Background: an optimization exercise with open tools, aiming at small area and a short achievable clock period. Do not read the settings as production practice. Where RTL was checked, it was by simulation tests only, not by an equivalence proof against the original. Some runs may be left out. An edit can pass the tests and still lose a function that they never use. No functional check of the RTL was part of runs 2 and 3. Power is estimated from default activity; no workload was simulated.

[flow/config.mk]
export PLATFORM = sky130hd
export DESIGN_NAME = fp_pipeline
export DESIGN_NICKNAME = fp_pipeline
export VERILOG_FILES = /design/flow/design.v
export SDC_FILE = /design/flow/constraint.sdc
export NUM_CORES = 4
export LEC_CHECK = 0
export CAP_MARGIN = 20
export CORE_MARGIN = 2
export CORE_UTILIZATION = 40
export SLEW_MARGIN = 20
[flow/constraint.sdc]
create_clock -name core_clock -period 7.0 [get_ports {clk}]
set_input_delay 1.4000 -clock core_clock [delete_from_list [all_inputs] [get_ports {clk}]]
set_output_delay 1.4000 -clock core_clock [all_outputs]
set_load 0.01 [all_outputs]
[flow/design.v]
module b16fpmul_pipe (          
    input [15:0] oprA, oprB,
    input clk,
    input rst,
    input pipe_en,
    output reg [15:0] Result
);    
    reg SA, SB, SR;                  
    reg [5:0] ExpZ; 
    reg [4:0] ExpA, ExpB, ExpR;      
    reg [9:0] FracA, FracB, FracR;   
    reg [21:0] FracZ;                
    reg [21:0] FracZ_reg;
    reg [5:0] ExpR_reg;
    reg SRreg; 
    always @(*) begin
        SA = oprA[15];
        SB = oprB[15];
        ExpA = oprA[14:10];
        ExpB = oprB[14:10];
        FracA = oprA[9:0];
        FracB = oprB[9:0]; 
        SR = SA ^ SB;
        FracZ = {1'b1, FracA} * {1'b1, FracB};
        ExpZ = ExpA + ExpB;
        ExpZ = ExpZ - 15;
    end
    always @(posedge clk) begin
        if (rst) begin
            FracZ_reg <= 0;
            ExpR_reg <= 0;
            SRreg <= 0;
        end else if (pipe_en) begin
            FracZ_reg <= FracZ;
            ExpR_reg <= ExpZ[5:0];
            SRreg <= SR;
        end
    end
    reg [4:0] ExpR_out;
    always @(*) begin
        ExpR_out = FracZ_reg[21] ? ExpR_reg[4:0] + 1 : ExpR_reg[4:0];
        FracR = FracZ_reg[21] ? FracZ_reg[20:11] : FracZ_reg[19:10];
        if (ExpR_reg[5] == 1) begin
            Result = 16'b0;
        end else begin
            Result = {SRreg, ExpR_out[4:0], FracR};
        end
    end
endmodule
module b16fpadd_pipe (oprA, oprB, clk, reset, pipe_en, Result);         
    input [15:0] oprA, oprB;
    input clk, reset, pipe_en;
    output reg [15:0] Result;
    reg SA, SB, SR;                  
    reg [4:0] ExpA, ExpB, ExpR;      
    reg [9:0] FracA, FracB, FracR;   
    reg [11:0] FracA_ext, FracB_ext;  
    reg [12:0] FracZ;
    reg [4:0] ExpDiff;
    integer i;
    reg [3:0] shift_amt;
    always @(*) begin
        SA = oprA[15];
        SB = oprB[15];
        ExpA = oprA[14:10];
        ExpB = oprB[14:10];
        FracA = oprA[9:0];
        FracB = oprB[9:0];
        FracA_ext = (ExpA == 0) ? {1'b0, FracA, 1'b0} : {1'b1, FracA, 1'b0};   
        FracB_ext = (ExpB == 0) ? {1'b0, FracB, 1'b0} : {1'b1, FracB, 1'b0};   
        if (ExpA > ExpB) begin
            ExpDiff = ExpA - ExpB;
            FracB_ext = FracB_ext >> ExpDiff;
            ExpR = ExpA;
        end else begin
            ExpDiff = ExpB - ExpA;
            FracA_ext = FracA_ext >> ExpDiff;
            ExpR = ExpB;
        end
        if (SA == SB) begin
            FracZ = FracA_ext + FracB_ext;
            SR = SA;
        end else begin
            if (FracA_ext >= FracB_ext) begin
                FracZ = FracA_ext - FracB_ext;
                SR = SA;
            end else begin
                FracZ = FracB_ext - FracA_ext;
                SR = SB;
            end
        end
    end 
    reg [4:0] ExpR_reg;
    reg [12:0] FracZ_reg;
    reg SR_reg;
    always @(posedge clk) begin
        if (reset) begin
            ExpR_reg <= 0;
            FracZ_reg <= 0;
            SR_reg <= 0;
        end else if (pipe_en) begin
            ExpR_reg <= ExpR;
            FracZ_reg <= FracZ;
            SR_reg <= SR;
        end
    end
    reg [4:0] ExpR_norm;
    reg [9:0] FracR_norm;
    reg [12:0] FracZ_norm;
    reg SR_norm;
    always @(*) begin
        shift_amt = 0;
        FracZ_norm = 0;
        if (FracZ_reg == 0) begin
            ExpR_norm = 0;
            FracR_norm = 0;
            SR_norm = 0;
        end else begin
            casex (FracZ_reg)
                13'b1xxxxxxxxxxxx: shift_amt = 0;
                13'b01xxxxxxxxxxx: shift_amt = 1;
                13'b001xxxxxxxxxx: shift_amt = 2;
                13'b0001xxxxxxxxx: shift_amt = 3;
                13'b00001xxxxxxxx: shift_amt = 4;
                13'b000001xxxxxxx: shift_amt = 5;
                13'b0000001xxxxxx: shift_amt = 6;
                13'b00000001xxxxx: shift_amt = 7;
                13'b000000001xxxx: shift_amt = 8;
                13'b0000000001xxx: shift_amt = 9;
                13'b00000000001xx: shift_amt = 10;
                13'b000000000001x: shift_amt = 11;
                13'b0000000000001: shift_amt = 12;
                default: shift_amt = 13;
            endcase
            FracZ_norm = FracZ_reg << shift_amt;
            ExpR_norm = ExpR_reg - shift_amt + 1;
            FracR_norm = FracZ_norm[11:2];
            SR_norm = SR_reg;
        end
        Result = {SR_norm, ExpR_norm, FracR_norm};
    end
endmodule
module fp_pipeline (
    input wire clk,
    input wire reset,
    input wire pipe_en,
    input wire [15:0] in_scalar,
    input wire [15:0] in_batch,
    input wire [8:0] in_waddr,
    input wire in_wen,
    input wire in_valid,
    output wire out_we,
    output wire [8:0] out_waddr,
    output wire [15:0] out_data
);
reg [42:0] ID_MUL_reg;
reg [26:0] MUL_ACC_reg;
reg [26:0] ACC_MEM_reg;
reg proc_en;
always @(posedge clk) begin
    if (reset) begin
        proc_en <= 1'b0;
    end else begin
        proc_en <= pipe_en;
    end
end
always @(posedge clk) begin
    if (reset) begin
        ID_MUL_reg[41] <= 1'b0;
        ID_MUL_reg[42] <= 1'b0;
    end else if (proc_en) begin
        ID_MUL_reg[15:0] <= in_scalar;
        ID_MUL_reg[31:16] <= in_batch;
        ID_MUL_reg[40:32] <= in_waddr;
        ID_MUL_reg[41] <= in_wen;
        ID_MUL_reg[42] <= in_valid;
    end
end
wire [15:0] fp0data_MUL;
wire [15:0] fp1data_MUL;
wire [15:0] fpmul;
wire [8:0] waddr_MUL;
wire wEn_MUL;
wire valid_MUL;
assign fp0data_MUL = ID_MUL_reg[15:0];
assign fp1data_MUL = ID_MUL_reg[31:16];
assign waddr_MUL = ID_MUL_reg[40:32];
assign wEn_MUL = ID_MUL_reg[41];
assign valid_MUL = ID_MUL_reg[42];
b16fpmul_pipe fpmult_pipe (
    .clk(clk),
    .rst(reset),
    .pipe_en(proc_en),
    .oprA(fp0data_MUL),
    .oprB(fp1data_MUL),
    .Result(fpmul)
);
reg [8:0] waddr_MUL_reg;         
reg wEn_MUL_reg;
reg valid_MUL_reg;
always @(posedge clk) begin
    if (reset) begin
        waddr_MUL_reg <= 9'b0;
        wEn_MUL_reg <= 1'b0;
        valid_MUL_reg <= 1'b0;
    end else if (proc_en) begin
        waddr_MUL_reg <= waddr_MUL;
        wEn_MUL_reg <= wEn_MUL;
        valid_MUL_reg <= valid_MUL;
    end
end
always @(posedge clk) begin
    if (reset) begin
        MUL_ACC_reg <= 27'b0;
    end else if (proc_en) begin
        MUL_ACC_reg[15:0] <= fpmul;
        MUL_ACC_reg[24:16] <= waddr_MUL_reg;
        MUL_ACC_reg[25] <= wEn_MUL_reg;
        MUL_ACC_reg[26] <= valid_MUL_reg;
    end
end
wire [15:0] fp2data_ACC;
wire [15:0] fp3data_ACC;
wire [15:0] fpaccum;
wire [8:0] waddr_ACC;
wire wEn_ACC;
wire valid_ACC;
assign valid_ACC = MUL_ACC_reg[26];
assign fp2data_ACC = valid_ACC ? MUL_ACC_reg[15:0] : 16'b0;
assign waddr_ACC = MUL_ACC_reg[24:16];
assign wEn_ACC = MUL_ACC_reg[25];
b16fpadd_pipe fpacc(
    .oprA(fp2data_ACC),
    .oprB(fp3data_ACC),
    .clk(clk),
    .reset(reset),
    .pipe_en(proc_en),
    .Result(fpaccum)
);
reg [8:0] waddr_ACC_reg;         
reg wEn_ACC_reg;
reg valid_ACC_reg;
always @(posedge clk) begin
    if (reset) begin
        waddr_ACC_reg <= 9'b0;
        wEn_ACC_reg <= 1'b0;
        valid_ACC_reg <= 1'b0;
    end else if (proc_en) begin
        waddr_ACC_reg <= waddr_ACC;
        wEn_ACC_reg <= wEn_ACC;
        valid_ACC_reg <= valid_ACC;
    end
end
always @(posedge clk) begin
    if (reset) begin
        ACC_MEM_reg[25] <= 1'b0;
    end else if (proc_en) begin
        ACC_MEM_reg[15:0] <= fpaccum;
        ACC_MEM_reg[24:16] <= waddr_ACC_reg;
        ACC_MEM_reg[25] <= wEn_ACC_reg;
        ACC_MEM_reg[26] <= valid_ACC_reg;
    end
end
wire [15:0] fpmulacc;
wire [8:0] waddr_MEM;
wire wEn_MEM;
wire valid_MEM;
assign fpmulacc = ACC_MEM_reg[15:0];
assign valid_MEM = ACC_MEM_reg[26];
assign fp3data_ACC = (wEn_MEM||!valid_MEM) ? 16'b0 : fpmulacc;
assign waddr_MEM = ACC_MEM_reg[24:16];
assign wEn_MEM = ACC_MEM_reg[25];
assign out_we = wEn_MEM;
assign out_waddr = waddr_MEM;
assign out_data = fpmulacc;
endmodule
[flow/run.sh]
#!/bin/bash
# synth_recipe.tcl (not shown) runs the flow's synth.tcl, then flattens the netlist and writes it again
# the make line also repeats each setting of config.mk as NAME=value (left out here)
make -C /OpenROAD-flow-scripts/flow DESIGN_CONFIG=/design/flow/config.mk WORK_HOME=/design/flow/orfs CLKGATE_MAP_FILE= SYNTH_SCRIPT=/design/flow/synth_recipe.tcl finish
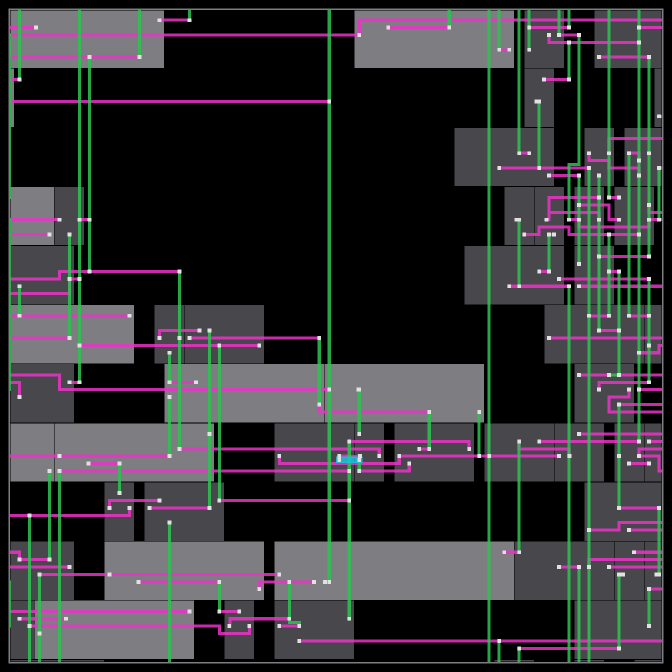
*A small window of the routed layout, run 1*
Window x 32 to 62, y 125 to 155 microns. Cells in grey, sequential cells in the stronger grey; small squares are vias.
metal 2 -> green
metal 1 -> magenta
metal 3 -> cyan
most frequent = dfxtp_1 (8), nor2_1 (8)
sequential cells in the window = 9
netlist names of flops here include = ACC_MEM_reg (2), waddr_MUL_reg (2)
cells with their middle in the window = 45

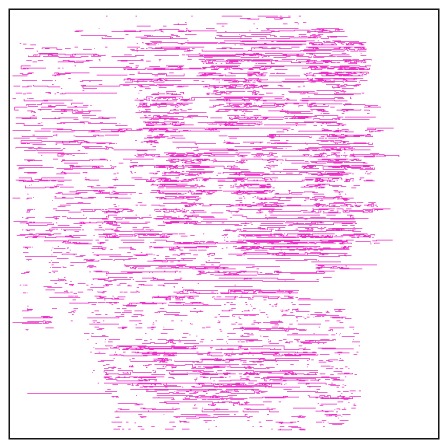
*Metal 1, run 1*
nets with wire on the layer = 1626
wire length on this layer = 14800 microns
share of all routed wire = 47%
longest straight run = 53.1 microns

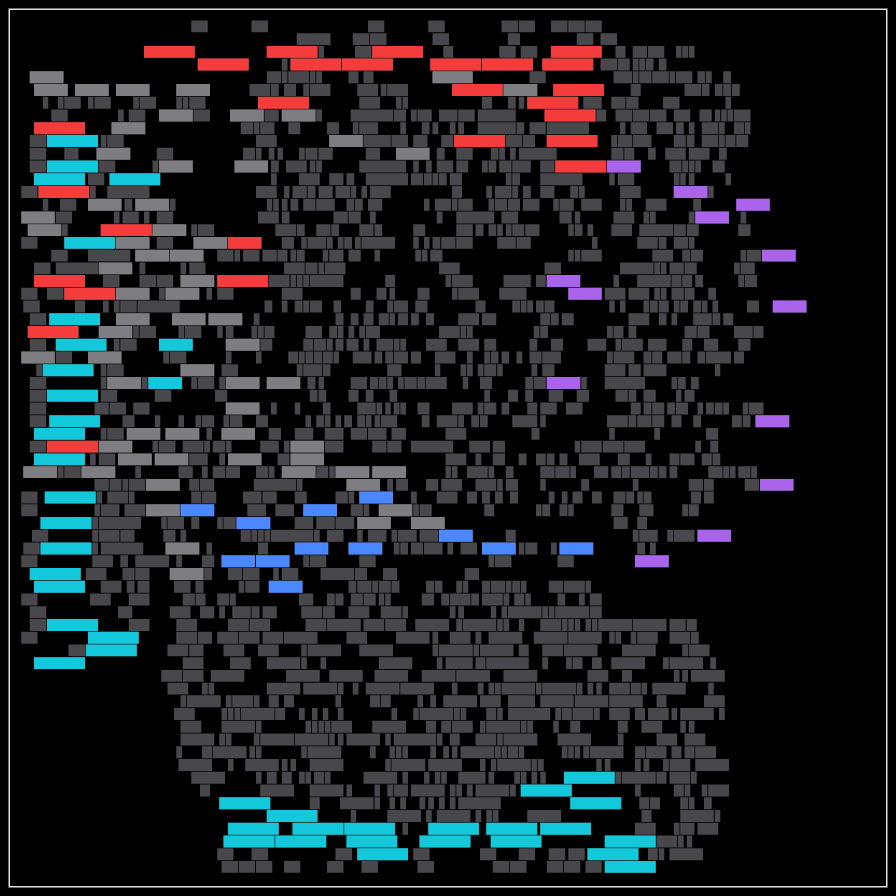
*Sequential cells coloured by netlist name, run 1*
ID_MUL_reg -> cyan  # flops 43
ACC_MEM_reg -> red  # flops 27
fpacc.FracZ_reg -> purple  # flops 13
fpmult_pipe.FracZ_reg -> blue  # flops 12

-- run 1: logic make-up (layout without fill, tap and decap cells) --
| logic type | after synthesis | in the layout | share of synthesized area |
|---|---|---|---|
| compound gates | 276 | 276 | 0.142 |
| xor+xnor | 34 | 34 | 0.0236 |
| fa+ha+maj | 203 | 203 | 0.238 |
| buf+inv | 254 | 296 | 0.0789 |
| flops | 158 | 158 | 0.286 |
| mux | 102 | 102 | 0.0822 |
| simple gates | 430 | 430 | 0.150 |
-- run 1: stage by stage --
| step | utilization | hold slack (ns) |
|---|---|---|
| 2_1_floorplan | - | 0.408 |
| 3_3_place_gp | 0.432 | 0.418 |
| 3_5_place_dp | 0.432 | 0.415 |
| 4_1_cts | 0.450 | 0.429 |
| 5_1_grt | 0.450 | 0.436 |
| 6_report | 0.450 | 0.427 |
-- run 1: cells in the mapped netlist, types with 23 or more instances --
library cell	number	share of area
ha_1	117	0.11
nand2_1	124	0.035
nand3_1	23	0.0086
a21oi_1	70	0.026
edfxtp_1	67	0.15
xnor2_1	24	0.016
mux2i_1	73	0.054
and2_1	43	0.020
clkbuf_1	50	0.014
nor2_1	162	0.045
mux2_2	23	0.019
dfxtp_1	91	0.14
o21ai_0	33	0.012
fa_1	86	0.13
inv_1	179	0.050
-- run 1: repair_timing --
| item | in CTS | in global routing |
|---|---|---|
| hold buffers | 0 | 0 |
| setup buffers | 0 | 1 |
| setup endpoints to repair | 0 | 4 |
| resized for setup | 0 | 1 |
-- run 1: worst min-delay path by stage --
stage / start / end / slack, ns / cells past startpoint
CTS: waddr_ACC_reg[8] / ACC_MEM_reg[24] / 0.43 / 0
global placement: waddr_ACC_reg[4] / ACC_MEM_reg[20] / 0.42 / 0
finish: waddr_ACC_reg[4] / ACC_MEM_reg[20] / 0.43 / 0
floorplan: waddr_ACC_reg[0] / ACC_MEM_reg[16] / 0.41 / 0
global route: waddr_ACC_reg[4] / ACC_MEM_reg[20] / 0.44 / 0
detailed placement: valid_ACC_reg / ACC_MEM_reg[26] / 0.41 / 0
-- run 1: metal layers --
layer / up-vias / track usage / share of wire
li1: 5022 / - / -
met1: 4956 / 0.251 / 0.47
met3: 37 / 0.0268 / 0.042
met2: 232 / 0.305 / 0.46
met4: 0 / 0.0672 / 0.021
met5: - / 0 / 0
-- run 1: final cells by class --
| type | instances | area share |
|---|---|---|
| multi-input combinational | 1045 | 0.570 |
| clock buffer | 17 | 0.0284 |
| clock inverter | 15 | 0.0107 |
| inverter | 184 | 0.0461 |
| tap | 448 | 0.0374 |
| timing repair buffer | 80 | 0.0518 |
| sequential | 158 | 0.256 |
-- run 1: where the power goes --
group          total, mW  leakage [nW]  switching, mW  internal [mW]
clock network      0.932         0.290          0.453          0.479
logic               1.04          4.75          0.565          0.472
registers           1.09          1.36         0.0646           1.03
total               3.06          6.41           1.08           1.98
==> reports/metrics.csv, run 1 <==
metric;value;unit
clkSinkCount;158;
cp-start-kind;flip-flop;
fin_cells;1947;
ys_async_sr_fraction;0;
synth_nets;1706;
finalWorstSetupSlack;0.546;ns
core_area;33300;sq um
die_y;187;microns
clk_path_buf_depth;2;
grt_max_degree;72;
reg2reg_depth;23;
grt_pass1_wl;52.7;mm
clock.fmax;155;MHz
dpl.cell_count;1914;
max_slew.worst_pin.slew;0.980;ns
startpoint;ACC_MEM_reg[25];
r2r-end;fpacc.FracZ_reg[7];
ios;72;
synth_area;13400;sq um
hold_viol_final;0;
multiInputGateArea;8540;sq um
crit_type;flip-flop to flip-flop;
critical_path_arrival;6.84;ns
antenna_left;0;
max_slew_margin;0.344;
syn-instance-count;1457;
initial_utilization;0.403;
grt_usage;0.186;
crit_cells;23;
die_w;187;microns
globalRoute.totalOverflow;0;
cts_buffers;17;
place_congestion;0.847;
hp-class;flip-flop to flip-flop;
root_buffer;clkbuf_16;
yosysUniqueCellTypes;83;
p_per_area;204;nW/um^2
grt_pass1_vias;10300;
tns;0;ns
vias;10200;
dr.pass1.iters;7;
cp.required;7.38;ns
path_clk_slew;0.08;ns
critPathTopFamily;simple AND/OR/NAND/NOR gates;
ys_dominant_reg_cell;dfxtp_1;
stdcell_area;15000;sq um
ctsHtreeMaxLevel;4;
crit_chain;and2b_2, nand2_1, inv_1, ha_1, inv_1, fa_1, a21o_1, a211o_1, a21oi_2, o22ai_2, nor2_1, nand3_1, a21boi_0, ha_1, or3_2, nor3b_1, a211oi_2, nor4b_4, buf_4, or4_1, o221ai_1, mux2_1, a21oi_1;
wl_per_cell;16.1;microns
drv_cap;0;
power.leakage;6.41;nW
drc;0;
design_power_total;3.06;mW
nets;1735;
place_ws;0.471;ns
post_dp_cell_area;14400;sq um
fin_crit_sh;0.922;
most-common-layout-cells;inv_1 (178), nor2_1 (162), nand2_1 (124), ha_1 (117), dfxtp_1 (90);
synth-seq-area-share;0.286;
critical_path_buf_inv_count;3;
ir_drop;187;uV
synth_edf_count;67;
dieArea;35000;sq um
clk_latency;0.45;ns
num_rows;67;
dr.first_iter.drc_count;753;
skew;0.00963;ns
rsz0062_at_grt;false;
status;no timing/DRC/antenna violations;
vias_per_cell;5.26;
finalSetupViolCount;0;
antenna_cells;0;
slowest_stage;or3_2;
ys_ff_latch;158;
routed_wl;31.3;mm
cp_slowest_stage_delay;0.58;ns
synth_warnings;3;
cts_tree;yes;
crit_path_end_kind;flip-flop;
antenna_found_initial;0;
cp_max_fo;22;
r2r_setup_slack;0.55;ns
crit_end;fpacc.FracZ_reg[7];
synthToLayoutAreaGrowth;11.8;%
r2r-start;ACC_MEM_reg[25];
finalMaxSlewViolations;0;
largest_reg_flops;43;
avgSynthCellArea;9.20;sq um
mostFrequentLayoutCell;inv_1;
period_minus_slack;6.45;ns
dp_hpwl;23.4;mm
seqCellArea;3840;sq um
io_buffers;71;
fillers;3238;
drive_gt1_frac;0.0707;
### Gate-type map, run 1

The bar under the picture is 50 microns long.
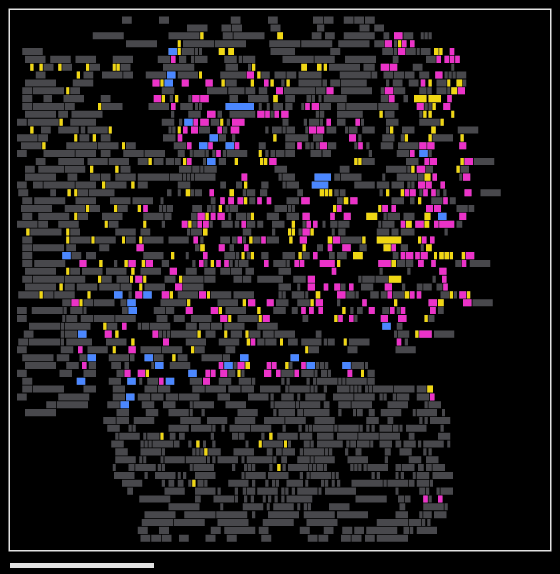

## Run 2: files that changed since run 1, shown whole
==> flow/design.v <==
module fpmul_exp (
    input  [4:0] ea, eb,
    input        valid,
    output [4:0] e5,
    output       z
);
    wire [5:0] ez = {1'b0, ea} + {1'b0, eb} - 6'd15;
    assign e5 = ez[4:0];
    assign z  = ez[5] | ~valid;
endmodule
module fpmul_frac (
    input  [9:0]  fa, fb,
    output [11:0] ph
);
    wire [21:0] p = {1'b1, fa} * {1'b1, fb};
    assign ph = p[21:10];
endmodule
module fpmul_norm (
    input  [11:0] ph,
    input  [4:0]  e5,
    input         z,
    input         s,
    output [15:0] r
);
    wire [4:0] e = e5 + {4'b0, ph[11]};
    wire [9:0] f = ph[11] ? ph[10:1] : ph[9:0];
    assign r = z ? 16'b0 : {s, e, f};
endmodule
module fpadd_align (
    input  [15:0] a, b,
    output reg [12:0] fz,
    output reg [4:0]  er,
    output reg        sr
);
    wire       sa = a[15], sb = b[15];
    wire [4:0] ea = a[14:10], eb = b[14:10];
    wire [11:0] xa = {|ea, a[9:0], 1'b0};
    wire [11:0] xb = {|eb, b[9:0], 1'b0};
    wire        agt = ea > eb;
    wire [4:0]  dab = ea - eb;
    wire [4:0]  dba = eb - ea;
    wire [11:0] big   = agt ? xa : xb;
    wire [11:0] sml = agt ? (xb >> dab) : (xa >> dba);
    wire        eq = (ea == eb);
    wire        alt = xa < xb;   
    always @(*) begin
        er = agt ? ea : eb;
        if (sa == sb) begin
            fz = {1'b0, big} + {1'b0, sml};
            sr = sa;
        end else if (eq) begin
            fz = alt ? {1'b0, xb} - {1'b0, xa} : {1'b0, xa} - {1'b0, xb};
            sr = alt ? sb : sa;
        end else begin
            fz = {1'b0, big} - {1'b0, sml};
            sr = agt ? sa : sb;
        end
    end
endmodule
module fpadd_norm (
    input  [12:0] fz,
    input  [4:0]  er,
    input         sr,
    output reg [15:0] r
);
    reg [3:0] lz;
    reg [12:0] n;
    integer i;
    always @(*) begin
        lz = 4'd12;
        for (i = 0; i <= 12; i = i + 1)
            if (fz[i]) lz = 12 - i;
        n = fz << lz;
        if (fz == 13'b0)
            r = 16'b0;
        else
            r = {sr, er - {1'b0, lz} + 5'd1, n[11:2]};
    end
endmodule
module fp_pipeline (
    input wire clk,
    input wire reset,
    input wire pipe_en,
    input wire [15:0] in_scalar,
    input wire [15:0] in_batch,
    input wire [8:0] in_waddr,
    input wire in_wen,
    input wire in_valid,
    output wire out_we,
    output wire [8:0] out_waddr,
    output wire [15:0] out_data
);
reg proc_en;
always @(posedge clk) begin
    if (reset) proc_en <= 1'b0;
    else       proc_en <= pipe_en;
end
wire [4:0] e5_in;
wire       z_in;
fpmul_exp u_exp (.ea(in_scalar[14:10]), .eb(in_batch[14:10]), .valid(in_valid),
                 .e5(e5_in), .z(z_in));
reg [9:0] s1_fa, s1_fb;
reg [4:0] s1_e5;
reg       s1_s;
reg [8:0] s1_waddr;
reg       s1_z, s1_wen, s1_vw;
always @(posedge clk) begin
    if (proc_en) begin
        s1_fa    <= in_scalar[9:0];
        s1_fb    <= in_batch[9:0];
        s1_e5    <= e5_in;
        s1_s     <= in_scalar[15] ^ in_batch[15];
        s1_waddr <= in_waddr;
    end
end
always @(posedge clk) begin
    if (reset) begin
        s1_z <= 1'b1; s1_wen <= 1'b0; s1_vw <= 1'b0;
    end else if (proc_en) begin
        s1_z <= z_in; s1_wen <= in_wen; s1_vw <= in_valid | in_wen;
    end
end
wire [11:0] ph;
fpmul_frac u_mul (.fa(s1_fa), .fb(s1_fb), .ph(ph));
reg [11:0] s2_ph;
reg [4:0]  s2_e5;
reg        s2_s;
reg [8:0]  s2_waddr;
reg        s2_z, s2_wen, s2_vw;
always @(posedge clk) begin
    if (proc_en) begin
        s2_ph    <= ph;
        s2_e5    <= s1_e5;
        s2_s     <= s1_s;
        s2_waddr <= s1_waddr;
    end
end
always @(posedge clk) begin
    if (reset) begin
        s2_z <= 1'b1; s2_wen <= 1'b0; s2_vw <= 1'b0;
    end else if (proc_en) begin
        s2_z <= s1_z; s2_wen <= s1_wen; s2_vw <= s1_vw;
    end
end
wire [15:0] prod;
fpmul_norm u_mnorm (.ph(s2_ph), .e5(s2_e5), .z(s2_z), .s(s2_s), .r(prod));
reg [15:0] s3_p;
reg [8:0]  s3_waddr;
reg        s3_wen, s3_vw;
always @(posedge clk) begin
    if (proc_en) begin
        s3_p     <= prod;
        s3_waddr <= s2_waddr;
        s3_vw    <= s2_vw;
    end
end
always @(posedge clk) begin
    if (reset)        s3_wen <= 1'b0;
    else if (proc_en) s3_wen <= s2_wen;
end
reg  [15:0] s5_sum;
reg         s5_wen;
wire        use_c = s3_vw & ~s5_wen;
wire [15:0] c = {s5_sum[15], use_c ? s5_sum[14:0] : 15'b0};
wire [12:0] fz;
wire [4:0]  er;
wire        sr;
fpadd_align u_align (.a(s3_p), .b(c), .fz(fz), .er(er), .sr(sr));
reg [12:0] s4_fz;
reg [4:0]  s4_er;
reg        s4_sr;
reg [8:0]  s4_waddr;
reg        s4_wen;
always @(posedge clk) begin
    if (proc_en) begin
        s4_fz    <= fz;
        s4_er    <= er;
        s4_sr    <= sr;
        s4_waddr <= s3_waddr;
    end
end
always @(posedge clk) begin
    if (reset)        s4_wen <= 1'b0;
    else if (proc_en) s4_wen <= s3_wen;
end
wire [15:0] sum;
fpadd_norm u_anorm (.fz(s4_fz), .er(s4_er), .sr(s4_sr), .r(sum));
reg [8:0] s5_waddr;
always @(posedge clk) begin
    if (proc_en) begin
        s5_sum   <= sum;
        s5_waddr <= s4_waddr;
    end
end
always @(posedge clk) begin
    if (reset)        s5_wen <= 1'b0;
    else if (proc_en) s5_wen <= s4_wen;
end
assign out_we    = s5_wen;
assign out_waddr = s5_waddr;
assign out_data  = s5_sum;
endmodule
==> flow/config.mk <==
export PLATFORM = sky130hd
export DESIGN_NAME = fp_pipeline
export DESIGN_NICKNAME = fp_pipeline
export VERILOG_FILES = /design/flow/design.v
export SDC_FILE = /design/flow/constraint.sdc
export NUM_CORES = 4
export LEC_CHECK = 0
export ABC_CLOCK_PERIOD_IN_PS = 3000
export CAP_MARGIN = 20
export CORE_MARGIN = 2
export CORE_UTILIZATION = 40
export SETUP_SLACK_MARGIN = 3.5
export SLEW_MARGIN = 20
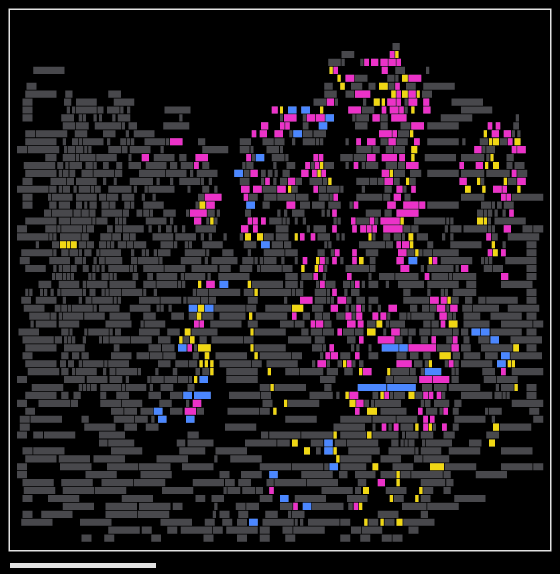
*Gate-type map, run 2*
The bar under the picture is 50 microns long.
inverting AOI/OAI gates -> magenta  # cells 209, most used a21oi_1
XOR/XNOR gates -> blue  # cells 37, most used xnor2_1
NOR gates -> yellow  # cells 121, most used nor2_1

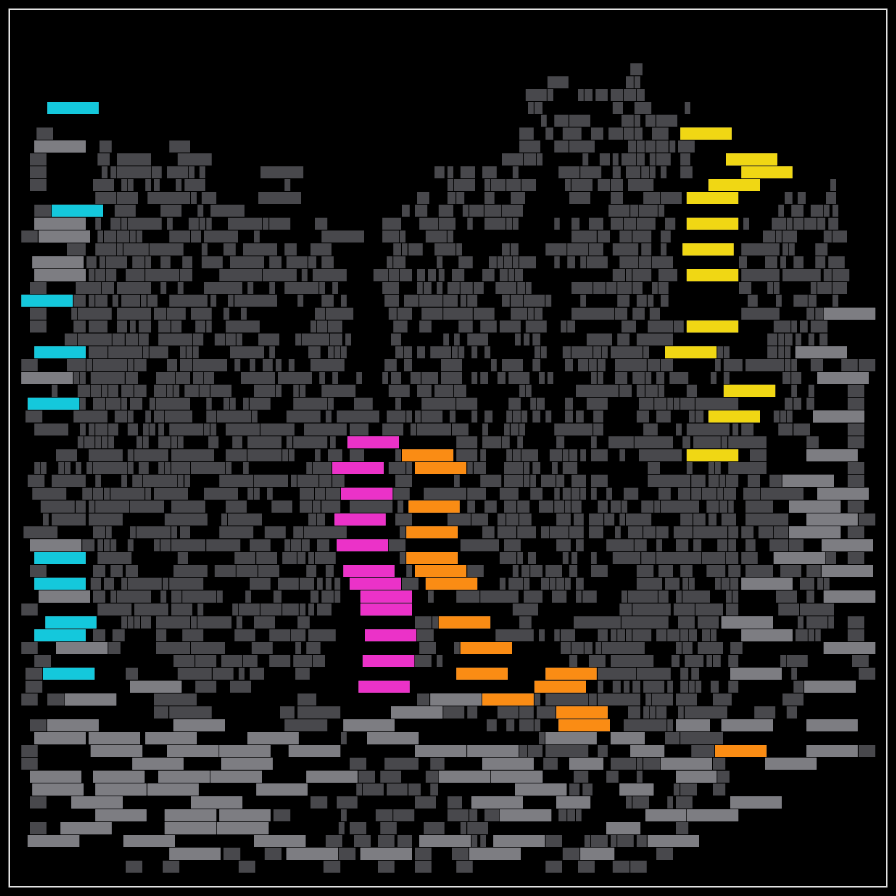
*Sequential cells coloured by netlist name, run 2*
s1_fb -> cyan  # flops 10
s3_p -> orange  # flops 16
s4_fz -> yellow  # flops 13
s2_ph -> magenta  # flops 12
Reg area: 4440 sq um
Flop+latch power: 1.22 mW
Util after Layout: 0.508
Seq/total area: 0.270

==> run 2 against run 1 <==
  * Still clean on timing, DRC and antenna
  * Clock power is 0.9% lower
  * Sequential share of layout area is 1.3 points higher
  * Flip-flop and latch count is 7 lower
  * Die area is 1.9% lower
  * Global-route usage hardly changed
  * Largest power group is now combinational logic
  * Wire length is 0.99% lower
  * Clock skew is 0.0025 ns higher
  * Setup slack better by 1.2 ns
  * Non-clock buffer count is 104 higher
  * Utilization is 5.7 points higher
  * Combinational power is 98% higher
  * Register-to-register slack better by 1.2 ns
==> reports/metrics.csv, run 2 <==
metric;value;unit;change
status;no timing/DRC/antenna violations;;unchanged
initial_utilization;0.405;;was 0.403
power.leakage;7.01;nW;was 6.41 nW
path_clk_slew;0.08;ns;about the same
drc;0;;unchanged
crit_path_end_kind;flip-flop;;unchanged
place_congestion;0.861;;was 0.847
synth_warnings;3;;unchanged
period_minus_slack;5.27;ns;was 6.45 ns
hold_path.startpoint;s3_waddr[7];;was waddr_ACC_reg[4]
r2r_setup_slack;1.73;ns;was 0.55 ns
rsz0062_at_grt;true;;was false
synth-seq-area-share;0.337;;was 0.286
finalSetupViolCount;0;;unchanged
crit_chain;buf_6, buf_8, nand2_4, fa_1, fa_2, inv_2, ha_4, fa_1, fa_1, ha_4, a211oi_2, o211ai_1, a211oi_2, o211ai_1, nand2_1, a211o_1, and4b_1, o21bai_2, buf_4, xor2_2;;was and2b_2, nand2_1, inv_1, ha_1, inv_1, fa_1, a21o_1, a211o_1, a21oi_2, o22ai_2, nor2_1, nand3_1, a21boi_0, ha_1, or3_2, nor3b_1, a211oi_2, nor4b_4, buf_4, or4_1, o221ai_1, mux2_1, a21oi_1
multiInputGateArea;8510;sq um;was 8540 sq um
cts_buffers;17;;unchanged
synth-xor-area-share;0.0258;;was 0.0236
synth_top_family_by_area;adder cells;;unchanged
antenna_left;0;;unchanged
cp_slowest_stage_delay;0.61;ns;was 0.58 ns
globalRoute.totalOverflow;0;;unchanged
drv_cap;0;;unchanged
yosysMostFrequentCell;inv_1;;unchanged
routed_wl;31.0;mm;was 31.3 mm
nets;1731;;was 1735
yosysUniqueCellTypes;73;;was 83
drive_gt1_frac;0.205;;was 0.0707
ctsHoldBuffers;0;;unchanged
synth.area.top_cells;edfxtp_1 (32%), fa_1 (13%), ha_1 (12%);;was edfxtp_1 (15%), dfxtp_1 (14%), fa_1 (13%)
grt_usage;0.186;;about the same
die_w;185;microns;was 187 microns
tns;0;ns;unchanged
num_rows;66;;was 67
grt_pass1_wl;50.1;mm;was 52.7 mm
hold_viol_final;0;;unchanged
synth_area_leader_cell;edfxtp_1;;unchanged
critical_path_arrival;5.45;ns;was 6.84 ns
die_y;185;microns;was 187 microns
met2_usage;0.324;;was 0.305
hp-class;flip-flop to flip-flop;;unchanged
synthToLayoutAreaGrowth;25.4;%;was 11.8%
fin_cells;1926;;was 1947
dieArea;34300;sq um;was 35000 sq um
synth-adder-area-share;0.253;;was 0.238
wl_per_cell;16.1;microns;about the same
use_met1;0.227;;was 0.251
dpl.cell_count;1786;;was 1914
ys_async_sr_fraction;0;;unchanged
antenna_found_initial;0;;unchanged
grt_max_degree;67;;was 72
clk_path_buf_depth;2;;unchanged
synth_edf_count;141;;was 67
fin_crit_sh;0.753;;was 0.922
netlist.area_leader.share;0.322;;was 0.150
synth_compound_area_frac;0.127;;was 0.142
synth_area;13100;sq um;was 13400 sq um
cp.required;7.18;ns;was 7.38 ns
io_buffers;71;;unchanged
met3_usage;0.0319;;was 0.0268
cts_tree;yes;;unchanged
mostFrequentLayoutCell;inv_1;;unchanged
fillers;2923;;was 3238
vias_per_cell;5.15;;was 5.26
p_per_area;255;nW/um^2;was 204 nW/um^2
avgSynthCellArea;9.97;sq um;was 9.20 sq um
most-common-layout-cells;inv_1 (168), edfxtp_1 (141), nand2_1 (132), ha_1 (105), buf_4 (90);;was inv_1 (178), nor2_1 (162), nand2_1 (124), ha_1 (117), dfxtp_1 (90)
max_slew_margin;0.452;;was 0.344
grt_pass1_vias;10100;;was 10300
antenna_cells;0;;unchanged
vias;9923;;was 10200
skew;0.0121;ns;was 0.00963 ns
slowest_stage;fa_1;;was or3_2
r2r-start;s1_fb[4];;was ACC_MEM_reg[25]
max_slew.worst_pin.slew;0.822;ns;was 0.980 ns
synth_commonest_cells;inv_1 (182), nand2_1 (144), edfxtp_1 (141);;was inv_1 (179), nor2_1 (162), nand2_1 (124)
clkSinkCount;151;;was 158
dr.pass1.iters;5;;was 7
synth_mux_area_frac;0.0586;;was 0.0822
finalMaxSlewViolations;0;;unchanged
ctsHtreeMaxLevel;4;;unchanged
root_buffer;clkbuf_16;;unchanged
ios;72;;unchanged
dr.first_iter.drc_count;423;;was 753
core_area;32500;sq um;was 33300 sq um
clock.fmax;190;MHz;was 155 MHz
syn-instance-count;1319;;was 1457
cp-start-kind;flip-flop;;unchanged
[run 2: stage by stage]
step | area, sq um | utilization | setup WS [ns] | hold slack (ns) | total power, mW
6_report | 16500 | 0.508 | 1.73 | 0.415 | 4.20
5_1_grt | 16500 | 0.508 | 1.52 | 0.426 | 4.52
4_1_cts | 15900 | 0.491 | 1.75 | 0.420 | 4.10
3_5_place_dp | 14400 | 0.445 | 1.44 | 0.405 | 2.93
3_3_place_gp | 14400 | 0.445 | 1.52 | 0.401 | 2.89
2_1_floorplan | 13500 | - | 2.00 | 0.400 | 2.54
[run 2: where the power goes]
part / internal, mW / total [mW] / switching, mW
combinational: 1.00 / 2.06 / 1.06
sequential: 1.14 / 1.22 / 0.0756
clock: 0.483 / 0.924 / 0.440
[run 2: final cells by class]
cell class	instances	area share
tap	442	0.0336
inverter	183	0.0421
sequential	151	0.270
clock inverter	15	0.0107
clock buffer	17	0.0258
multi-input combinational	934	0.516
timing repair buffer	184	0.102
[run 2: cells by family after synthesis]
| family | after synthesis |
|---|---|
| multiplexers | 66 |
| AO/OA/AOI/OAI | 254 |
| AND/OR/NAND/NOR | 362 |
| XOR/XNOR | 37 |
| adder cells (fa/ha/maj) | 214 |
| buffers and inverters | 235 |
| flip-flops | 151 |
[run 2: final timing paths]
path | endpoint | cells after the start
max | s2_ph[10] | 20
min | s4_waddr[7] | 0
max reg2reg | s2_ph[10] | 20
min reg2reg | s4_waddr[7] | 0
[run 2: layer usage]
layer	share of wire	routed length, microns
met4	0.035	1100
met3	0.041	1260
met2	0.50	15400
met1	0.43	13200
met5	0	0
[run 2: repair_timing]
action                                 in CTS  in global routing
pin swaps                                  58                 57
setup endpoints to repair                  26                 25
buffers inserted                           77                 30
resized for setup                          60                 77
gates cloned                                1                  0
endpoints found under the hold margin       0                  0
### Metal 1, run 2

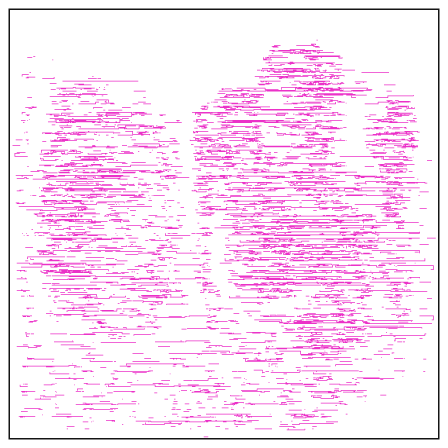

## Run 3: what changed since run 2
--- a/flow/config.mk
+++ b/flow/config.mk
@@ -7,3 +7,2 @@
 export LEC_CHECK = 0
-export ABC_CLOCK_PERIOD_IN_PS = 3000
 export CAP_MARGIN = 20
@@ -11,3 +10,2 @@
 export CORE_UTILIZATION = 40
-export SETUP_SLACK_MARGIN = 3.5
 export SLEW_MARGIN = 20
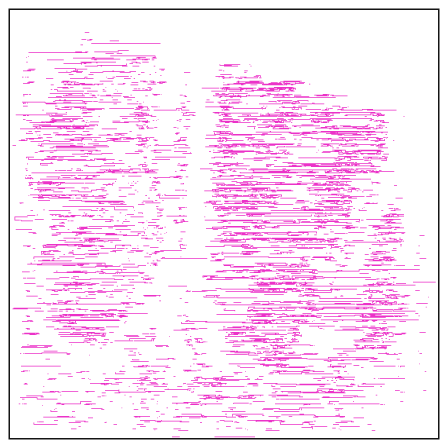
*Metal 1, run 3*
drt total wl: 29.7 mm
routed vias: 9471
met1 Use GR: 0.234

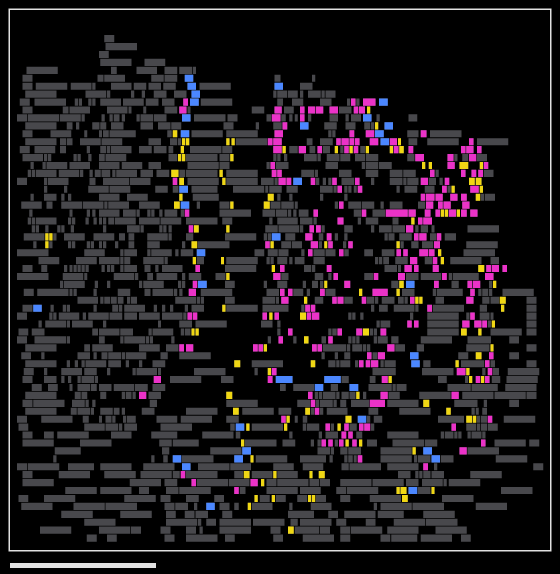
*Gate-type map, run 3*
The bar under the picture is 50 microns long.
NOR gates -> yellow  # cells 120, most used nor2_1
inverting AOI/OAI gates -> magenta  # cells 209, most used o21ai_0
XOR/XNOR gates -> blue  # cells 37, most used xnor2_1

==> run 3 against run 2 <==
  * First-iteration DRC count up 70%
  * Sequential share of layout area up 2.9 points
  * Cell area down 9.9%
  * Area after synthesis unchanged
  * Count of clock-buffer cells in the layout up 2
  * Cell count down 5.6%
  * Critical path depth up 2
  * Setup slack worse by 0.63 ns
  * Non-clock buffer count down 106
  * Combinational power down 23%
  * Utilization down 5.0 points
  * Wire length down 4.2%
  * Largest cell class unchanged
  * Largest power group unchanged
  * Highest routed layer is now met5
==> reports/metrics.csv, run 3 <==
metric;value;unit;change
ctsHoldBuffers;0;;unchanged
fin_crit_sh;0.843;;was 0.753
place_ws;1.18;ns;was 1.44 ns
cp_max_fo;19;;was 4
clk_latency;0.44;ns;was 0.43 ns
antenna_cells;0;;unchanged
wl_per_cell;16.3;microns;was 16.1 microns
synth_area_leader_cell;edfxtp_1;;unchanged
clkSinkCount;151;;unchanged
finalWorstSetupSlack;1.10;ns;was 1.73 ns
cp.required;7.18;ns;about the same
power.leakage;6.38;nW;was 7.01 nW
die_w;185;microns;unchanged
core_area;32500;sq um;unchanged
clk_path_buf_depth;2;;unchanged
crit_chain;nor2b_1, buf_4, nand2_1, ha_1, fa_1, mux2i_1, mux2i_1, mux2i_1, o22a_1, o21ai_0, ha_1, fa_1, a21o_1, a21o_1, a21o_1, a21oi_1, o21bai_1, a21oi_1, nor2_1, a211oi_1, o22ai_1, o21bai_1;;was buf_6, buf_8, nand2_4, fa_1, fa_2, inv_2, ha_4, fa_1, fa_1, ha_4, a211oi_2, o211ai_1, a211oi_2, o211ai_1, nand2_1, a211o_1, and4b_1, o21bai_2, buf_4, xor2_2
crit_end;s4_fz[9];;was s2_ph[10]
hold_viol_final;0;;unchanged
cp_slowest_stage_delay;0.94;ns;was 0.61 ns
grt_usage;0.184;;was 0.186
synth.area.top_cells;edfxtp_1 (32%), fa_1 (13%), ha_1 (12%);;unchanged
r2r-end;s4_fz[9];;was s2_ph[10]
startpoint;s3_vw;;was s1_fb[4]
rsz0062_at_grt;false;;was true
finalSetupViolCount;0;;unchanged
skew;0.0132;ns;was 0.0121 ns
yosysUniqueCellTypes;73;;unchanged
synth-seq-area-share;0.337;;unchanged
synth_area;13100;sq um;unchanged
place_congestion;0.910;;was 0.861
ctsHtreeMaxLevel;4;;unchanged
status;no timing/DRC/antenna violations;;unchanged
r2r-start;s3_vw;;was s1_fb[4]
clock.fmax;169;MHz;was 190 MHz
fin_hold_ws;0.417;ns;was 0.415 ns
hp-class;flip-flop to flip-flop;;unchanged
vias_per_cell;5.21;;was 5.15
syn-instance-count;1319;;unchanged
stdcell_area;14900;sq um;was 16500 sq um
p_per_area;256;nW/um^2;was 255 nW/um^2
ys_ff_latch;151;;unchanged
crit_type;flip-flop to flip-flop;;unchanged
num_rows;66;;unchanged
io_buffers;71;;unchanged
drv_cap;0;;unchanged
critPathTopFamily;compound AO/OA/AOI/OAI gates;;was adder cells
dr.pass1.iters;6;;was 5
post_dp_cell_area;14200;sq um;was 14400 sq um
globalRoute.totalOverflow;0;;unchanged
grt_pass1_vias;9483;;was 10100
tns;0;ns;unchanged
crit_path_end_kind;flip-flop;;unchanged
max_slew.worst_pin.slew;1.08;ns;was 0.822 ns
nets;1624;;was 1731
ys_async_sr_fraction;0;;unchanged
r2r_setup_slack;1.10;ns;was 1.73 ns
crit_cells;22;;was 20
ys_dominant_reg_cell;edfxtp_1;;unchanged
synth_edf_count;141;;unchanged
dieArea;34300;sq um;unchanged
finalMaxSlewViolations;0;;unchanged
grt_pass1_wl;49.1;mm;was 50.1 mm
period_minus_slack;5.90;ns;was 5.27 ns
most-common-layout-cells;inv_1 (182), nand2_1 (144), edfxtp_1 (141), ha_1 (127), fa_1 (87);;was inv_1 (168), edfxtp_1 (141), nand2_1 (132), ha_1 (105), buf_4 (90)
mostFrequentLayoutCell;inv_1;;unchanged
critical_path_buf_inv_count;1;;was 4
slowest_stage;fa_1;;unchanged
post_cts_buffers;0;;was 77
antenna_found_initial;1;;was 0
synth_warnings;3;;unchanged
path_clk_slew;0.06;ns;was 0.08 ns
cts_tree;yes;;unchanged
drive_gt1_frac;0.0494;;was 0.205
ir_drop;160;uV;was 210 uV
ios;72;;unchanged
die_y;185;microns;unchanged
synth_nets;1579;;unchanged
-- run 3: cell counts after synthesis --
No cell type changed its count.
-- run 3: where the power goes --
group	switching, mW	internal (mW)
combinational	0.874	0.719
sequential	0.0903	1.14
clock	0.373	0.594
-- run 3: cells by family after synthesis --
group / Yosys count / synth area share
compound gates: 254 / 0.127
xor+xnor: 37 / 0.0258
fa+ha+maj: 214 / 0.253
buf+inv: 235 / 0.0690
flops: 151 / 0.337
mux: 66 / 0.0586
simple gates: 362 / 0.129
-- run 3: final cells by class --
| cell class | count | area, sq um |
|---|---|---|
| multi-input cells | 933 | 7800 |
| flip-flops and latches | 151 | 4440 |
| clock buffers | 19 | 433 |
| repair buffers | 78 | 763 |
| well taps | 442 | 553 |
| clock inverters | 13 | 178 |
| fillers | 3083 | 17600 |
| inverters | 183 | 687 |
-- run 3: worst register-to-register path: cells and delay by family (launching register included) --
family	cells	cell delay [ns]
flops	1	0.33
compound gates	11	2.05
simple gates	3	0.48
buf+inv	1	0.29
mux	3	0.64
fa+ha+maj	4	1.86
-- run 3: per-layer routing --
metal  GRT usage  wire [microns]  vias up
li1            -               -     4621
met1       0.234           13000     4575
met2       0.316           14700      227
met3      0.0326            1210       46
met4      0.0635             763        2
met5           0              13        -
-- run 3: through the flow --
| stage | utilization | std cells | power, mW |
|---|---|---|---|
| 6_report | 0.458 | 1819 | 3.80 |
| 5_1_grt | 0.458 | 1819 | 4.10 |
| 4_1_cts | 0.458 | 1819 | 3.83 |
| 3_5_place_dp | 0.439 | 1787 | 2.84 |
| 3_3_place_gp | 0.439 | 1787 | 2.82 |
| 2_1_floorplan | - | 1319 | 2.47 |
-- run 3: how the worst min path moves through the flow --
stage                     start     endpoint  cells after the start
global placement    s4_waddr[1]  s5_waddr[1]                      0
detailed placement  s4_waddr[3]  s5_waddr[3]                      0
finish              s1_waddr[5]  s2_waddr[5]                      0
floorplan              s1_e5[0]     s2_e5[0]                      0
CTS                 s2_waddr[5]  s3_waddr[5]                      0
global route           s1_e5[0]     s2_e5[0]                      0
### A small window of the routed layout, run 3

Window x 31 to 61, y 124 to 154 microns. Cells in grey, sequential cells in the stronger grey; small squares are vias.
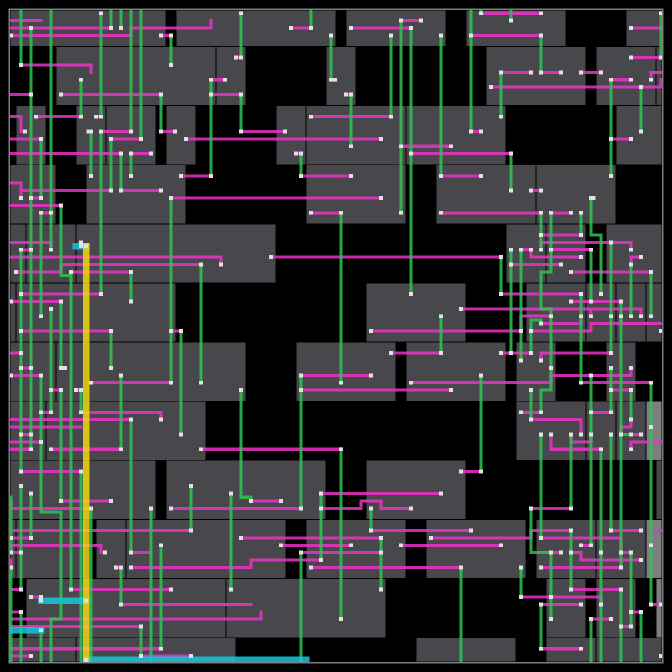

==> run 4: a larger rewrite; changed files in full <==
==> flow/design.v <==
module fpmul_exp (
    input  [4:0] ea, eb,
    input        valid,
    output [4:0] e5,
    output       z
);
    wire [5:0] ez = {1'b0, ea} + {1'b0, eb} - 6'd15;
    assign e5 = ez[4:0];
    assign z  = ez[5] | ~valid;
endmodule
module fpmul_norm (
    input  [21:0] r0, r1,
    input  [4:0]  e5,
    input         z,
    input         s,
    output [15:0] r,
    output        hidden     
);
    wire [21:0] p = r0 + r1;
    wire [4:0] e = p[21] ? e5 + 5'd1 : e5;
    wire [9:0] f = p[21] ? p[20:11] : p[19:10];
    assign r = z ? 16'b0 : {s, e, f};
    assign hidden = ~z & (|e);
endmodule
module fpmul_tree (
    input  [9:0]  fa, fb,
    output [21:0] r0, r1
);
    wire t1, t2;
    assign t1 = (fa[0]&fb[9]) ^ (fa[1]&fb[8]);
    assign t2 = (fa[0]&fb[9]) & (fa[1]&fb[8]);
    wire t3, t4;
    assign t3 = (fa[1]&fb[9]) ^ (fa[2]&fb[8]) ^ (fa[3]&fb[7]);
    assign t4 = ((fa[1]&fb[9]) & (fa[2]&fb[8])) | ((fa[1]&fb[9]) & (fa[3]&fb[7])) | ((fa[2]&fb[8]) & (fa[3]&fb[7]));
    wire t5, t6;
    assign t5 = (fa[4]&fb[6]) ^ (fa[5]&fb[5]);
    assign t6 = (fa[4]&fb[6]) & (fa[5]&fb[5]);
    wire t7, t8;
    assign t7 = (fa[2]&fb[9]) ^ (fa[3]&fb[8]) ^ (fa[4]&fb[7]);
    assign t8 = ((fa[2]&fb[9]) & (fa[3]&fb[8])) | ((fa[2]&fb[9]) & (fa[4]&fb[7])) | ((fa[3]&fb[8]) & (fa[4]&fb[7]));
    wire t9, t10;
    assign t9 = (fa[5]&fb[6]) ^ (fa[6]&fb[5]);
    assign t10 = (fa[5]&fb[6]) & (fa[6]&fb[5]);
    wire t11, t12;
    assign t11 = (fa[3]&fb[9]) ^ (fa[4]&fb[8]) ^ (fa[5]&fb[7]);
    assign t12 = ((fa[3]&fb[9]) & (fa[4]&fb[8])) | ((fa[3]&fb[9]) & (fa[5]&fb[7])) | ((fa[4]&fb[8]) & (fa[5]&fb[7]));
    wire t13, t14;
    assign t13 = (fa[0]&fb[6]) ^ (fa[1]&fb[5]);
    assign t14 = (fa[0]&fb[6]) & (fa[1]&fb[5]);
    wire t15, t16;
    assign t15 = (fa[0]&fb[7]) ^ (fa[1]&fb[6]) ^ (fa[2]&fb[5]);
    assign t16 = ((fa[0]&fb[7]) & (fa[1]&fb[6])) | ((fa[0]&fb[7]) & (fa[2]&fb[5])) | ((fa[1]&fb[6]) & (fa[2]&fb[5]));
    wire t17, t18;
    assign t17 = (fa[3]&fb[4]) ^ (fa[4]&fb[3]);
    assign t18 = (fa[3]&fb[4]) & (fa[4]&fb[3]);
    wire t19, t20;
    assign t19 = (fa[0]&fb[8]) ^ (fa[1]&fb[7]) ^ (fa[2]&fb[6]);
    assign t20 = ((fa[0]&fb[8]) & (fa[1]&fb[7])) | ((fa[0]&fb[8]) & (fa[2]&fb[6])) | ((fa[1]&fb[7]) & (fa[2]&fb[6]));
    wire t21, t22;
    assign t21 = (fa[3]&fb[5]) ^ (fa[4]&fb[4]) ^ (fa[5]&fb[3]);
    assign t22 = ((fa[3]&fb[5]) & (fa[4]&fb[4])) | ((fa[3]&fb[5]) & (fa[5]&fb[3])) | ((fa[4]&fb[4]) & (fa[5]&fb[3]));
    wire t23, t24;
    assign t23 = (fa[6]&fb[2]) ^ (fa[7]&fb[1]);
    assign t24 = (fa[6]&fb[2]) & (fa[7]&fb[1]);
    wire t25, t26;
    assign t25 = t1 ^ (fa[2]&fb[7]) ^ (fa[3]&fb[6]);
    assign t26 = (t1 & (fa[2]&fb[7])) | (t1 & (fa[3]&fb[6])) | ((fa[2]&fb[7]) & (fa[3]&fb[6]));
    wire t27, t28;
    assign t27 = (fa[4]&fb[5]) ^ (fa[5]&fb[4]) ^ (fa[6]&fb[3]);
    assign t28 = ((fa[4]&fb[5]) & (fa[5]&fb[4])) | ((fa[4]&fb[5]) & (fa[6]&fb[3])) | ((fa[5]&fb[4]) & (fa[6]&fb[3]));
    wire t29, t30;
    assign t29 = (fa[7]&fb[2]) ^ (fa[8]&fb[1]) ^ (fa[9]&fb[0]);
    assign t30 = ((fa[7]&fb[2]) & (fa[8]&fb[1])) | ((fa[7]&fb[2]) & (fa[9]&fb[0])) | ((fa[8]&fb[1]) & (fa[9]&fb[0]));
    wire t31, t32;
    assign t31 = t2 ^ t3 ^ t5;
    assign t32 = (t2 & t3) | (t2 & t5) | (t3 & t5);
    wire t33, t34;
    assign t33 = (fa[6]&fb[4]) ^ (fa[7]&fb[3]) ^ (fa[8]&fb[2]);
    assign t34 = ((fa[6]&fb[4]) & (fa[7]&fb[3])) | ((fa[6]&fb[4]) & (fa[8]&fb[2])) | ((fa[7]&fb[3]) & (fa[8]&fb[2]));
    wire t35, t36;
    assign t35 = (fa[9]&fb[1]) ^ fa[0] ^ fb[0];
    assign t36 = ((fa[9]&fb[1]) & fa[0]) | ((fa[9]&fb[1]) & fb[0]) | (fa[0] & fb[0]);
    wire t37, t38;
    assign t37 = t4 ^ t6 ^ t7;
    assign t38 = (t4 & t6) | (t4 & t7) | (t6 & t7);
    wire t39, t40;
    assign t39 = t9 ^ (fa[7]&fb[4]) ^ (fa[8]&fb[3]);
    assign t40 = (t9 & (fa[7]&fb[4])) | (t9 & (fa[8]&fb[3])) | ((fa[7]&fb[4]) & (fa[8]&fb[3]));
    wire t41, t42;
    assign t41 = (fa[9]&fb[2]) ^ fa[1] ^ fb[1];
    assign t42 = ((fa[9]&fb[2]) & fa[1]) | ((fa[9]&fb[2]) & fb[1]) | (fa[1] & fb[1]);
    wire t43, t44;
    assign t43 = t8 ^ t10 ^ t11;
    assign t44 = (t8 & t10) | (t8 & t11) | (t10 & t11);
    wire t45, t46;
    assign t45 = (fa[6]&fb[6]) ^ (fa[7]&fb[5]) ^ (fa[8]&fb[4]);
    assign t46 = ((fa[6]&fb[6]) & (fa[7]&fb[5])) | ((fa[6]&fb[6]) & (fa[8]&fb[4])) | ((fa[7]&fb[5]) & (fa[8]&fb[4]));
    wire t47, t48;
    assign t47 = (fa[9]&fb[3]) ^ fa[2] ^ fb[2];
    assign t48 = ((fa[9]&fb[3]) & fa[2]) | ((fa[9]&fb[3]) & fb[2]) | (fa[2] & fb[2]);
    wire t49, t50;
    assign t49 = t12 ^ (fa[4]&fb[9]) ^ (fa[5]&fb[8]);
    assign t50 = (t12 & (fa[4]&fb[9])) | (t12 & (fa[5]&fb[8])) | ((fa[4]&fb[9]) & (fa[5]&fb[8]));
    wire t51, t52;
    assign t51 = (fa[6]&fb[7]) ^ (fa[7]&fb[6]) ^ (fa[8]&fb[5]);
    assign t52 = ((fa[6]&fb[7]) & (fa[7]&fb[6])) | ((fa[6]&fb[7]) & (fa[8]&fb[5])) | ((fa[7]&fb[6]) & (fa[8]&fb[5]));
    wire t53, t54;
    assign t53 = (fa[9]&fb[4]) ^ fa[3] ^ fb[3];
    assign t54 = ((fa[9]&fb[4]) & fa[3]) | ((fa[9]&fb[4]) & fb[3]) | (fa[3] & fb[3]);
    wire t55, t56;
    assign t55 = (fa[5]&fb[9]) ^ (fa[6]&fb[8]) ^ (fa[7]&fb[7]);
    assign t56 = ((fa[5]&fb[9]) & (fa[6]&fb[8])) | ((fa[5]&fb[9]) & (fa[7]&fb[7])) | ((fa[6]&fb[8]) & (fa[7]&fb[7]));
    wire t57, t58;
    assign t57 = (fa[8]&fb[6]) ^ (fa[9]&fb[5]) ^ fa[4];
    assign t58 = ((fa[8]&fb[6]) & (fa[9]&fb[5])) | ((fa[8]&fb[6]) & fa[4]) | ((fa[9]&fb[5]) & fa[4]);
    wire t59, t60;
    assign t59 = (fa[6]&fb[9]) ^ (fa[7]&fb[8]) ^ (fa[8]&fb[7]);
    assign t60 = ((fa[6]&fb[9]) & (fa[7]&fb[8])) | ((fa[6]&fb[9]) & (fa[8]&fb[7])) | ((fa[7]&fb[8]) & (fa[8]&fb[7]));
    wire t61, t62;
    assign t61 = (fa[0]&fb[4]) ^ (fa[1]&fb[3]);
    assign t62 = (fa[0]&fb[4]) & (fa[1]&fb[3]);
    wire t63, t64;
    assign t63 = (fa[0]&fb[5]) ^ (fa[1]&fb[4]) ^ (fa[2]&fb[3]);
    assign t64 = ((fa[0]&fb[5]) & (fa[1]&fb[4])) | ((fa[0]&fb[5]) & (fa[2]&fb[3])) | ((fa[1]&fb[4]) & (fa[2]&fb[3]));
    wire t65, t66;
    assign t65 = (fa[3]&fb[2]) ^ (fa[4]&fb[1]);
    assign t66 = (fa[3]&fb[2]) & (fa[4]&fb[1]);
    wire t67, t68;
    assign t67 = t13 ^ (fa[2]&fb[4]) ^ (fa[3]&fb[3]);
    assign t68 = (t13 & (fa[2]&fb[4])) | (t13 & (fa[3]&fb[3])) | ((fa[2]&fb[4]) & (fa[3]&fb[3]));
    wire t69, t70;
    assign t69 = (fa[4]&fb[2]) ^ (fa[5]&fb[1]) ^ (fa[6]&fb[0]);
    assign t70 = ((fa[4]&fb[2]) & (fa[5]&fb[1])) | ((fa[4]&fb[2]) & (fa[6]&fb[0])) | ((fa[5]&fb[1]) & (fa[6]&fb[0]));
    wire t71, t72;
    assign t71 = t14 ^ t15 ^ t17;
    assign t72 = (t14 & t15) | (t14 & t17) | (t15 & t17);
    wire t73, t74;
    assign t73 = (fa[5]&fb[2]) ^ (fa[6]&fb[1]) ^ (fa[7]&fb[0]);
    assign t74 = ((fa[5]&fb[2]) & (fa[6]&fb[1])) | ((fa[5]&fb[2]) & (fa[7]&fb[0])) | ((fa[6]&fb[1]) & (fa[7]&fb[0]));
    wire t75, t76;
    assign t75 = t16 ^ t18 ^ t19;
    assign t76 = (t16 & t18) | (t16 & t19) | (t18 & t19);
    wire t77, t78;
    assign t77 = t21 ^ t23 ^ (fa[8]&fb[0]);
    assign t78 = (t21 & t23) | (t21 & (fa[8]&fb[0])) | (t23 & (fa[8]&fb[0]));
    wire t79, t80;
    assign t79 = t20 ^ t22 ^ t24;
    assign t80 = (t20 & t22) | (t20 & t24) | (t22 & t24);
    wire t81, t82;
    assign t81 = t25 ^ t27 ^ t29;
    assign t82 = (t25 & t27) | (t25 & t29) | (t27 & t29);
    wire t83, t84;
    assign t83 = t26 ^ t28 ^ t30;
    assign t84 = (t26 & t28) | (t26 & t30) | (t28 & t30);
    wire t85, t86;
    assign t85 = t31 ^ t33 ^ t35;
    assign t86 = (t31 & t33) | (t31 & t35) | (t33 & t35);
    wire t87, t88;
    assign t87 = t32 ^ t34 ^ t36;
    assign t88 = (t32 & t34) | (t32 & t36) | (t34 & t36);
    wire t89, t90;
    assign t89 = t37 ^ t39 ^ t41;
    assign t90 = (t37 & t39) | (t37 & t41) | (t39 & t41);
    wire t91, t92;
    assign t91 = t38 ^ t40 ^ t42;
    assign t92 = (t38 & t40) | (t38 & t42) | (t40 & t42);
    wire t93, t94;
    assign t93 = t43 ^ t45 ^ t47;
    assign t94 = (t43 & t45) | (t43 & t47) | (t45 & t47);
    wire t95, t96;
    assign t95 = t44 ^ t46 ^ t48;
    assign t96 = (t44 & t46) | (t44 & t48) | (t46 & t48);
    wire t97, t98;
    assign t97 = t49 ^ t51 ^ t53;
    assign t98 = (t49 & t51) | (t49 & t53) | (t51 & t53);
    wire t99, t100;
    assign t99 = t50 ^ t52 ^ t54;
    assign t100 = (t50 & t52) | (t50 & t54) | (t52 & t54);
    wire t101, t102;
    assign t101 = t55 ^ t57 ^ fb[4];
    assign t102 = (t55 & t57) | (t55 & fb[4]) | (t57 & fb[4]);
    wire t103, t104;
    assign t103 = t56 ^ t58 ^ t59;
    assign t104 = (t56 & t58) | (t56 & t59) | (t58 & t59);
    wire t105, t106;
    assign t105 = (fa[9]&fb[6]) ^ fa[5] ^ fb[5];
    assign t106 = ((fa[9]&fb[6]) & fa[5]) | ((fa[9]&fb[6]) & fb[5]) | (fa[5] & fb[5]);
    wire t107, t108;
    assign t107 = t60 ^ (fa[7]&fb[9]) ^ (fa[8]&fb[8]);
    assign t108 = (t60 & (fa[7]&fb[9])) | (t60 & (fa[8]&fb[8])) | ((fa[7]&fb[9]) & (fa[8]&fb[8]));
    wire t109, t110;
    assign t109 = (fa[9]&fb[7]) ^ fa[6] ^ fb[6];
    assign t110 = ((fa[9]&fb[7]) & fa[6]) | ((fa[9]&fb[7]) & fb[6]) | (fa[6] & fb[6]);
    wire t111, t112;
    assign t111 = (fa[8]&fb[9]) ^ (fa[9]&fb[8]) ^ fa[7];
    assign t112 = ((fa[8]&fb[9]) & (fa[9]&fb[8])) | ((fa[8]&fb[9]) & fa[7]) | ((fa[9]&fb[8]) & fa[7]);
    wire t113, t114;
    assign t113 = (fa[0]&fb[3]) ^ (fa[1]&fb[2]);
    assign t114 = (fa[0]&fb[3]) & (fa[1]&fb[2]);
    wire t115, t116;
    assign t115 = t61 ^ (fa[2]&fb[2]) ^ (fa[3]&fb[1]);
    assign t116 = (t61 & (fa[2]&fb[2])) | (t61 & (fa[3]&fb[1])) | ((fa[2]&fb[2]) & (fa[3]&fb[1]));
    wire t117, t118;
    assign t117 = t62 ^ t63 ^ t65;
    assign t118 = (t62 & t63) | (t62 & t65) | (t63 & t65);
    wire t119, t120;
    assign t119 = t64 ^ t66 ^ t67;
    assign t120 = (t64 & t66) | (t64 & t67) | (t66 & t67);
    wire t121, t122;
    assign t121 = t68 ^ t70 ^ t71;
    assign t122 = (t68 & t70) | (t68 & t71) | (t70 & t71);
    wire t123, t124;
    assign t123 = t72 ^ t74 ^ t75;
    assign t124 = (t72 & t74) | (t72 & t75) | (t74 & t75);
    wire t125, t126;
    assign t125 = t76 ^ t78 ^ t79;
    assign t126 = (t76 & t78) | (t76 & t79) | (t78 & t79);
    wire t127, t128;
    assign t127 = t80 ^ t82 ^ t83;
    assign t128 = (t80 & t82) | (t80 & t83) | (t82 & t83);
    wire t129, t130;
    assign t129 = t84 ^ t86 ^ t87;
    assign t130 = (t84 & t86) | (t84 & t87) | (t86 & t87);
    wire t131, t132;
    assign t131 = t88 ^ t90 ^ t91;
    assign t132 = (t88 & t90) | (t88 & t91) | (t90 & t91);
    wire t133, t134;
    assign t133 = t92 ^ t94 ^ t95;
    assign t134 = (t92 & t94) | (t92 & t95) | (t94 & t95);
    wire t135, t136;
    assign t135 = t96 ^ t98 ^ t99;
    assign t136 = (t96 & t98) | (t96 & t99) | (t98 & t99);
    wire t137, t138;
    assign t137 = t100 ^ t102 ^ t103;
    assign t138 = (t100 & t102) | (t100 & t103) | (t102 & t103);
    wire t139, t140;
    assign t139 = t104 ^ t106 ^ t107;
    assign t140 = (t104 & t106) | (t104 & t107) | (t106 & t107);
    wire t141, t142;
    assign t141 = t108 ^ t110 ^ t111;
    assign t142 = (t108 & t110) | (t108 & t111) | (t110 & t111);
    wire t143, t144;
    assign t143 = t112 ^ (fa[9]&fb[9]) ^ fa[8];
    assign t144 = (t112 & (fa[9]&fb[9])) | (t112 & fa[8]) | ((fa[9]&fb[9]) & fa[8]);
    wire t145, t146;
    assign t145 = (fa[0]&fb[2]) ^ (fa[1]&fb[1]);
    assign t146 = (fa[0]&fb[2]) & (fa[1]&fb[1]);
    wire t147, t148;
    assign t147 = t113 ^ (fa[2]&fb[1]) ^ (fa[3]&fb[0]);
    assign t148 = (t113 & (fa[2]&fb[1])) | (t113 & (fa[3]&fb[0])) | ((fa[2]&fb[1]) & (fa[3]&fb[0]));
    wire t149, t150;
    assign t149 = t114 ^ t115 ^ (fa[4]&fb[0]);
    assign t150 = (t114 & t115) | (t114 & (fa[4]&fb[0])) | (t115 & (fa[4]&fb[0]));
    wire t151, t152;
    assign t151 = t116 ^ t117 ^ (fa[5]&fb[0]);
    assign t152 = (t116 & t117) | (t116 & (fa[5]&fb[0])) | (t117 & (fa[5]&fb[0]));
    wire t153, t154;
    assign t153 = t118 ^ t119 ^ t69;
    assign t154 = (t118 & t119) | (t118 & t69) | (t119 & t69);
    wire t155, t156;
    assign t155 = t120 ^ t121 ^ t73;
    assign t156 = (t120 & t121) | (t120 & t73) | (t121 & t73);
    wire t157, t158;
    assign t157 = t122 ^ t123 ^ t77;
    assign t158 = (t122 & t123) | (t122 & t77) | (t123 & t77);
    wire t159, t160;
    assign t159 = t124 ^ t125 ^ t81;
    assign t160 = (t124 & t125) | (t124 & t81) | (t125 & t81);
    wire t161, t162;
    assign t161 = t126 ^ t127 ^ t85;
    assign t162 = (t126 & t127) | (t126 & t85) | (t127 & t85);
    wire t163, t164;
    assign t163 = t128 ^ t129 ^ t89;
    assign t164 = (t128 & t129) | (t128 & t89) | (t129 & t89);
    wire t165, t166;
    assign t165 = t130 ^ t131 ^ t93;
    assign t166 = (t130 & t131) | (t130 & t93) | (t131 & t93);
    wire t167, t168;
    assign t167 = t132 ^ t133 ^ t97;
    assign t168 = (t132 & t133) | (t132 & t97) | (t133 & t97);
    wire t169, t170;
    assign t169 = t134 ^ t135 ^ t101;
    assign t170 = (t134 & t135) | (t134 & t101) | (t135 & t101);
    wire t171, t172;
    assign t171 = t136 ^ t137 ^ t105;
    assign t172 = (t136 & t137) | (t136 & t105) | (t137 & t105);
    wire t173, t174;
    assign t173 = t138 ^ t139 ^ t109;
    assign t174 = (t138 & t139) | (t138 & t109) | (t139 & t109);
    wire t175, t176;
    assign t175 = t140 ^ t141 ^ fb[7];
    assign t176 = (t140 & t141) | (t140 & fb[7]) | (t141 & fb[7]);
    wire t177, t178;
    assign t177 = t142 ^ t143 ^ fb[8];
    assign t178 = (t142 & t143) | (t142 & fb[8]) | (t143 & fb[8]);
    wire t179, t180;
    assign t179 = t144 ^ fa[9] ^ fb[9];
    assign t180 = (t144 & fa[9]) | (t144 & fb[9]) | (fa[9] & fb[9]);
    assign r0 = {1'b0, t180, t178, t176, t174, t172, t170, t168, t166, t164, t162, t160, t158, t156, t154, t152, t150, t148, t146, t145, (fa[0]&fb[1]), (fa[0]&fb[0])};
    assign r1 = {1'b0, 1'b1, t179, t177, t175, t173, t171, t169, t167, t165, t163, t161, t159, t157, t155, t153, t151, t149, t147, (fa[2]&fb[0]), (fa[1]&fb[0]), 1'b0};
endmodule
module fpadd_norm (
    input  [12:0] fz,
    input  [4:0]  er,
    input         sr,
    output reg [15:0] r,
    output reg        hidden    
);
    reg [3:0] lz;
    reg [12:0] n;
    reg [4:0] e;
    integer i;
    always @(*) begin
        lz = 4'd12;
        for (i = 0; i <= 12; i = i + 1)
            if (fz[i]) lz = 12 - i;
        n = fz << lz;
        e = er - {1'b0, lz} + 5'd1;
        if (fz == 13'b0) begin
            r = 16'b0;
            hidden = 1'b0;
        end else begin
            r = {sr, e, n[11:2]};
            hidden = |e;
        end
    end
endmodule
module fpadd_order (
    input  [14:0] a, b,
    output        a_big,
    output [3:0]  d,
    output        dz
);
    wire [4:0] ea = a[14:10], eb = b[14:10];
    wire [5:0] dab = {1'b0, ea} - {1'b0, eb};
    wire [4:0] dba = eb - ea;
    wire       b_egt = dab[5];
    wire       eeq = (ea == eb);
    wire       fge = a[9:0] >= b[9:0];
    assign a_big = ~b_egt & (~eeq | fge);
    wire [4:0] dd = b_egt ? dba : dab[4:0];
    assign d  = dd[3:0];
    assign dz = dd[4] | (dd[3] & dd[2]);
endmodule
module fpadd_align (
    input  [15:0] a, b,        
    input         ha, hb,      
    input         a_big,
    input  [3:0]  d,
    input         dz,
    output [12:0] fz,
    output [4:0]  er,
    output        sr
);
    wire [11:0] xa = {ha, a[9:0], 1'b0};
    wire [11:0] xb = {hb, b[9:0], 1'b0};
    wire [11:0] big = a_big ? xa : xb;
    wire [11:0] sml = a_big ? xb : xa;
    wire [11:0] sh  = dz ? 12'b0 : sml >> d;
    wire        sub = a[15] ^ b[15];
    assign fz = {1'b0, big} + ({1'b0, sh} ^ {13{sub}}) + {12'b0, sub};
    assign er = a_big ? a[14:10] : b[14:10];
    assign sr = a_big ? a[15] : b[15];
endmodule
module fp_pipeline (
    input wire clk,
    input wire reset,
    input wire pipe_en,
    input wire [15:0] in_scalar,
    input wire [15:0] in_batch,
    input wire [8:0] in_waddr,
    input wire in_wen,
    input wire in_valid,
    output wire out_we,
    output wire [8:0] out_waddr,
    output wire [15:0] out_data
);
reg proc_en;
always @(posedge clk) begin
    if (reset) proc_en <= 1'b0;
    else       proc_en <= pipe_en;
end
wire [4:0] e5_in;
wire       z_in;
fpmul_exp u_exp (.ea(in_scalar[14:10]), .eb(in_batch[14:10]), .valid(in_valid),
                 .e5(e5_in), .z(z_in));
reg [9:0] s1_fa, s1_fb;
reg [4:0] s1_e5;
reg       s1_s;
reg [8:0] s1_waddr;
reg       s1_z, s1_wen, s1_vw;
always @(posedge clk) begin
    if (proc_en) begin
        s1_fa    <= in_scalar[9:0];
        s1_fb    <= in_batch[9:0];
        s1_e5    <= e5_in;
        s1_s     <= in_scalar[15] ^ in_batch[15];
        s1_waddr <= in_waddr;
    end
end
always @(posedge clk) begin
    if (reset) begin
        s1_z <= 1'b1; s1_wen <= 1'b0; s1_vw <= 1'b0;
    end else if (proc_en) begin
        s1_z <= z_in; s1_wen <= in_wen; s1_vw <= in_valid | in_wen;
    end
end
wire [21:0] r0, r1;
fpmul_tree u_tree (.fa(s1_fa), .fb(s1_fb), .r0(r0), .r1(r1));
reg [20:1] s2_r0;
reg [19:1] s2_r1;
reg [4:0]  s2_e5;
reg        s2_s;
reg [8:0]  s2_waddr;
reg        s2_z, s2_wen, s2_vw;
always @(posedge clk) begin
    if (proc_en) begin
        s2_r0    <= r0[20:1];
        s2_r1    <= r1[19:1];
        s2_e5    <= s1_e5;
        s2_s     <= s1_s;
        s2_waddr <= s1_waddr;
    end
end
always @(posedge clk) begin
    if (reset) begin
        s2_z <= 1'b1; s2_wen <= 1'b0; s2_vw <= 1'b0;
    end else if (proc_en) begin
        s2_z <= s1_z; s2_wen <= s1_wen; s2_vw <= s1_vw;
    end
end
reg  [12:0] s4_fz;
reg  [4:0]  s4_er;
reg         s4_sr;
reg         s4_wen;
wire [15:0] sum;
wire        sum_h;
fpadd_norm u_anorm (.fz(s4_fz), .er(s4_er), .sr(s4_sr), .r(sum), .hidden(sum_h));
wire [15:0] prod;
wire        prod_h;
fpmul_norm u_mnorm (.r0({1'b0, s2_r0, 1'b0}), .r1({2'b01, s2_r1, 1'b0}),
                    .e5(s2_e5), .z(s2_z), .s(s2_s), .r(prod), .hidden(prod_h));
wire        g_next = s2_vw & ~s4_wen;
wire [14:0] c_next = g_next ? sum[14:0] : 15'b0;
wire        a_big;
wire [3:0]  d;
wire        dz;
fpadd_order u_order (.a(prod[14:0]), .b(c_next), .a_big(a_big), .d(d), .dz(dz));
reg [15:0] s3_p;
reg        s3_h, s3_g, s3_abig, s3_dz;
reg [3:0]  s3_d;
reg [8:0]  s3_waddr;
reg        s3_wen;
always @(posedge clk) begin
    if (proc_en) begin
        s3_p     <= prod;
        s3_h     <= prod_h;
        s3_g     <= g_next;
        s3_abig  <= a_big;
        s3_d     <= d;
        s3_dz    <= dz;
        s3_waddr <= s2_waddr;
    end
end
always @(posedge clk) begin
    if (reset)        s3_wen <= 1'b0;
    else if (proc_en) s3_wen <= s2_wen;
end
reg  [15:0] s5_sum;
reg         s5_h;
wire [15:0] c = {s5_sum[15], s3_g ? s5_sum[14:0] : 15'b0};
wire        c_h = s3_g & s5_h;
wire [12:0] fz;
wire [4:0]  er;
wire        sr;
fpadd_align u_align (.a(s3_p), .b(c), .ha(s3_h), .hb(c_h), .a_big(s3_abig),
                     .d(s3_d), .dz(s3_dz), .fz(fz), .er(er), .sr(sr));
reg [8:0] s4_waddr;
always @(posedge clk) begin
    if (proc_en) begin
        s4_fz    <= fz;
        s4_er    <= er;
        s4_sr    <= sr;
        s4_waddr <= s3_waddr;
    end
end
always @(posedge clk) begin
    if (reset)        s4_wen <= 1'b0;
    else if (proc_en) s4_wen <= s3_wen;
end
reg [8:0] s5_waddr;
reg       s5_wen;
always @(posedge clk) begin
    if (proc_en) begin
        s5_sum   <= sum;
        s5_h     <= sum_h;
        s5_waddr <= s4_waddr;
    end
end
always @(posedge clk) begin
    if (reset)        s5_wen <= 1'b0;
    else if (proc_en) s5_wen <= s4_wen;
end
assign out_we    = s5_wen;
assign out_waddr = s5_waddr;
assign out_data  = s5_sum;
endmodule
==> flow/config.mk <==
export PLATFORM = sky130hd
export DESIGN_NAME = fp_pipeline
export DESIGN_NICKNAME = fp_pipeline
export VERILOG_FILES = /design/flow/design.v
export SDC_FILE = /design/flow/constraint.sdc
export NUM_CORES = 4
export LEC_CHECK = 0
export CAP_MARGIN = 20
export CORE_MARGIN = 2
export CORE_UTILIZATION = 40
export SETUP_SLACK_MARGIN = 3.5
export SLEW_MARGIN = 20
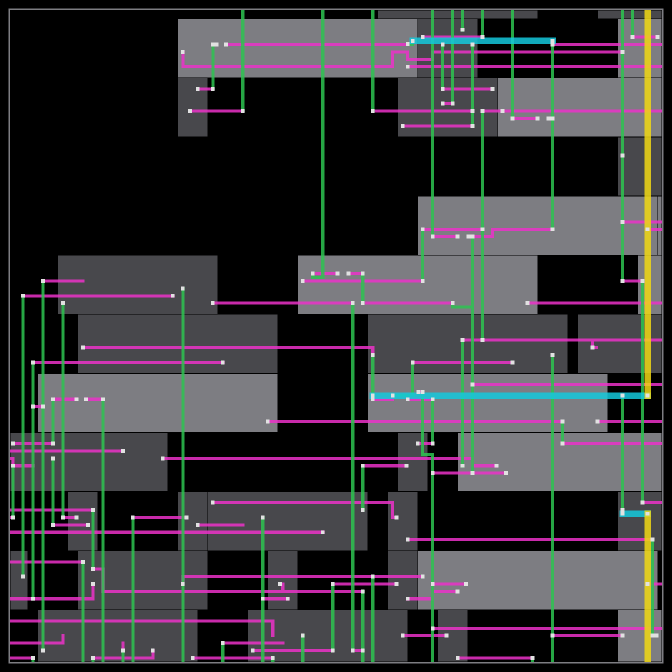
*A small window of the routed layout, run 4*
Window x 30 to 60, y 120 to 150 microns. Cells in grey, sequential cells in the stronger grey; small squares are vias.

==> run 4 against run 3 <==
  * Total power down 4.0%
  * Setup slack better by 1.9 ns
  * Fmax up 46%
  * Sequential share of layout area up 5.6 points
  * Cell count down 8.9%
  * Synthesized cell count down 16%
  * Die area down 5.2%
  * Global-route usage down 1.4 points
  * Critical path type unchanged
  * Wire length down 7.9%
==> reports/metrics.csv, run 4 <==
metric;value;unit;change
status;no timing/DRC/antenna violations;;unchanged
avgSynthCellArea;11.2;sq um;was 9.97 sq um
rsz0062_at_grt;true;;was false
most-common-layout-cells;edfxtp_1 (176), inv_1 (128), nand2_1 (94), fa_1 (81), buf_4 (78);;was inv_1 (182), nand2_1 (144), edfxtp_1 (141), ha_1 (127), fa_1 (87)
tns;0;ns;unchanged
crit_type;flip-flop to flip-flop;;unchanged
r2r-start;s4_fz[1];;was s3_vw
grt_max_degree;77;;was 85
clkSinkCount;186;;was 151
nets;1456;;was 1624
post_dp_cell_area;13700;sq um;was 14200 sq um
vias;8463;;was 9471
synth_area;12400;sq um;was 13100 sq um
max_slew.worst_pin.slew;0.973;ns;was 1.08 ns
reg2reg_depth;19;;was 22
slowest_stage;edfxtp_1;;was fa_1
p_per_area;235;nW/um^2;was 256 nW/um^2
ys_ff_latch;186;;was 151
stdcell_area;15500;sq um;was 14900 sq um
synth_commonest_cells;edfxtp_1 (176), inv_1 (131), nand2_1 (98);;was inv_1 (182), nand2_1 (144), edfxtp_1 (141)
finalMaxSlewViolations;0;;unchanged
max_slew_margin;0.351;;was 0.283
globalRoute.totalOverflow;0;;unchanged
cp_slowest_stage_delay;0.43;ns;was 0.94 ns
startpoint;s4_fz[1];;was s3_vw
die_w;180;microns;was 185 microns
num_rows;64;;was 66
grt_pass1_wl;44.3;mm;was 49.1 mm
grt_pass1_vias;8532;;was 9483
yosysMostFrequentCell;edfxtp_1;;was inv_1
power.leakage;6.22;nW;was 6.38 nW
clock.fmax;248;MHz;was 169 MHz
antenna_cells;0;;unchanged
hold_depth;0;;unchanged
clk_path_buf_depth;2;;unchanged
netlist.area_leader.share;0.425;;was 0.322
antenna_left;0;;unchanged
clk_latency;0.45;ns;was 0.44 ns
finalSetupViolCount;0;;unchanged
cp.required;7.21;ns;was 7.18 ns
initial_utilization;0.407;;was 0.405
cts_tree;yes;;unchanged
synthToLayoutAreaGrowth;24.4;%;was 13.0%
crit_cells;19;;was 22
dp_hpwl;18.7;mm;was 23.4 mm
synth_nets;1315;;was 1579
io_buffers;71;;unchanged
hold_viol_final;0;;unchanged
crit_chain;buf_4, nand2b_4, a21o_1, a21oi_2, o31ai_4, a21oi_4, inv_2, ha_2, ha_4, fa_2, xnor2_2, or3_4, inv_2, ha_4, a21o_1, a21o_1, buf_4, a21boi_0, a41o_1;;was nor2b_1, buf_4, nand2_1, ha_1, fa_1, mux2i_1, mux2i_1, mux2i_1, o22a_1, o21ai_0, ha_1, fa_1, a21o_1, a21o_1, a21o_1, a21oi_1, o21bai_1, a21oi_1, nor2_1, a211oi_1, o22ai_1, o21bai_1
ctsHoldBuffers;0;;unchanged
critPathTopFamily;compound AO/OA/AOI/OAI gates;;unchanged
crit_path_end_kind;flip-flop;;unchanged
drive_gt1_frac;0.181;;was 0.0494
synth.area.top_cells;edfxtp_1 (42%), fa_1 (14%), ha_1 (7.6%);;was edfxtp_1 (32%), fa_1 (13%), ha_1 (12%)
path_clk_slew;0.08;ns;was 0.06 ns
critical_path_buf_inv_count;4;;was 1
fin_crit_sh;0.577;;was 0.843
synth_edf_count;176;;was 141
antenna_found_initial;0;;was 1
drc;0;;unchanged
yosysUniqueCellTypes;65;;was 73
synth_warnings;2;;was 3
hp-class;flip-flop to flip-flop;;unchanged
ctsHtreeMaxLevel;4;;unchanged
grt_usage;0.171;;was 0.184
ios;72;;unchanged
skew;0.0101;ns;was 0.0132 ns
dieArea;32500;sq um;was 34300 sq um
routed_wl;27.3;mm;was 29.7 mm
dr.pass1.iters;7;;was 6
die_y;180;microns;was 185 microns
dr.first_iter.drc_count;491;;was 721
synth-seq-area-share;0.441;;was 0.337
critical_path_arrival;4.25;ns;was 6.08 ns
root_buffer;clkbuf_16;;unchanged
largest_reg_flops;20;;
ys_dominant_reg_cell;edfxtp_1;;unchanged
cts_buffers;17;;unchanged
wl_per_cell;16.5;microns;was 16.3 microns
vias_per_cell;5.10;;was 5.21
place_congestion;0.874;;was 0.910
period_minus_slack;4.04;ns;was 5.90 ns
hold_path.startpoint;s1_s;;was s1_waddr[5]
synth_area_leader_cell;edfxtp_1;;unchanged
ir_drop;191;uV;was 160 uV
syn-instance-count;1108;;was 1319
ys_async_sr_fraction;0;;unchanged
core_area;30600;sq um;was 32500 sq um
cp_max_fo;8;;was 19
drv_cap;0;;unchanged
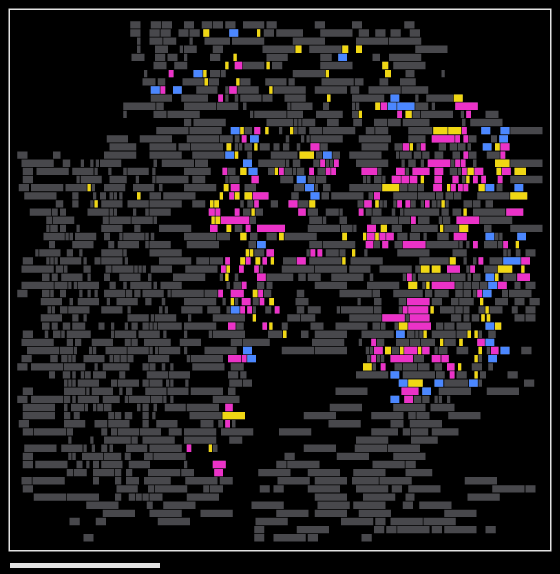
*Gate-type map, run 4*
The bar under the picture is 50 microns long.
inverting AOI/OAI gates -> magenta  # cells 142, most used o21ai_0
NOR gates -> yellow  # cells 115, most used nor2_1
XOR/XNOR gates -> blue  # cells 44, most used xnor2_1
commonest non-fill, non-tap cell in the layout: edfxtp_1
final non-filler cell total: 1658
multi-input logic portion of the cell area: 0.446

[run 4: cell types whose count changed after synthesis, moves of 17 or more]
cell	previous run	this run
a21oi_1	62	41
edfxtp_1	141	176
ha_1	127	76
o21ai_0	63	39
mux2i_1	50	30
nand2_1	144	98
inv_1	182	131
and2_1	47	72
nor2_1	85	68
[run 4: path summary, 6_finish.rpt]
kind | end | slack, ns
worst max register to register | s3_abig | 2.96
worst max-delay path | s3_abig | 2.96
worst min register to register | s2_s | 0.41
worst min-delay path | s2_s | 0.41
[run 4: logic make-up after synthesis]
| group | count (synthesis) | share of synthesized area |
|---|---|---|
| and+or+nand+nor | 329 | 0.130 |
| DFF | 186 | 0.441 |
| AOI/OAI and AO/OA | 177 | 0.0967 |
| buffers and inverters | 172 | 0.0531 |
| adders and majority gates | 161 | 0.213 |
| xor gates and xnor gates | 44 | 0.0310 |
| muxes | 39 | 0.0350 |
[run 4: power breakdown]
part | switching (mW) | internal [mW] | total [mW] | leakage (nW)
combinational | 0.620 | 0.571 | 1.19 | 4.16
clock | 0.494 | 0.519 | 1.01 | 0.301
sequential | 0.0814 | 1.36 | 1.44 | 1.76
[run 4: worst register-to-register path: cells and delay by family, from the launching register on]
family                     cells  cell delay [ns]
buffers and inverters          4             0.50
DFF                            1             0.43
xor gates and xnor gates       1             0.17
adders and majority gates      4             0.92
and+or+nand+nor                2             0.41
AOI/OAI and AO/OA              8             1.41
[run 4: layout make-up]
class / count / area (sq um)
Inverter: 136 / 515
Sequential cell: 186 / 5490
Clock inverter: 15 / 204
Tap cell: 396 / 495
Multi-Input combinational cell: 751 / 6910
Timing Repair Buffer: 157 / 1450
Fill cell: 2746 / 15100
Clock buffer: 17 / 425
[run 4: what timing repair did]
item / in CTS / in global routing
setup endpoints to repair: 20 / 17
resized for setup: 66 / 39
pin swaps: 37 / 36
buffers inserted: 62 / 15
cloned: 4 / 0
[run 4: layer usage]
layer	routed length, microns	global-route usage
met3	862	0.0285
met4	892	0.0748
met2	13400	0.286
met1	12200	0.218
met5	0	0
[run 4: per-stage QoR]
| step | std cells | hold slack (ns) | total power, mW | setup WS [ns] | utilization |
|---|---|---|---|---|---|
| floorplan | 1108 | 0.400 | 2.17 | 3.00 | - |
| global placement | 1545 | 0.401 | 2.41 | 2.22 | 0.447 |
| detailed placement | 1545 | 0.405 | 2.43 | 2.10 | 0.447 |
| CTS | 1643 | 0.417 | 3.62 | 3.02 | 0.497 |
| global route | 1658 | 0.419 | 3.87 | 2.78 | 0.506 |
| finish | 1658 | 0.414 | 3.65 | 2.96 | 0.506 |
### Sequential cells coloured by netlist name, run 4

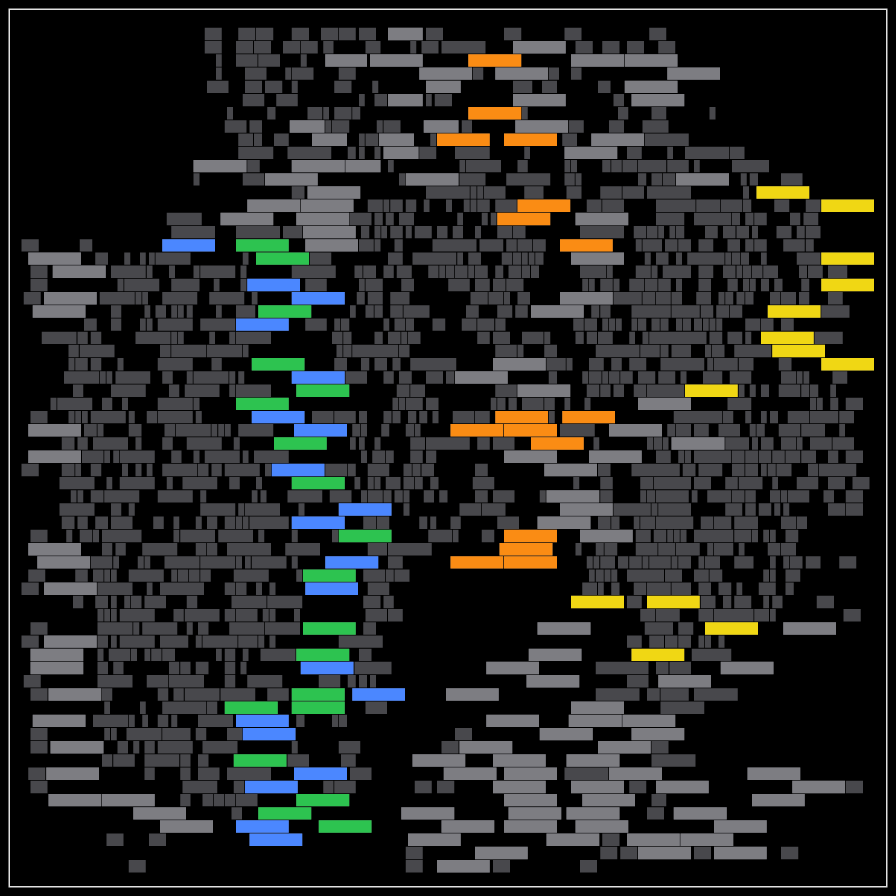

## Run 5: what changed since run 4
--- a/flow/design.v
+++ b/flow/design.v
@@ -11,3 +11,4 @@
 module fpmul_norm (
-    input  [21:0] r0, r1,
+    input  [11:0] r0, r1,
+    input         c10,
     input  [4:0]  e5,
@@ -18,5 +19,5 @@
 );
-    wire [21:0] p = r0 + r1;
-    wire [4:0] e = p[21] ? e5 + 5'd1 : e5;
-    wire [9:0] f = p[21] ? p[20:11] : p[19:10];
+    wire [11:0] p = r0 + r1 + {11'b0, c10};
+    wire [4:0] e = p[11] ? e5 + 5'd1 : e5;
+    wire [9:0] f = p[11] ? p[10:1] : p[9:0];
     assign r = z ? 16'b0 : {s, e, f};
@@ -409,12 +410,15 @@
 fpmul_tree u_tree (.fa(s1_fa), .fb(s1_fb), .r0(r0), .r1(r1));
-reg [20:1] s2_r0;
-reg [19:1] s2_r1;
-reg [4:0]  s2_e5;
-reg        s2_s;
-reg [8:0]  s2_waddr;
-reg        s2_z, s2_wen, s2_vw;
+wire [9:0]  lo = {1'b0, r0[9:1]} + {1'b0, r1[9:1]};
+reg [20:10] s2_r0;
+reg [19:10] s2_r1;
+reg         s2_c10;
+reg [4:0]   s2_e5;
+reg         s2_s;
+reg [8:0]   s2_waddr;
+reg         s2_z, s2_wen, s2_vw;
 always @(posedge clk) begin
     if (proc_en) begin
-        s2_r0    <= r0[20:1];
-        s2_r1    <= r1[19:1];
+        s2_r0    <= r0[20:10];
+        s2_r1    <= r1[19:10];
+        s2_c10   <= lo[9];
         s2_e5    <= s1_e5;
@@ -440,3 +444,3 @@
 wire        prod_h;
-fpmul_norm u_mnorm (.r0({1'b0, s2_r0, 1'b0}), .r1({2'b01, s2_r1, 1'b0}),
+fpmul_norm u_mnorm (.r0({1'b0, s2_r0}), .r1({2'b01, s2_r1}), .c10(s2_c10),
                     .e5(s2_e5), .z(s2_z), .s(s2_s), .r(prod), .hidden(prod_h));
--- a/flow/config.mk
+++ b/flow/config.mk
@@ -10,3 +10,3 @@
 export CORE_UTILIZATION = 40
-export SETUP_SLACK_MARGIN = 3.5
+export SETUP_SLACK_MARGIN = 3.0
 export SLEW_MARGIN = 20
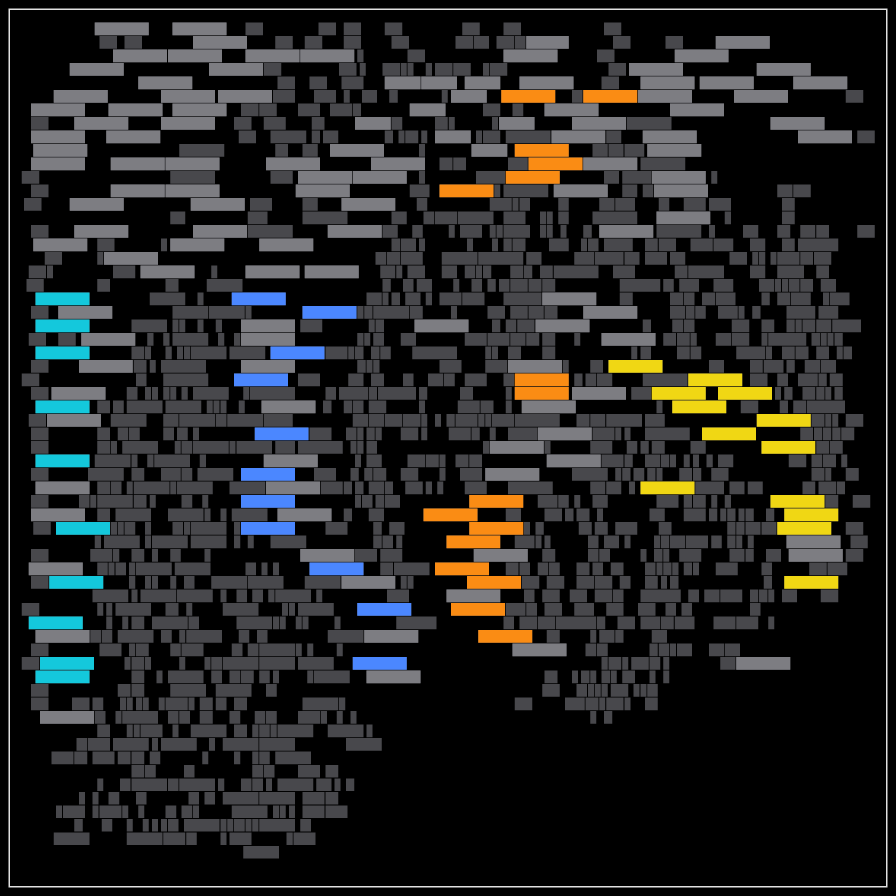
*Sequential cells coloured by netlist name, run 5*
s2_r0 -> blue  # flops 11
s4_fz -> yellow  # flops 13, where middle right
s3_p -> orange  # flops 16
s1_fb -> cyan  # flops 10
not coloured = 119

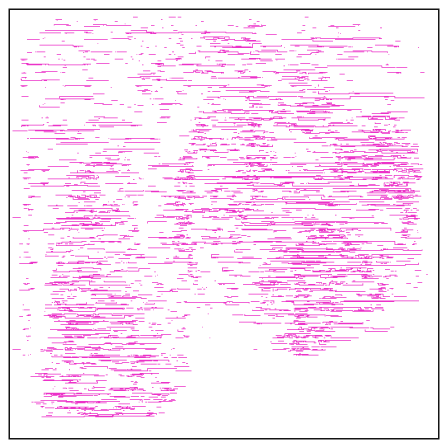
*Metal 1, run 5*
nets with wire on the layer = 1296
main direction = horizontal
wire length on this layer = 11000 microns
share of all routed wire = 44%

==> run 5 against run 4 <==
  * Setup slack improved by 0.052 ns
  * Cell area fell by 6.9%
  * Count of clock-buffer cells in the layout stayed put
  * Critical path depth shrank 2
  * Combinational power fell by 9%
  * Wire length is 8.0% lower
  * Largest cell class unchanged
==> reports/metrics.csv, run 5 <==
metric;value;unit;change
root_buffer;clkbuf_16;;unchanged
status;no timing/DRC/antenna violations;;unchanged
synth_warnings;2;;unchanged
dp_hpwl;18.5;mm;was 18.7 mm
die_w;177;microns;was 180 microns
max_slew.worst_pin.slew;1.11;ns;was 0.973 ns
antenna_cells;0;;unchanged
core_area;29500;sq um;was 30600 sq um
cp.required;7.19;ns;was 7.21 ns
finalWorstSetupSlack;3.01;ns;was 2.96 ns
grt_pass1_wl;40.0;mm;was 44.3 mm
ys_dominant_reg_cell;edfxtp_1;;unchanged
drv_cap;0;;unchanged
cp_slowest_stage_delay;0.47;ns;was 0.43 ns
crit_type;flip-flop to flip-flop;;unchanged
grt_pass1_vias;7910;;was 8532
mostFrequentLayoutCell;edfxtp_1;;unchanged
crit_path_end_kind;flip-flop;;unchanged
globalRoute.totalOverflow;0;;unchanged
power.leakage;5.96;nW;was 6.22 nW
drc;0;;unchanged
hold_viol_final;0;;unchanged
ios;72;;unchanged
dr.pass1.iters;4;;was 7
finalSetupViolCount;0;;unchanged
avgSynthCellArea;11.3;sq um;was 11.2 sq um
post-route-util;0.489;;was 0.506
clk_path_buf_depth;2;;unchanged
ctsHtreeMaxLevel;4;;unchanged
rsz0062_at_grt;true;;unchanged
hp-class;flip-flop to flip-flop;;unchanged
startpoint;s4_fz[9];;was s4_fz[1]
ys_async_sr_fraction;0;;unchanged
period_minus_slack;3.99;ns;was 4.04 ns
routed_wl;25.2;mm;was 27.3 mm
vias;7972;;was 8463
initial_utilization;0.404;;was 0.407
syn-instance-count;1055;;was 1108
grt_max_degree;66;;was 77
nets;1405;;was 1456
finalMaxSlewViolations;0;;unchanged
cp_max_fo;5;;was 8
ir_drop;154;uV;was 191 uV
clk_latency;0.43;ns;was 0.45 ns
antenna_found_initial;0;;unchanged
max_slew_margin;0.263;;was 0.351
synth_commonest_cells;edfxtp_1 (159), inv_1 (136), fa_1 (87);;was edfxtp_1 (176), inv_1 (131), nand2_1 (98)
synth.area.top_cells;edfxtp_1 (40%), fa_1 (15%), ha_1 (7.9%);;was edfxtp_1 (42%), fa_1 (14%), ha_1 (7.6%)
critical_path_arrival;4.18;ns;was 4.25 ns
synth_area;11900;sq um;was 12400 sq um
yosysUniqueCellTypes;67;;was 65
drive_gt1_frac;0.146;;was 0.181
dieArea;31200;sq um;was 32500 sq um
dr.first_iter.drc_count;419;;was 491
io_buffers;71;;unchanged
cts_buffers;17;;unchanged
synth_edf_count;159;;was 176
place_ws;2.49;ns;was 2.10 ns
path_clk_slew;0.07;ns;was 0.08 ns
die_y;177;microns;was 180 microns
r2r-start;s4_fz[9];;was s4_fz[1]
tns;0;ns;unchanged
netlist.area_leader.share;0.401;;was 0.425
crit_chain;buf_6, buf_6, nor3_4, buf_12, nand2_4, ha_4, ha_4, a21o_1, a21oi_2, xnor2_2, or3_4, ha_4, a21o_1, a31oi_4, mux2i_1, xnor2_1, a21o_1;;was buf_4, nand2b_4, a21o_1, a21oi_2, o31ai_4, a21oi_4, inv_2, ha_2, ha_4, fa_2, xnor2_2, or3_4, inv_2, ha_4, a21o_1, a21o_1, buf_4, a21boi_0, a41o_1
p_per_area;231;nW/um^2;was 235 nW/um^2
slowest_stage;edfxtp_1;;unchanged
vias_per_cell;4.98;;was 5.10
synth_area_leader_cell;edfxtp_1;;unchanged
synth-seq-area-share;0.418;;was 0.441
ys_ff_latch;169;;was 186
place_congestion;0.838;;was 0.874
clkSinkCount;169;;was 186
num_rows;63;;was 64
synth_nets;1263;;was 1315
fin_crit_sh;0.570;;was 0.577
synthToLayoutAreaGrowth;21.1;%;was 24.4%
antenna_left;0;;unchanged
cp-start-kind;flip-flop;;unchanged
grt_usage;0.163;;was 0.171
hold_path.startpoint;s1_e5[3];;was s1_s
wl_per_cell;15.7;microns;was 16.5 microns
cts_tree;yes;;unchanged
yosysMostFrequentCell;edfxtp_1;;unchanged
most-common-layout-cells;edfxtp_1 (159), inv_1 (136), fa_1 (85), nand2_1 (78);;was edfxtp_1 (176), inv_1 (128), nand2_1 (94), fa_1 (81), buf_4 (78)
clock.fmax;251;MHz;was 248 MHz
skew;0.0134;ns;was 0.0101 ns
## run 5: critical path: cells and delay by family (launching register included)
kind	cells	cell delay [ns]
simple gates	3	0.74
fa+ha+maj	3	0.68
compound gates	5	0.95
buf+inv	3	0.44
mux	1	0.25
xor+xnor	2	0.22
flops	1	0.47
## run 5: layout make-up
class | count | area (sq um)
multi-input combinational | 721 | 6490
sequential | 169 | 4980
fill | 2739 | 15100
timing repair buffer | 151 | 1350
clock buffer | 17 | 425
inverter | 137 | 514
clock inverter | 15 | 171
tap | 390 | 488
## run 5: metal layers
layer,vias to the layer above,wire length (microns),GRT usage
met1,3905,11000,0.212
li1,3884,-,-
met5,-,0,0
met2,152,12700,0.282
met3,31,884,0.0241
met4,0,506,0.0496
## run 5: report_power, final
| group | switching, mW | total, mW | internal (mW) |
|---|---|---|---|
| combinational | 0.573 | 1.08 | 0.508 |
| clock | 0.455 | 0.941 | 0.486 |
| sequential | 0.0757 | 1.31 | 1.24 |
## run 5: logic make-up after synthesis
group / after synthesis / synth area share
xor+xnor: 44 / 0.0324
mux: 59 / 0.0546
fa+ha+maj: 162 / 0.225
simple gates: 306 / 0.130
buf+inv: 165 / 0.0552
flops: 169 / 0.418
compound gates: 150 / 0.0847
## run 5: what timing repair did
action | in CTS | in global routing
hold endpoints to repair | 0 | 0
gates resized for setup | 10 | 28
setup buffers | 19 | 58
pin swaps | 4 | 25
hold buffers | 0 | 0
setup endpoints to repair | 8 | 10
## run 5: path summary, 6_finish.rpt
| kind | cells after the start | to | slack (ns) |
|---|---|---|---|
| worst min register to register | 0 | s2_e5[3] | 0.42 |
| worst max register to register | 17 | s3_dz | 3.01 |
| worst min-delay path | 0 | s2_e5[3] | 0.42 |
| worst max-delay path | 17 | s3_dz | 3.01 |
## run 5: through the flow
step / hold slack [ns] / std cells / total power, mW / instance area [sq um]
global route: 0.429 / 1600 / 3.55 / 14400
finish: 0.419 / 1600 / 3.33 / 14400
detailed placement: 0.405 / 1491 / 2.32 / 13100
global placement: 0.401 / 1491 / 2.30 / 13100
CTS: 0.421 / 1542 / 3.30 / 13900
floorplan: 0.400 / 1055 / 2.05 / 12000
### A small window of the routed layout, run 5

Window x 29 to 59, y 117 to 147 microns. Cells in grey, sequential cells in the stronger grey; small squares are vias.
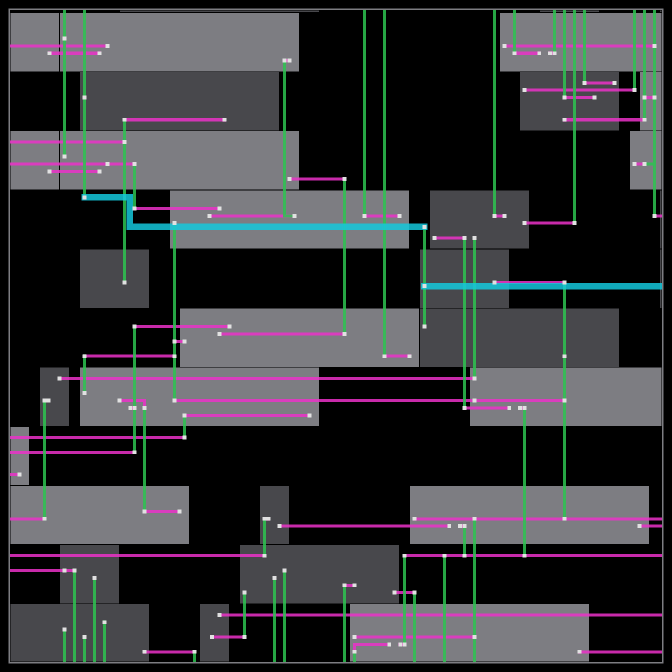

## Run 6: what changed since run 5
==> flow/flow/run.sh (new file) <==
#!/bin/bash
# The standard layout (standard.sh, unchanged synthesis and steps),
# except that the buffers it puts on every input and output port are
# sky130_fd_sc_hd__buf_1 cells instead of the flow's default choice.
set -e
cd "$(dirname "$0")/.."
export BUFFER_PORTS_ARGS="-buffer_cell sky130_fd_sc_hd__buf_1"
bash standard.sh > standard.log 2>&1
==> flow/standard.sh (new file) <==
#!/bin/bash
# synth_recipe.tcl (not shown) runs the flow's synth.tcl, then flattens the netlist and writes it again
# the make line also repeats each setting of config.mk as NAME=value (left out here)
make -C /OpenROAD-flow-scripts/flow DESIGN_CONFIG=/design/flow/config.mk WORK_HOME=/design/flow/orfs CLKGATE_MAP_FILE= SYNTH_SCRIPT=/design/flow/synth_recipe.tcl "${@:-finish}"
--- a/flow/config.mk
+++ b/flow/config.mk
@@ -10,2 +10,3 @@
 export CORE_UTILIZATION = 40
+export CTS_BUF_LIST = sky130_fd_sc_hd__clkbuf_8
 export SETUP_SLACK_MARGIN = 3.0
removed: flow/run.sh
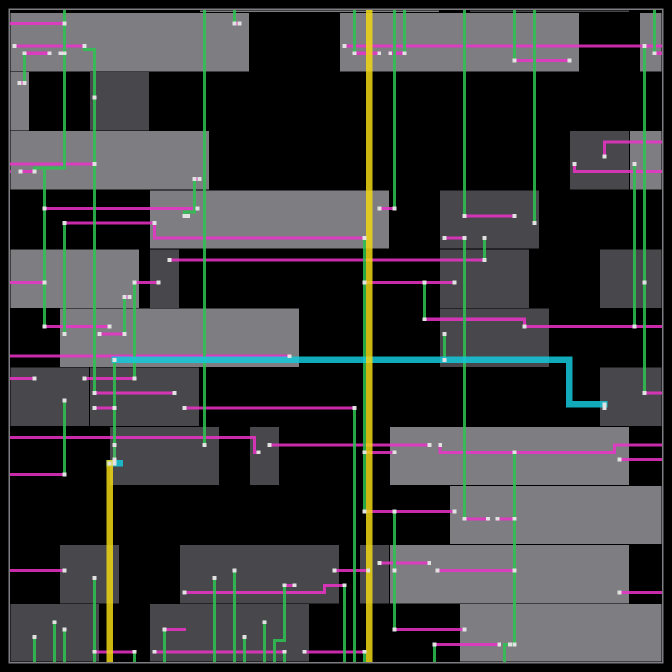
*A small window of the routed layout, run 6*
Window x 29 to 59, y 117 to 147 microns. Cells in grey, sequential cells in the stronger grey; small squares are vias.
metal 1 -> magenta
metal 3 -> cyan
metal 4 -> yellow
metal 2 -> green
sequential cells in the window = 10
cells with their middle in the window = 27
netlist names of flops here include = s4_waddr (3), s5_waddr (3), s1_e5 (2)
most frequent = edfxtp_1 (10), clkbuf_8 (4)

==> run 6 against run 5 <==
  * Still clean
  * Sequential share of layout area increased by 1.6 points
  * Cell area is 4.4% lower
  * First-iteration DRC count down 11%
  * Cell count fell by 0.81%
  * Non-clock buffer count is 13 lower
  * Combinational power about the same
  * Count of clock-buffer cells in the layout unchanged
  * Fmax shrank 1.5%
  * Largest power group unchanged
==> reports/metrics.csv, run 6 <==
metric;value;unit;change
place_congestion;0.854;;was 0.838
die_y;177;microns;unchanged
netlist.area_leader.share;0.401;;unchanged
tns;0;ns;unchanged
synth_commonest_cells;edfxtp_1 (159), inv_1 (136), fa_1 (87);;unchanged
cts_tree;yes;;unchanged
place_ws;2.48;ns;was 2.49 ns
ys_ff_latch;169;;unchanged
path_clk_slew;0.10;ns;was 0.07 ns
vias_per_cell;4.99;;was 4.98
nets;1392;;was 1405
skew;0.0216;ns;was 0.0134 ns
ir_drop;100;uV;was 154 uV
critical_path_arrival;4.28;ns;was 4.18 ns
fin_hold_ws;0.419;ns;about the same
synth_nets;1263;;unchanged
power.leakage;5.63;nW;was 5.96 nW
cp.required;7.23;ns;was 7.19 ns
finalWorstSetupSlack;2.95;ns;was 3.01 ns
dr.pass1.iters;5;;was 4
vias;7912;;was 7972
cp_max_fo;5;;unchanged
rsz0062_at_grt;true;;unchanged
clkSinkCount;169;;unchanged
dieArea;31200;sq um;unchanged
die_w;177;microns;unchanged
drive_gt1_frac;0.145;;was 0.146
period_minus_slack;4.05;ns;was 3.99 ns
max_slew.worst_pin.slew;0.800;ns;was 1.11 ns
num_rows;63;;unchanged
ctsHoldBuffers;0;;unchanged
clock.fmax;247;MHz;was 251 MHz
max_slew_margin;0.466;;was 0.263
synth_edf_count;159;;unchanged
synth-seq-area-share;0.418;;unchanged
dr.first_iter.drc_count;373;;was 419
ys_async_sr_fraction;0;;unchanged
grt_max_degree;63;;was 66
wl_per_cell;15.5;microns;was 15.7 microns
p_per_area;224;nW/um^2;was 231 nW/um^2
clk_path_buf_depth;2;;unchanged
initial_utilization;0.404;;unchanged
synthSimpleGateAreaFrac;0.130;;unchanged
synth_top_family_by_area;adder cells;;unchanged
synth_area_leader_cell;edfxtp_1;;unchanged
status;no timing/DRC/antenna violations;;unchanged
mostFrequentLayoutCell;edfxtp_1;;unchanged
synth_warnings;2;;unchanged
globalRoute.totalOverflow;0;;unchanged
drv_cap;0;;unchanged
clk_latency;0.47;ns;was 0.43 ns
hold_viol_final;0;;unchanged
synth-adder-area-share;0.225;;unchanged
core_area;29500;sq um;unchanged
routed_wl;24.6;mm;was 25.2 mm
yosysMostFrequentCell;edfxtp_1;;unchanged
most-common-layout-cells;edfxtp_1 (159), inv_1 (134), fa_1 (85), nand2_1 (79), and2_1 (74);;was edfxtp_1 (159), inv_1 (136), fa_1 (85), nand2_1 (78)
yosysUniqueCellTypes;67;;unchanged
finalSetupViolCount;0;;unchanged
synthToLayoutAreaGrowth;15.8;%;was 21.1%
cts_buffers;17;;unchanged
dp_hpwl;18.1;mm;was 18.5 mm
cp-start-kind;flip-flop;;unchanged
io_buffers;71;;unchanged
crit_path_end_kind;flip-flop;;unchanged
avgSynthCellArea;11.3;sq um;unchanged
synth_area;11900;sq um;unchanged
synth.area.top_cells;edfxtp_1 (40%), fa_1 (15%), ha_1 (7.9%);;unchanged
fin_crit_sh;0.578;;was 0.570
antenna_found_initial;0;;unchanged
root_buffer;clkbuf_8;;was clkbuf_16
antenna_left;0;;unchanged
crit_type;flip-flop to flip-flop;;unchanged
hp-class;flip-flop to flip-flop;;unchanged
ios;72;;unchanged
syn-instance-count;1055;;unchanged
drc;0;;unchanged
ys_dominant_reg_cell;edfxtp_1;;unchanged
synth_compound_area_frac;0.0847;;unchanged
fillers;2786;;was 2739
synth_mux_area_frac;0.0546;;unchanged
ctsHtreeMaxLevel;4;;unchanged
grt_usage;0.161;;was 0.163
synth-xor-area-share;0.0324;;unchanged
antenna_cells;0;;unchanged
finalMaxSlewViolations;0;;unchanged
grt_pass1_wl;39.4;mm;was 40.0 mm
grt_pass1_vias;7864;;was 7910
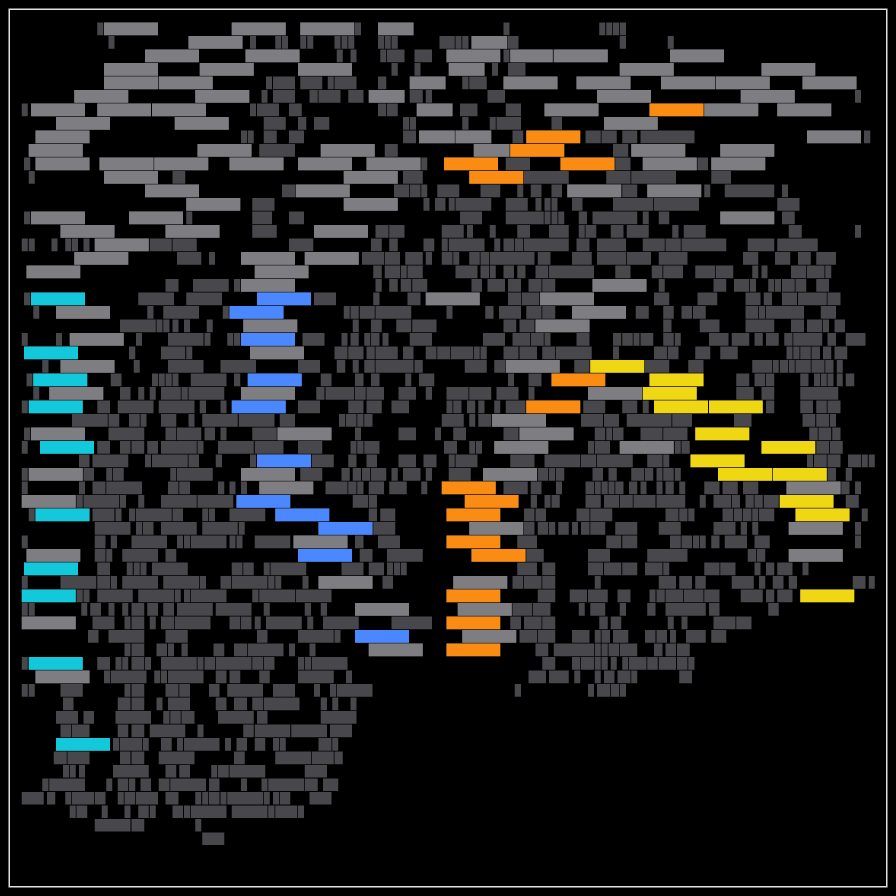
*Sequential cells coloured by netlist name, run 6*
Flop+latch power: 1.31 mW
Reg area: 4980 sq um
Seq/total area: 0.361
Util after Layout: 0.468

==> run 6: cell types whose count changed in the layout (fill, tap and decap cells not counted), moves of 3 or more <==
| cell | change |
|---|---|
| clkbuf_16 | -16 |
| ha_1 | -3 |
| buf_1 | +71 |
| inv_6 | +3 |
| clkbuf_8 | +17 |
| o21ai_1 | +3 |
| clkdlybuf4s50_1 | -71 |
| ha_4 | +4 |
| buf_4 | -11 |
| o21ai_0 | -4 |
==> run 6: path summary, 6_finish.rpt <==
kind | endpoint | slack [ns] | from | cells after the start
worst max-delay path | s3_dz | 2.95 | s4_fz[9] | 16
worst min-delay path | s2_e5[3] | 0.42 | s1_e5[3] | 0
worst max register to register | s3_dz | 2.95 | s4_fz[9] | 16
worst min register to register | s2_e5[3] | 0.42 | s1_e5[3] | 0
==> run 6: critical path: stages (launching register included) <==
cell	delay, ns
edfxtp_1	0.45
buf_6	0.15
nor4_4	0.31
o31ai_2	0.13
and2_4	0.21
ha_4	0.26
inv_2	0.04
ha_4	0.16
fa_2	0.40
xnor2_2	0.15
or3_4	0.41
ha_4	0.17
a21o_1	0.20
a31oi_4	0.24
mux2i_1	0.25
xnor2_1	0.10
a21o_1	0.19
==> run 6: stage by stage <==
| stage | power, mW | instance area, sq um | std cells |
|---|---|---|---|
| floorplan | 2.05 | 12000 | 1055 |
| global placement | 2.27 | 12600 | 1491 |
| detailed placement | 2.30 | 12600 | 1491 |
| CTS | 3.05 | 13200 | 1542 |
| global route | 3.31 | 13800 | 1587 |
| finish | 3.09 | 13800 | 1587 |
==> run 6: area by class of cell <==
type                    count  area, sq um  area share
multi-input cells         721         6580       0.477
flip-flops and latches    169         4980       0.361
repair buffers            138          816      0.0592
inverters                 137          514      0.0373
well taps                 390          488      0.0354
clock buffers              17          234      0.0170
clock inverters            15          171      0.0124
==> run 6: cell families (layout without fill, tap and decap cells) <==
kind of cell,Yosys count,after routing
AND/OR/NAND/NOR,306,306
flip-flops,169,169
buffers and inverters,165,307
adder cells (fa/ha/maj),162,162
AO/OA/AOI/OAI,150,150
multiplexers,59,59
XOR/XNOR,44,44
==> run 6: report_power, final <==
group | switching (mW) | leakage [nW] | internal [mW]
Clock | 0.409 | 0.205 | 0.303
Combinational | 0.585 | 3.84 | 0.487
Sequential | 0.0729 | 1.59 | 1.24
==> run 6: timing repair <==
action                     in CTS  in global routing
cloned                          0                  1
setup buffers                  19                 44
setup endpoints to repair       6                 11
gates resized for setup        12                 41
hold endpoints to repair        0                  0
pin swaps                       6                 20
==> run 6: metal layers <==
| layer | vias to the layer above | track usage | wire (microns) |
|---|---|---|---|
| met4 | 0 | 0.0482 | 491 |
| met1 | 3859 | 0.206 | 11100 |
| met5 | - | 0 | 0 |
| met3 | 31 | 0.0263 | 845 |
| met2 | 162 | 0.280 | 12200 |
| li1 | 3860 | - | - |
### Gate-type map, run 6

The bar under the picture is 50 microns long.
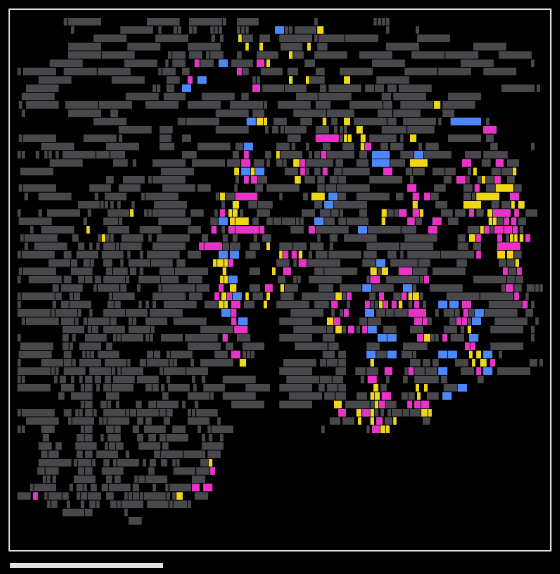

## Run 7: what changed since run 6
--- a/flow/config.mk
+++ b/flow/config.mk
@@ -10,3 +10,2 @@
 export CORE_UTILIZATION = 40
-export CTS_BUF_LIST = sky130_fd_sc_hd__clkbuf_8
 export SETUP_SLACK_MARGIN = 3.0
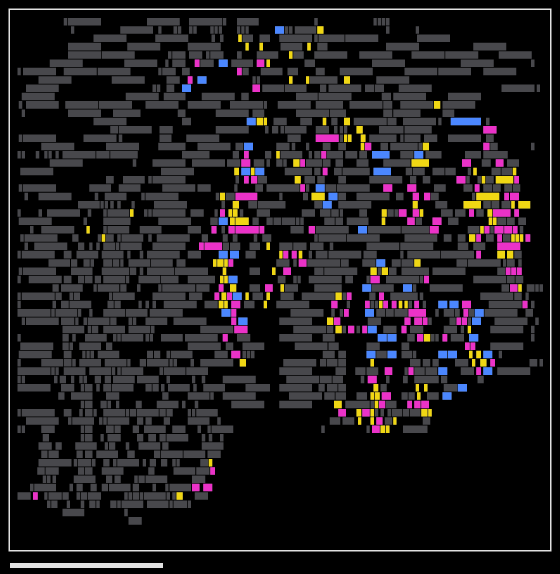
*Gate-type map, run 7*
The bar under the picture is 50 microns long.
final non-filler cell total: 1588
multi-input logic portion of the cell area: 0.470

==> run 7 against run 6 <==
  * Still clean
  * Sequential power hardly changed
  * Utilization increased by 0.56 points
  * Cell area up 1.2%
  * Combinational power is essentially flat
  * Die area is the same
  * Wire length hardly changed
  * First-iteration DRC count rose by 11%
  * Fmax grew 1.9%
  * Critical path depth fell by 1
  * Flip-flop and latch count is the same
  * Synthesized cell count unchanged
  * Clock power up 33%
==> reports/metrics.csv, run 7 <==
metric;value;unit;change
status;no timing/DRC/antenna violations;;unchanged
dp_hpwl;18.1;mm;unchanged
synth-xor-area-share;0.0324;;unchanged
die_w;177;microns;unchanged
root_buffer;clkbuf_16;;was clkbuf_8
die_y;177;microns;unchanged
ir_drop;128;uV;was 100 uV
max_slew.worst_pin.slew;0.799;ns;was 0.800 ns
vias;7929;;was 7912
power.leakage;5.71;nW;was 5.63 nW
cts_tree;yes;;unchanged
place_congestion;0.854;;unchanged
globalRoute.totalOverflow;0;;unchanged
hold_viol_final;0;;unchanged
synthSimpleGateAreaFrac;0.130;;unchanged
synth_area;11900;sq um;unchanged
synth_mux_area_frac;0.0546;;unchanged
dr.first_iter.drc_count;414;;was 373
antenna_cells;0;;unchanged
design_power_total;3.33;mW;was 3.09 mW
synthToLayoutAreaGrowth;17.1;%;was 15.8%
ys_ff_latch;169;;unchanged
path_clk_slew;0.07;ns;was 0.10 ns
ys_async_sr_fraction;0;;unchanged
synth_nets;1263;;unchanged
grt_max_degree;63;;unchanged
tns;0;ns;unchanged
crit_path_end_kind;flip-flop;;unchanged
initial_utilization;0.404;;unchanged
synth_compound_area_frac;0.0847;;unchanged
num_rows;63;;unchanged
antenna_left;0;;unchanged
skew;0.0129;ns;was 0.0216 ns
clk_path_buf_depth;2;;unchanged
synth_edf_count;159;;unchanged
antenna_found_initial;0;;unchanged
grt_pass1_vias;7829;;was 7864
ios;72;;unchanged
finalSetupViolCount;0;;unchanged
rsz0062_at_grt;true;;unchanged
critical_path_arrival;4.16;ns;was 4.28 ns
dr.pass1.iters;7;;was 5
drv_cap;0;;unchanged
cts_buffers;17;;unchanged
nets;1393;;was 1392
switchingPower;1.09;mW;was 1.07 mW
grt_pass1_wl;39.4;mm;about the same
seq_power_share;0.394;;was 0.423
clock.fmax;252;MHz;was 247 MHz
syn-instance-count;1055;;unchanged
io_buffers;71;;unchanged
ctsHtreeMaxLevel;4;;unchanged
swShare;0.328;;was 0.345
wl_per_cell;15.5;microns;about the same
fin_crit_sh;0.568;;was 0.578
cp.required;7.19;ns;was 7.23 ns
synth.area.top_cells;edfxtp_1 (40%), fa_1 (15%), ha_1 (7.9%);;unchanged
ctsHoldBuffers;0;;unchanged
routed_wl;24.6;mm;about the same
vias_per_cell;4.99;;about the same
drc;0;;unchanged
post_dp_cell_area;12600;sq um;unchanged
pwr-share-clk;0.285;;was 0.230
clk_latency;0.43;ns;was 0.47 ns
p_int;2.24;mW;was 2.03 mW
synth_top_family_by_area;adder cells;;unchanged
yosysUniqueCellTypes;67;;unchanged
mostFrequentLayoutCell;edfxtp_1;;unchanged
place_ws;2.48;ns;unchanged
dieArea;31200;sq um;unchanged
core_area;29500;sq um;unchanged
stdcell_area;13900;sq um;was 13800 sq um
synth_warnings;2;;unchanged
r2r_setup_slack;3.03;ns;was 2.95 ns
synth_area_leader_cell;edfxtp_1;;unchanged
finalMaxSlewViolations;0;;unchanged
synth_commonest_cells;edfxtp_1 (159), inv_1 (136), fa_1 (87);;unchanged
most-common-layout-cells;edfxtp_1 (159), inv_1 (136), fa_1 (85), nand2_1 (78), and2_1 (74);;was edfxtp_1 (159), inv_1 (134), fa_1 (85), nand2_1 (79), and2_1 (74)
netlist.area_leader.share;0.401;;unchanged
synth-seq-area-share;0.418;;unchanged
period_minus_slack;3.97;ns;was 4.05 ns
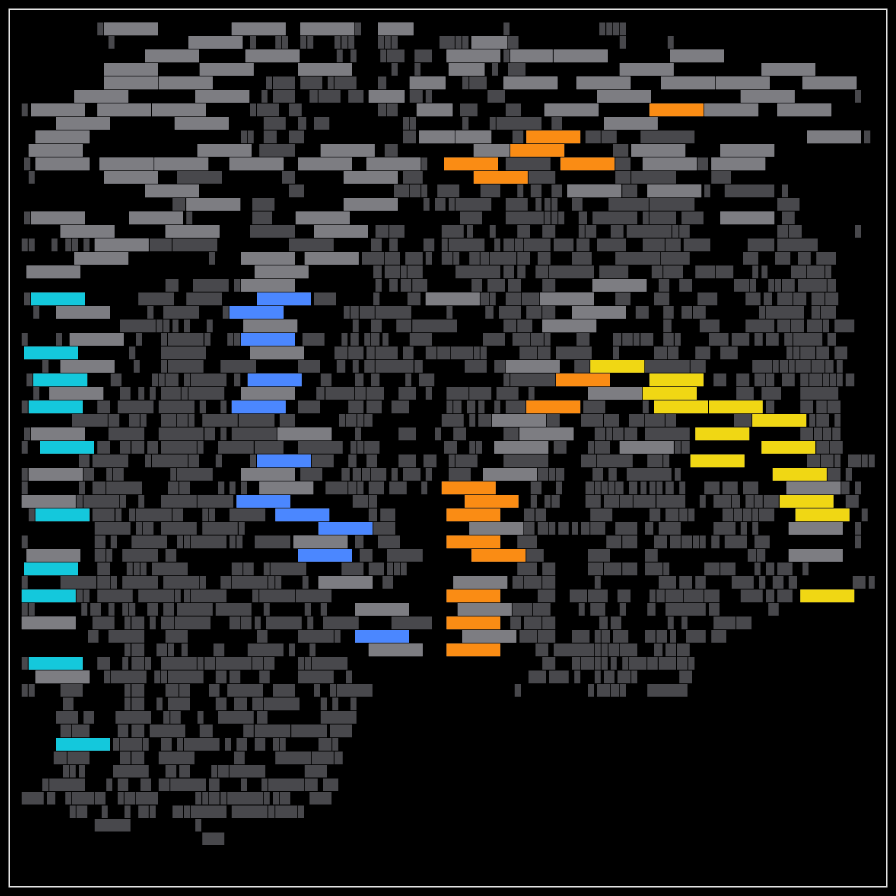
*Sequential cells coloured by netlist name, run 7*
s4_fz -> yellow  # flops 13, where middle right
s1_fb -> cyan  # flops 10, where middle left
s2_r0 -> blue  # flops 11
s3_p -> orange  # flops 16
Seq/total area: 0.357
Util after Layout: 0.473

-- run 7: logic make-up after synthesis --
| logic type | Yosys count |
|---|---|
| adder cells (fa/ha/maj) | 162 |
| flip-flops | 169 |
| multiplexers | 59 |
| AO/OA/AOI/OAI | 150 |
| AND/OR/NAND/NOR | 306 |
| buffers and inverters | 165 |
| XOR/XNOR | 44 |
-- run 7: path summary, 6_finish.rpt --
| check | cells after the start | end | start |
|---|---|---|---|
| worst min-delay path | 0 | s2_e5[3] | s1_e5[3] |
| worst min register to register | 0 | s2_e5[3] | s1_e5[3] |
| worst max-delay path | 15 | s3_dz | s4_fz[5] |
| worst max register to register | 15 | s3_dz | s4_fz[5] |
-- run 7: critical path: stages, from the launching register on --
cell      delay, ns
edfxtp_1       0.46
nor4_4         0.35
o31ai_2        0.13
and2_4         0.19
ha_1           0.27
inv_1          0.04
ha_2           0.19
fa_2           0.36
xnor2_2        0.17
or3_4          0.40
inv_1          0.07
ha_2           0.31
a31oi_4        0.27
mux2i_1        0.26
xnor2_1        0.11
a21o_1         0.17
-- run 7: layout make-up --
type | instances | area, sq um
Timing Repair Buffer | 139 | 811
Multi-Input combinational cell | 721 | 6560
Tap cell | 390 | 488
Clock buffer | 17 | 425
Sequential cell | 169 | 4980
Clock inverter | 15 | 171
Inverter | 137 | 514
Fill cell | 2753 | 15500
-- run 7: layer usage --
metal | global-route usage | part of all wire
met2 | 0.278 | 0.50
met4 | 0.0434 | 0.015
met3 | 0.0237 | 0.032
met1 | 0.209 | 0.45
met5 | 0 | 0
-- run 7: timing repair --
item | 4_1_cts | 5_1_grt
endpoints found under the setup margin | 6 | 10
pin swaps | 5 | 25
endpoints found under the hold margin | 0 | 0
setup buffers | 18 | 46
resized for setup | 12 | 39
cloned | 0 | 1
-- run 7: metrics by stage --
step	hold WS [ns]	instances
6_report	0.418	1588
5_1_grt	0.417	1588
4_1_cts	0.415	1541
3_5_place_dp	0.405	1491
3_3_place_gp	0.400	1491
2_1_floorplan	0.400	1055
-- run 7: power groups by stage --
stage,combinational [mW],clock [mW],sequential (mW)
final,1.07,0.948,1.31
after global routing,1.21,1.01,1.32
after CTS,0.998,0.975,1.31
after detailed placement,0.951,0,1.35
after global placement,0.926,0,1.34
after floorplan,0.735,0,1.32

afterwards: timing with drivers on the ports:
No port has a modelled driver above. Below, the same layouts with a new extraction and two added sets of constraints.
Step 1 (the two cells are an assumption about what drives the block):
set clk [get_ports {clk}]
set_driving_cell -lib_cell sky130_fd_sc_hd__clkbuf_16 $clk
set_driving_cell -lib_cell sky130_fd_sc_hd__buf_2 [delete_from_list [all_inputs] $clk]
Step 2 also shifts input and output timing later by t, the mid clock arrival at the registers, as if the neighbouring blocks saw the same clock.
Three values: no drivers, after step 1, after step 2; two values: the first two.
| run | t (ns) | slack for setup (ns) | hold WS [ns] |
|---|---|---|---|
| run 1 | 0.495 | 0.546 / 0.546 / 0.546 | 0.427 / 0.427 / 0.427 |
| run 2 | 0.479 | 1.732 / 1.732 / 1.732 | 0.415 / 0.415 / 0.415 |
| run 3 | 0.487 | 1.100 / 1.100 / 1.100 | 0.417 / 0.417 / 0.417 |
| run 4 | 0.495 | 2.960 / 2.960 / 2.960 | 0.414 / 0.414 / 0.414 |
| run 5 | 0.468 | 3.012 / 3.012 / 3.012 | 0.419 / 0.419 / 0.419 |
| run 6 | 0.496 | 2.952 / 2.952 / 2.952 | 0.419 / 0.419 / 0.419 |
| run 7 | 0.465 | 3.027 / 3.027 / 3.027 | 0.418 / 0.418 / 0.418 |
After both steps every run listed still meets setup and hold.
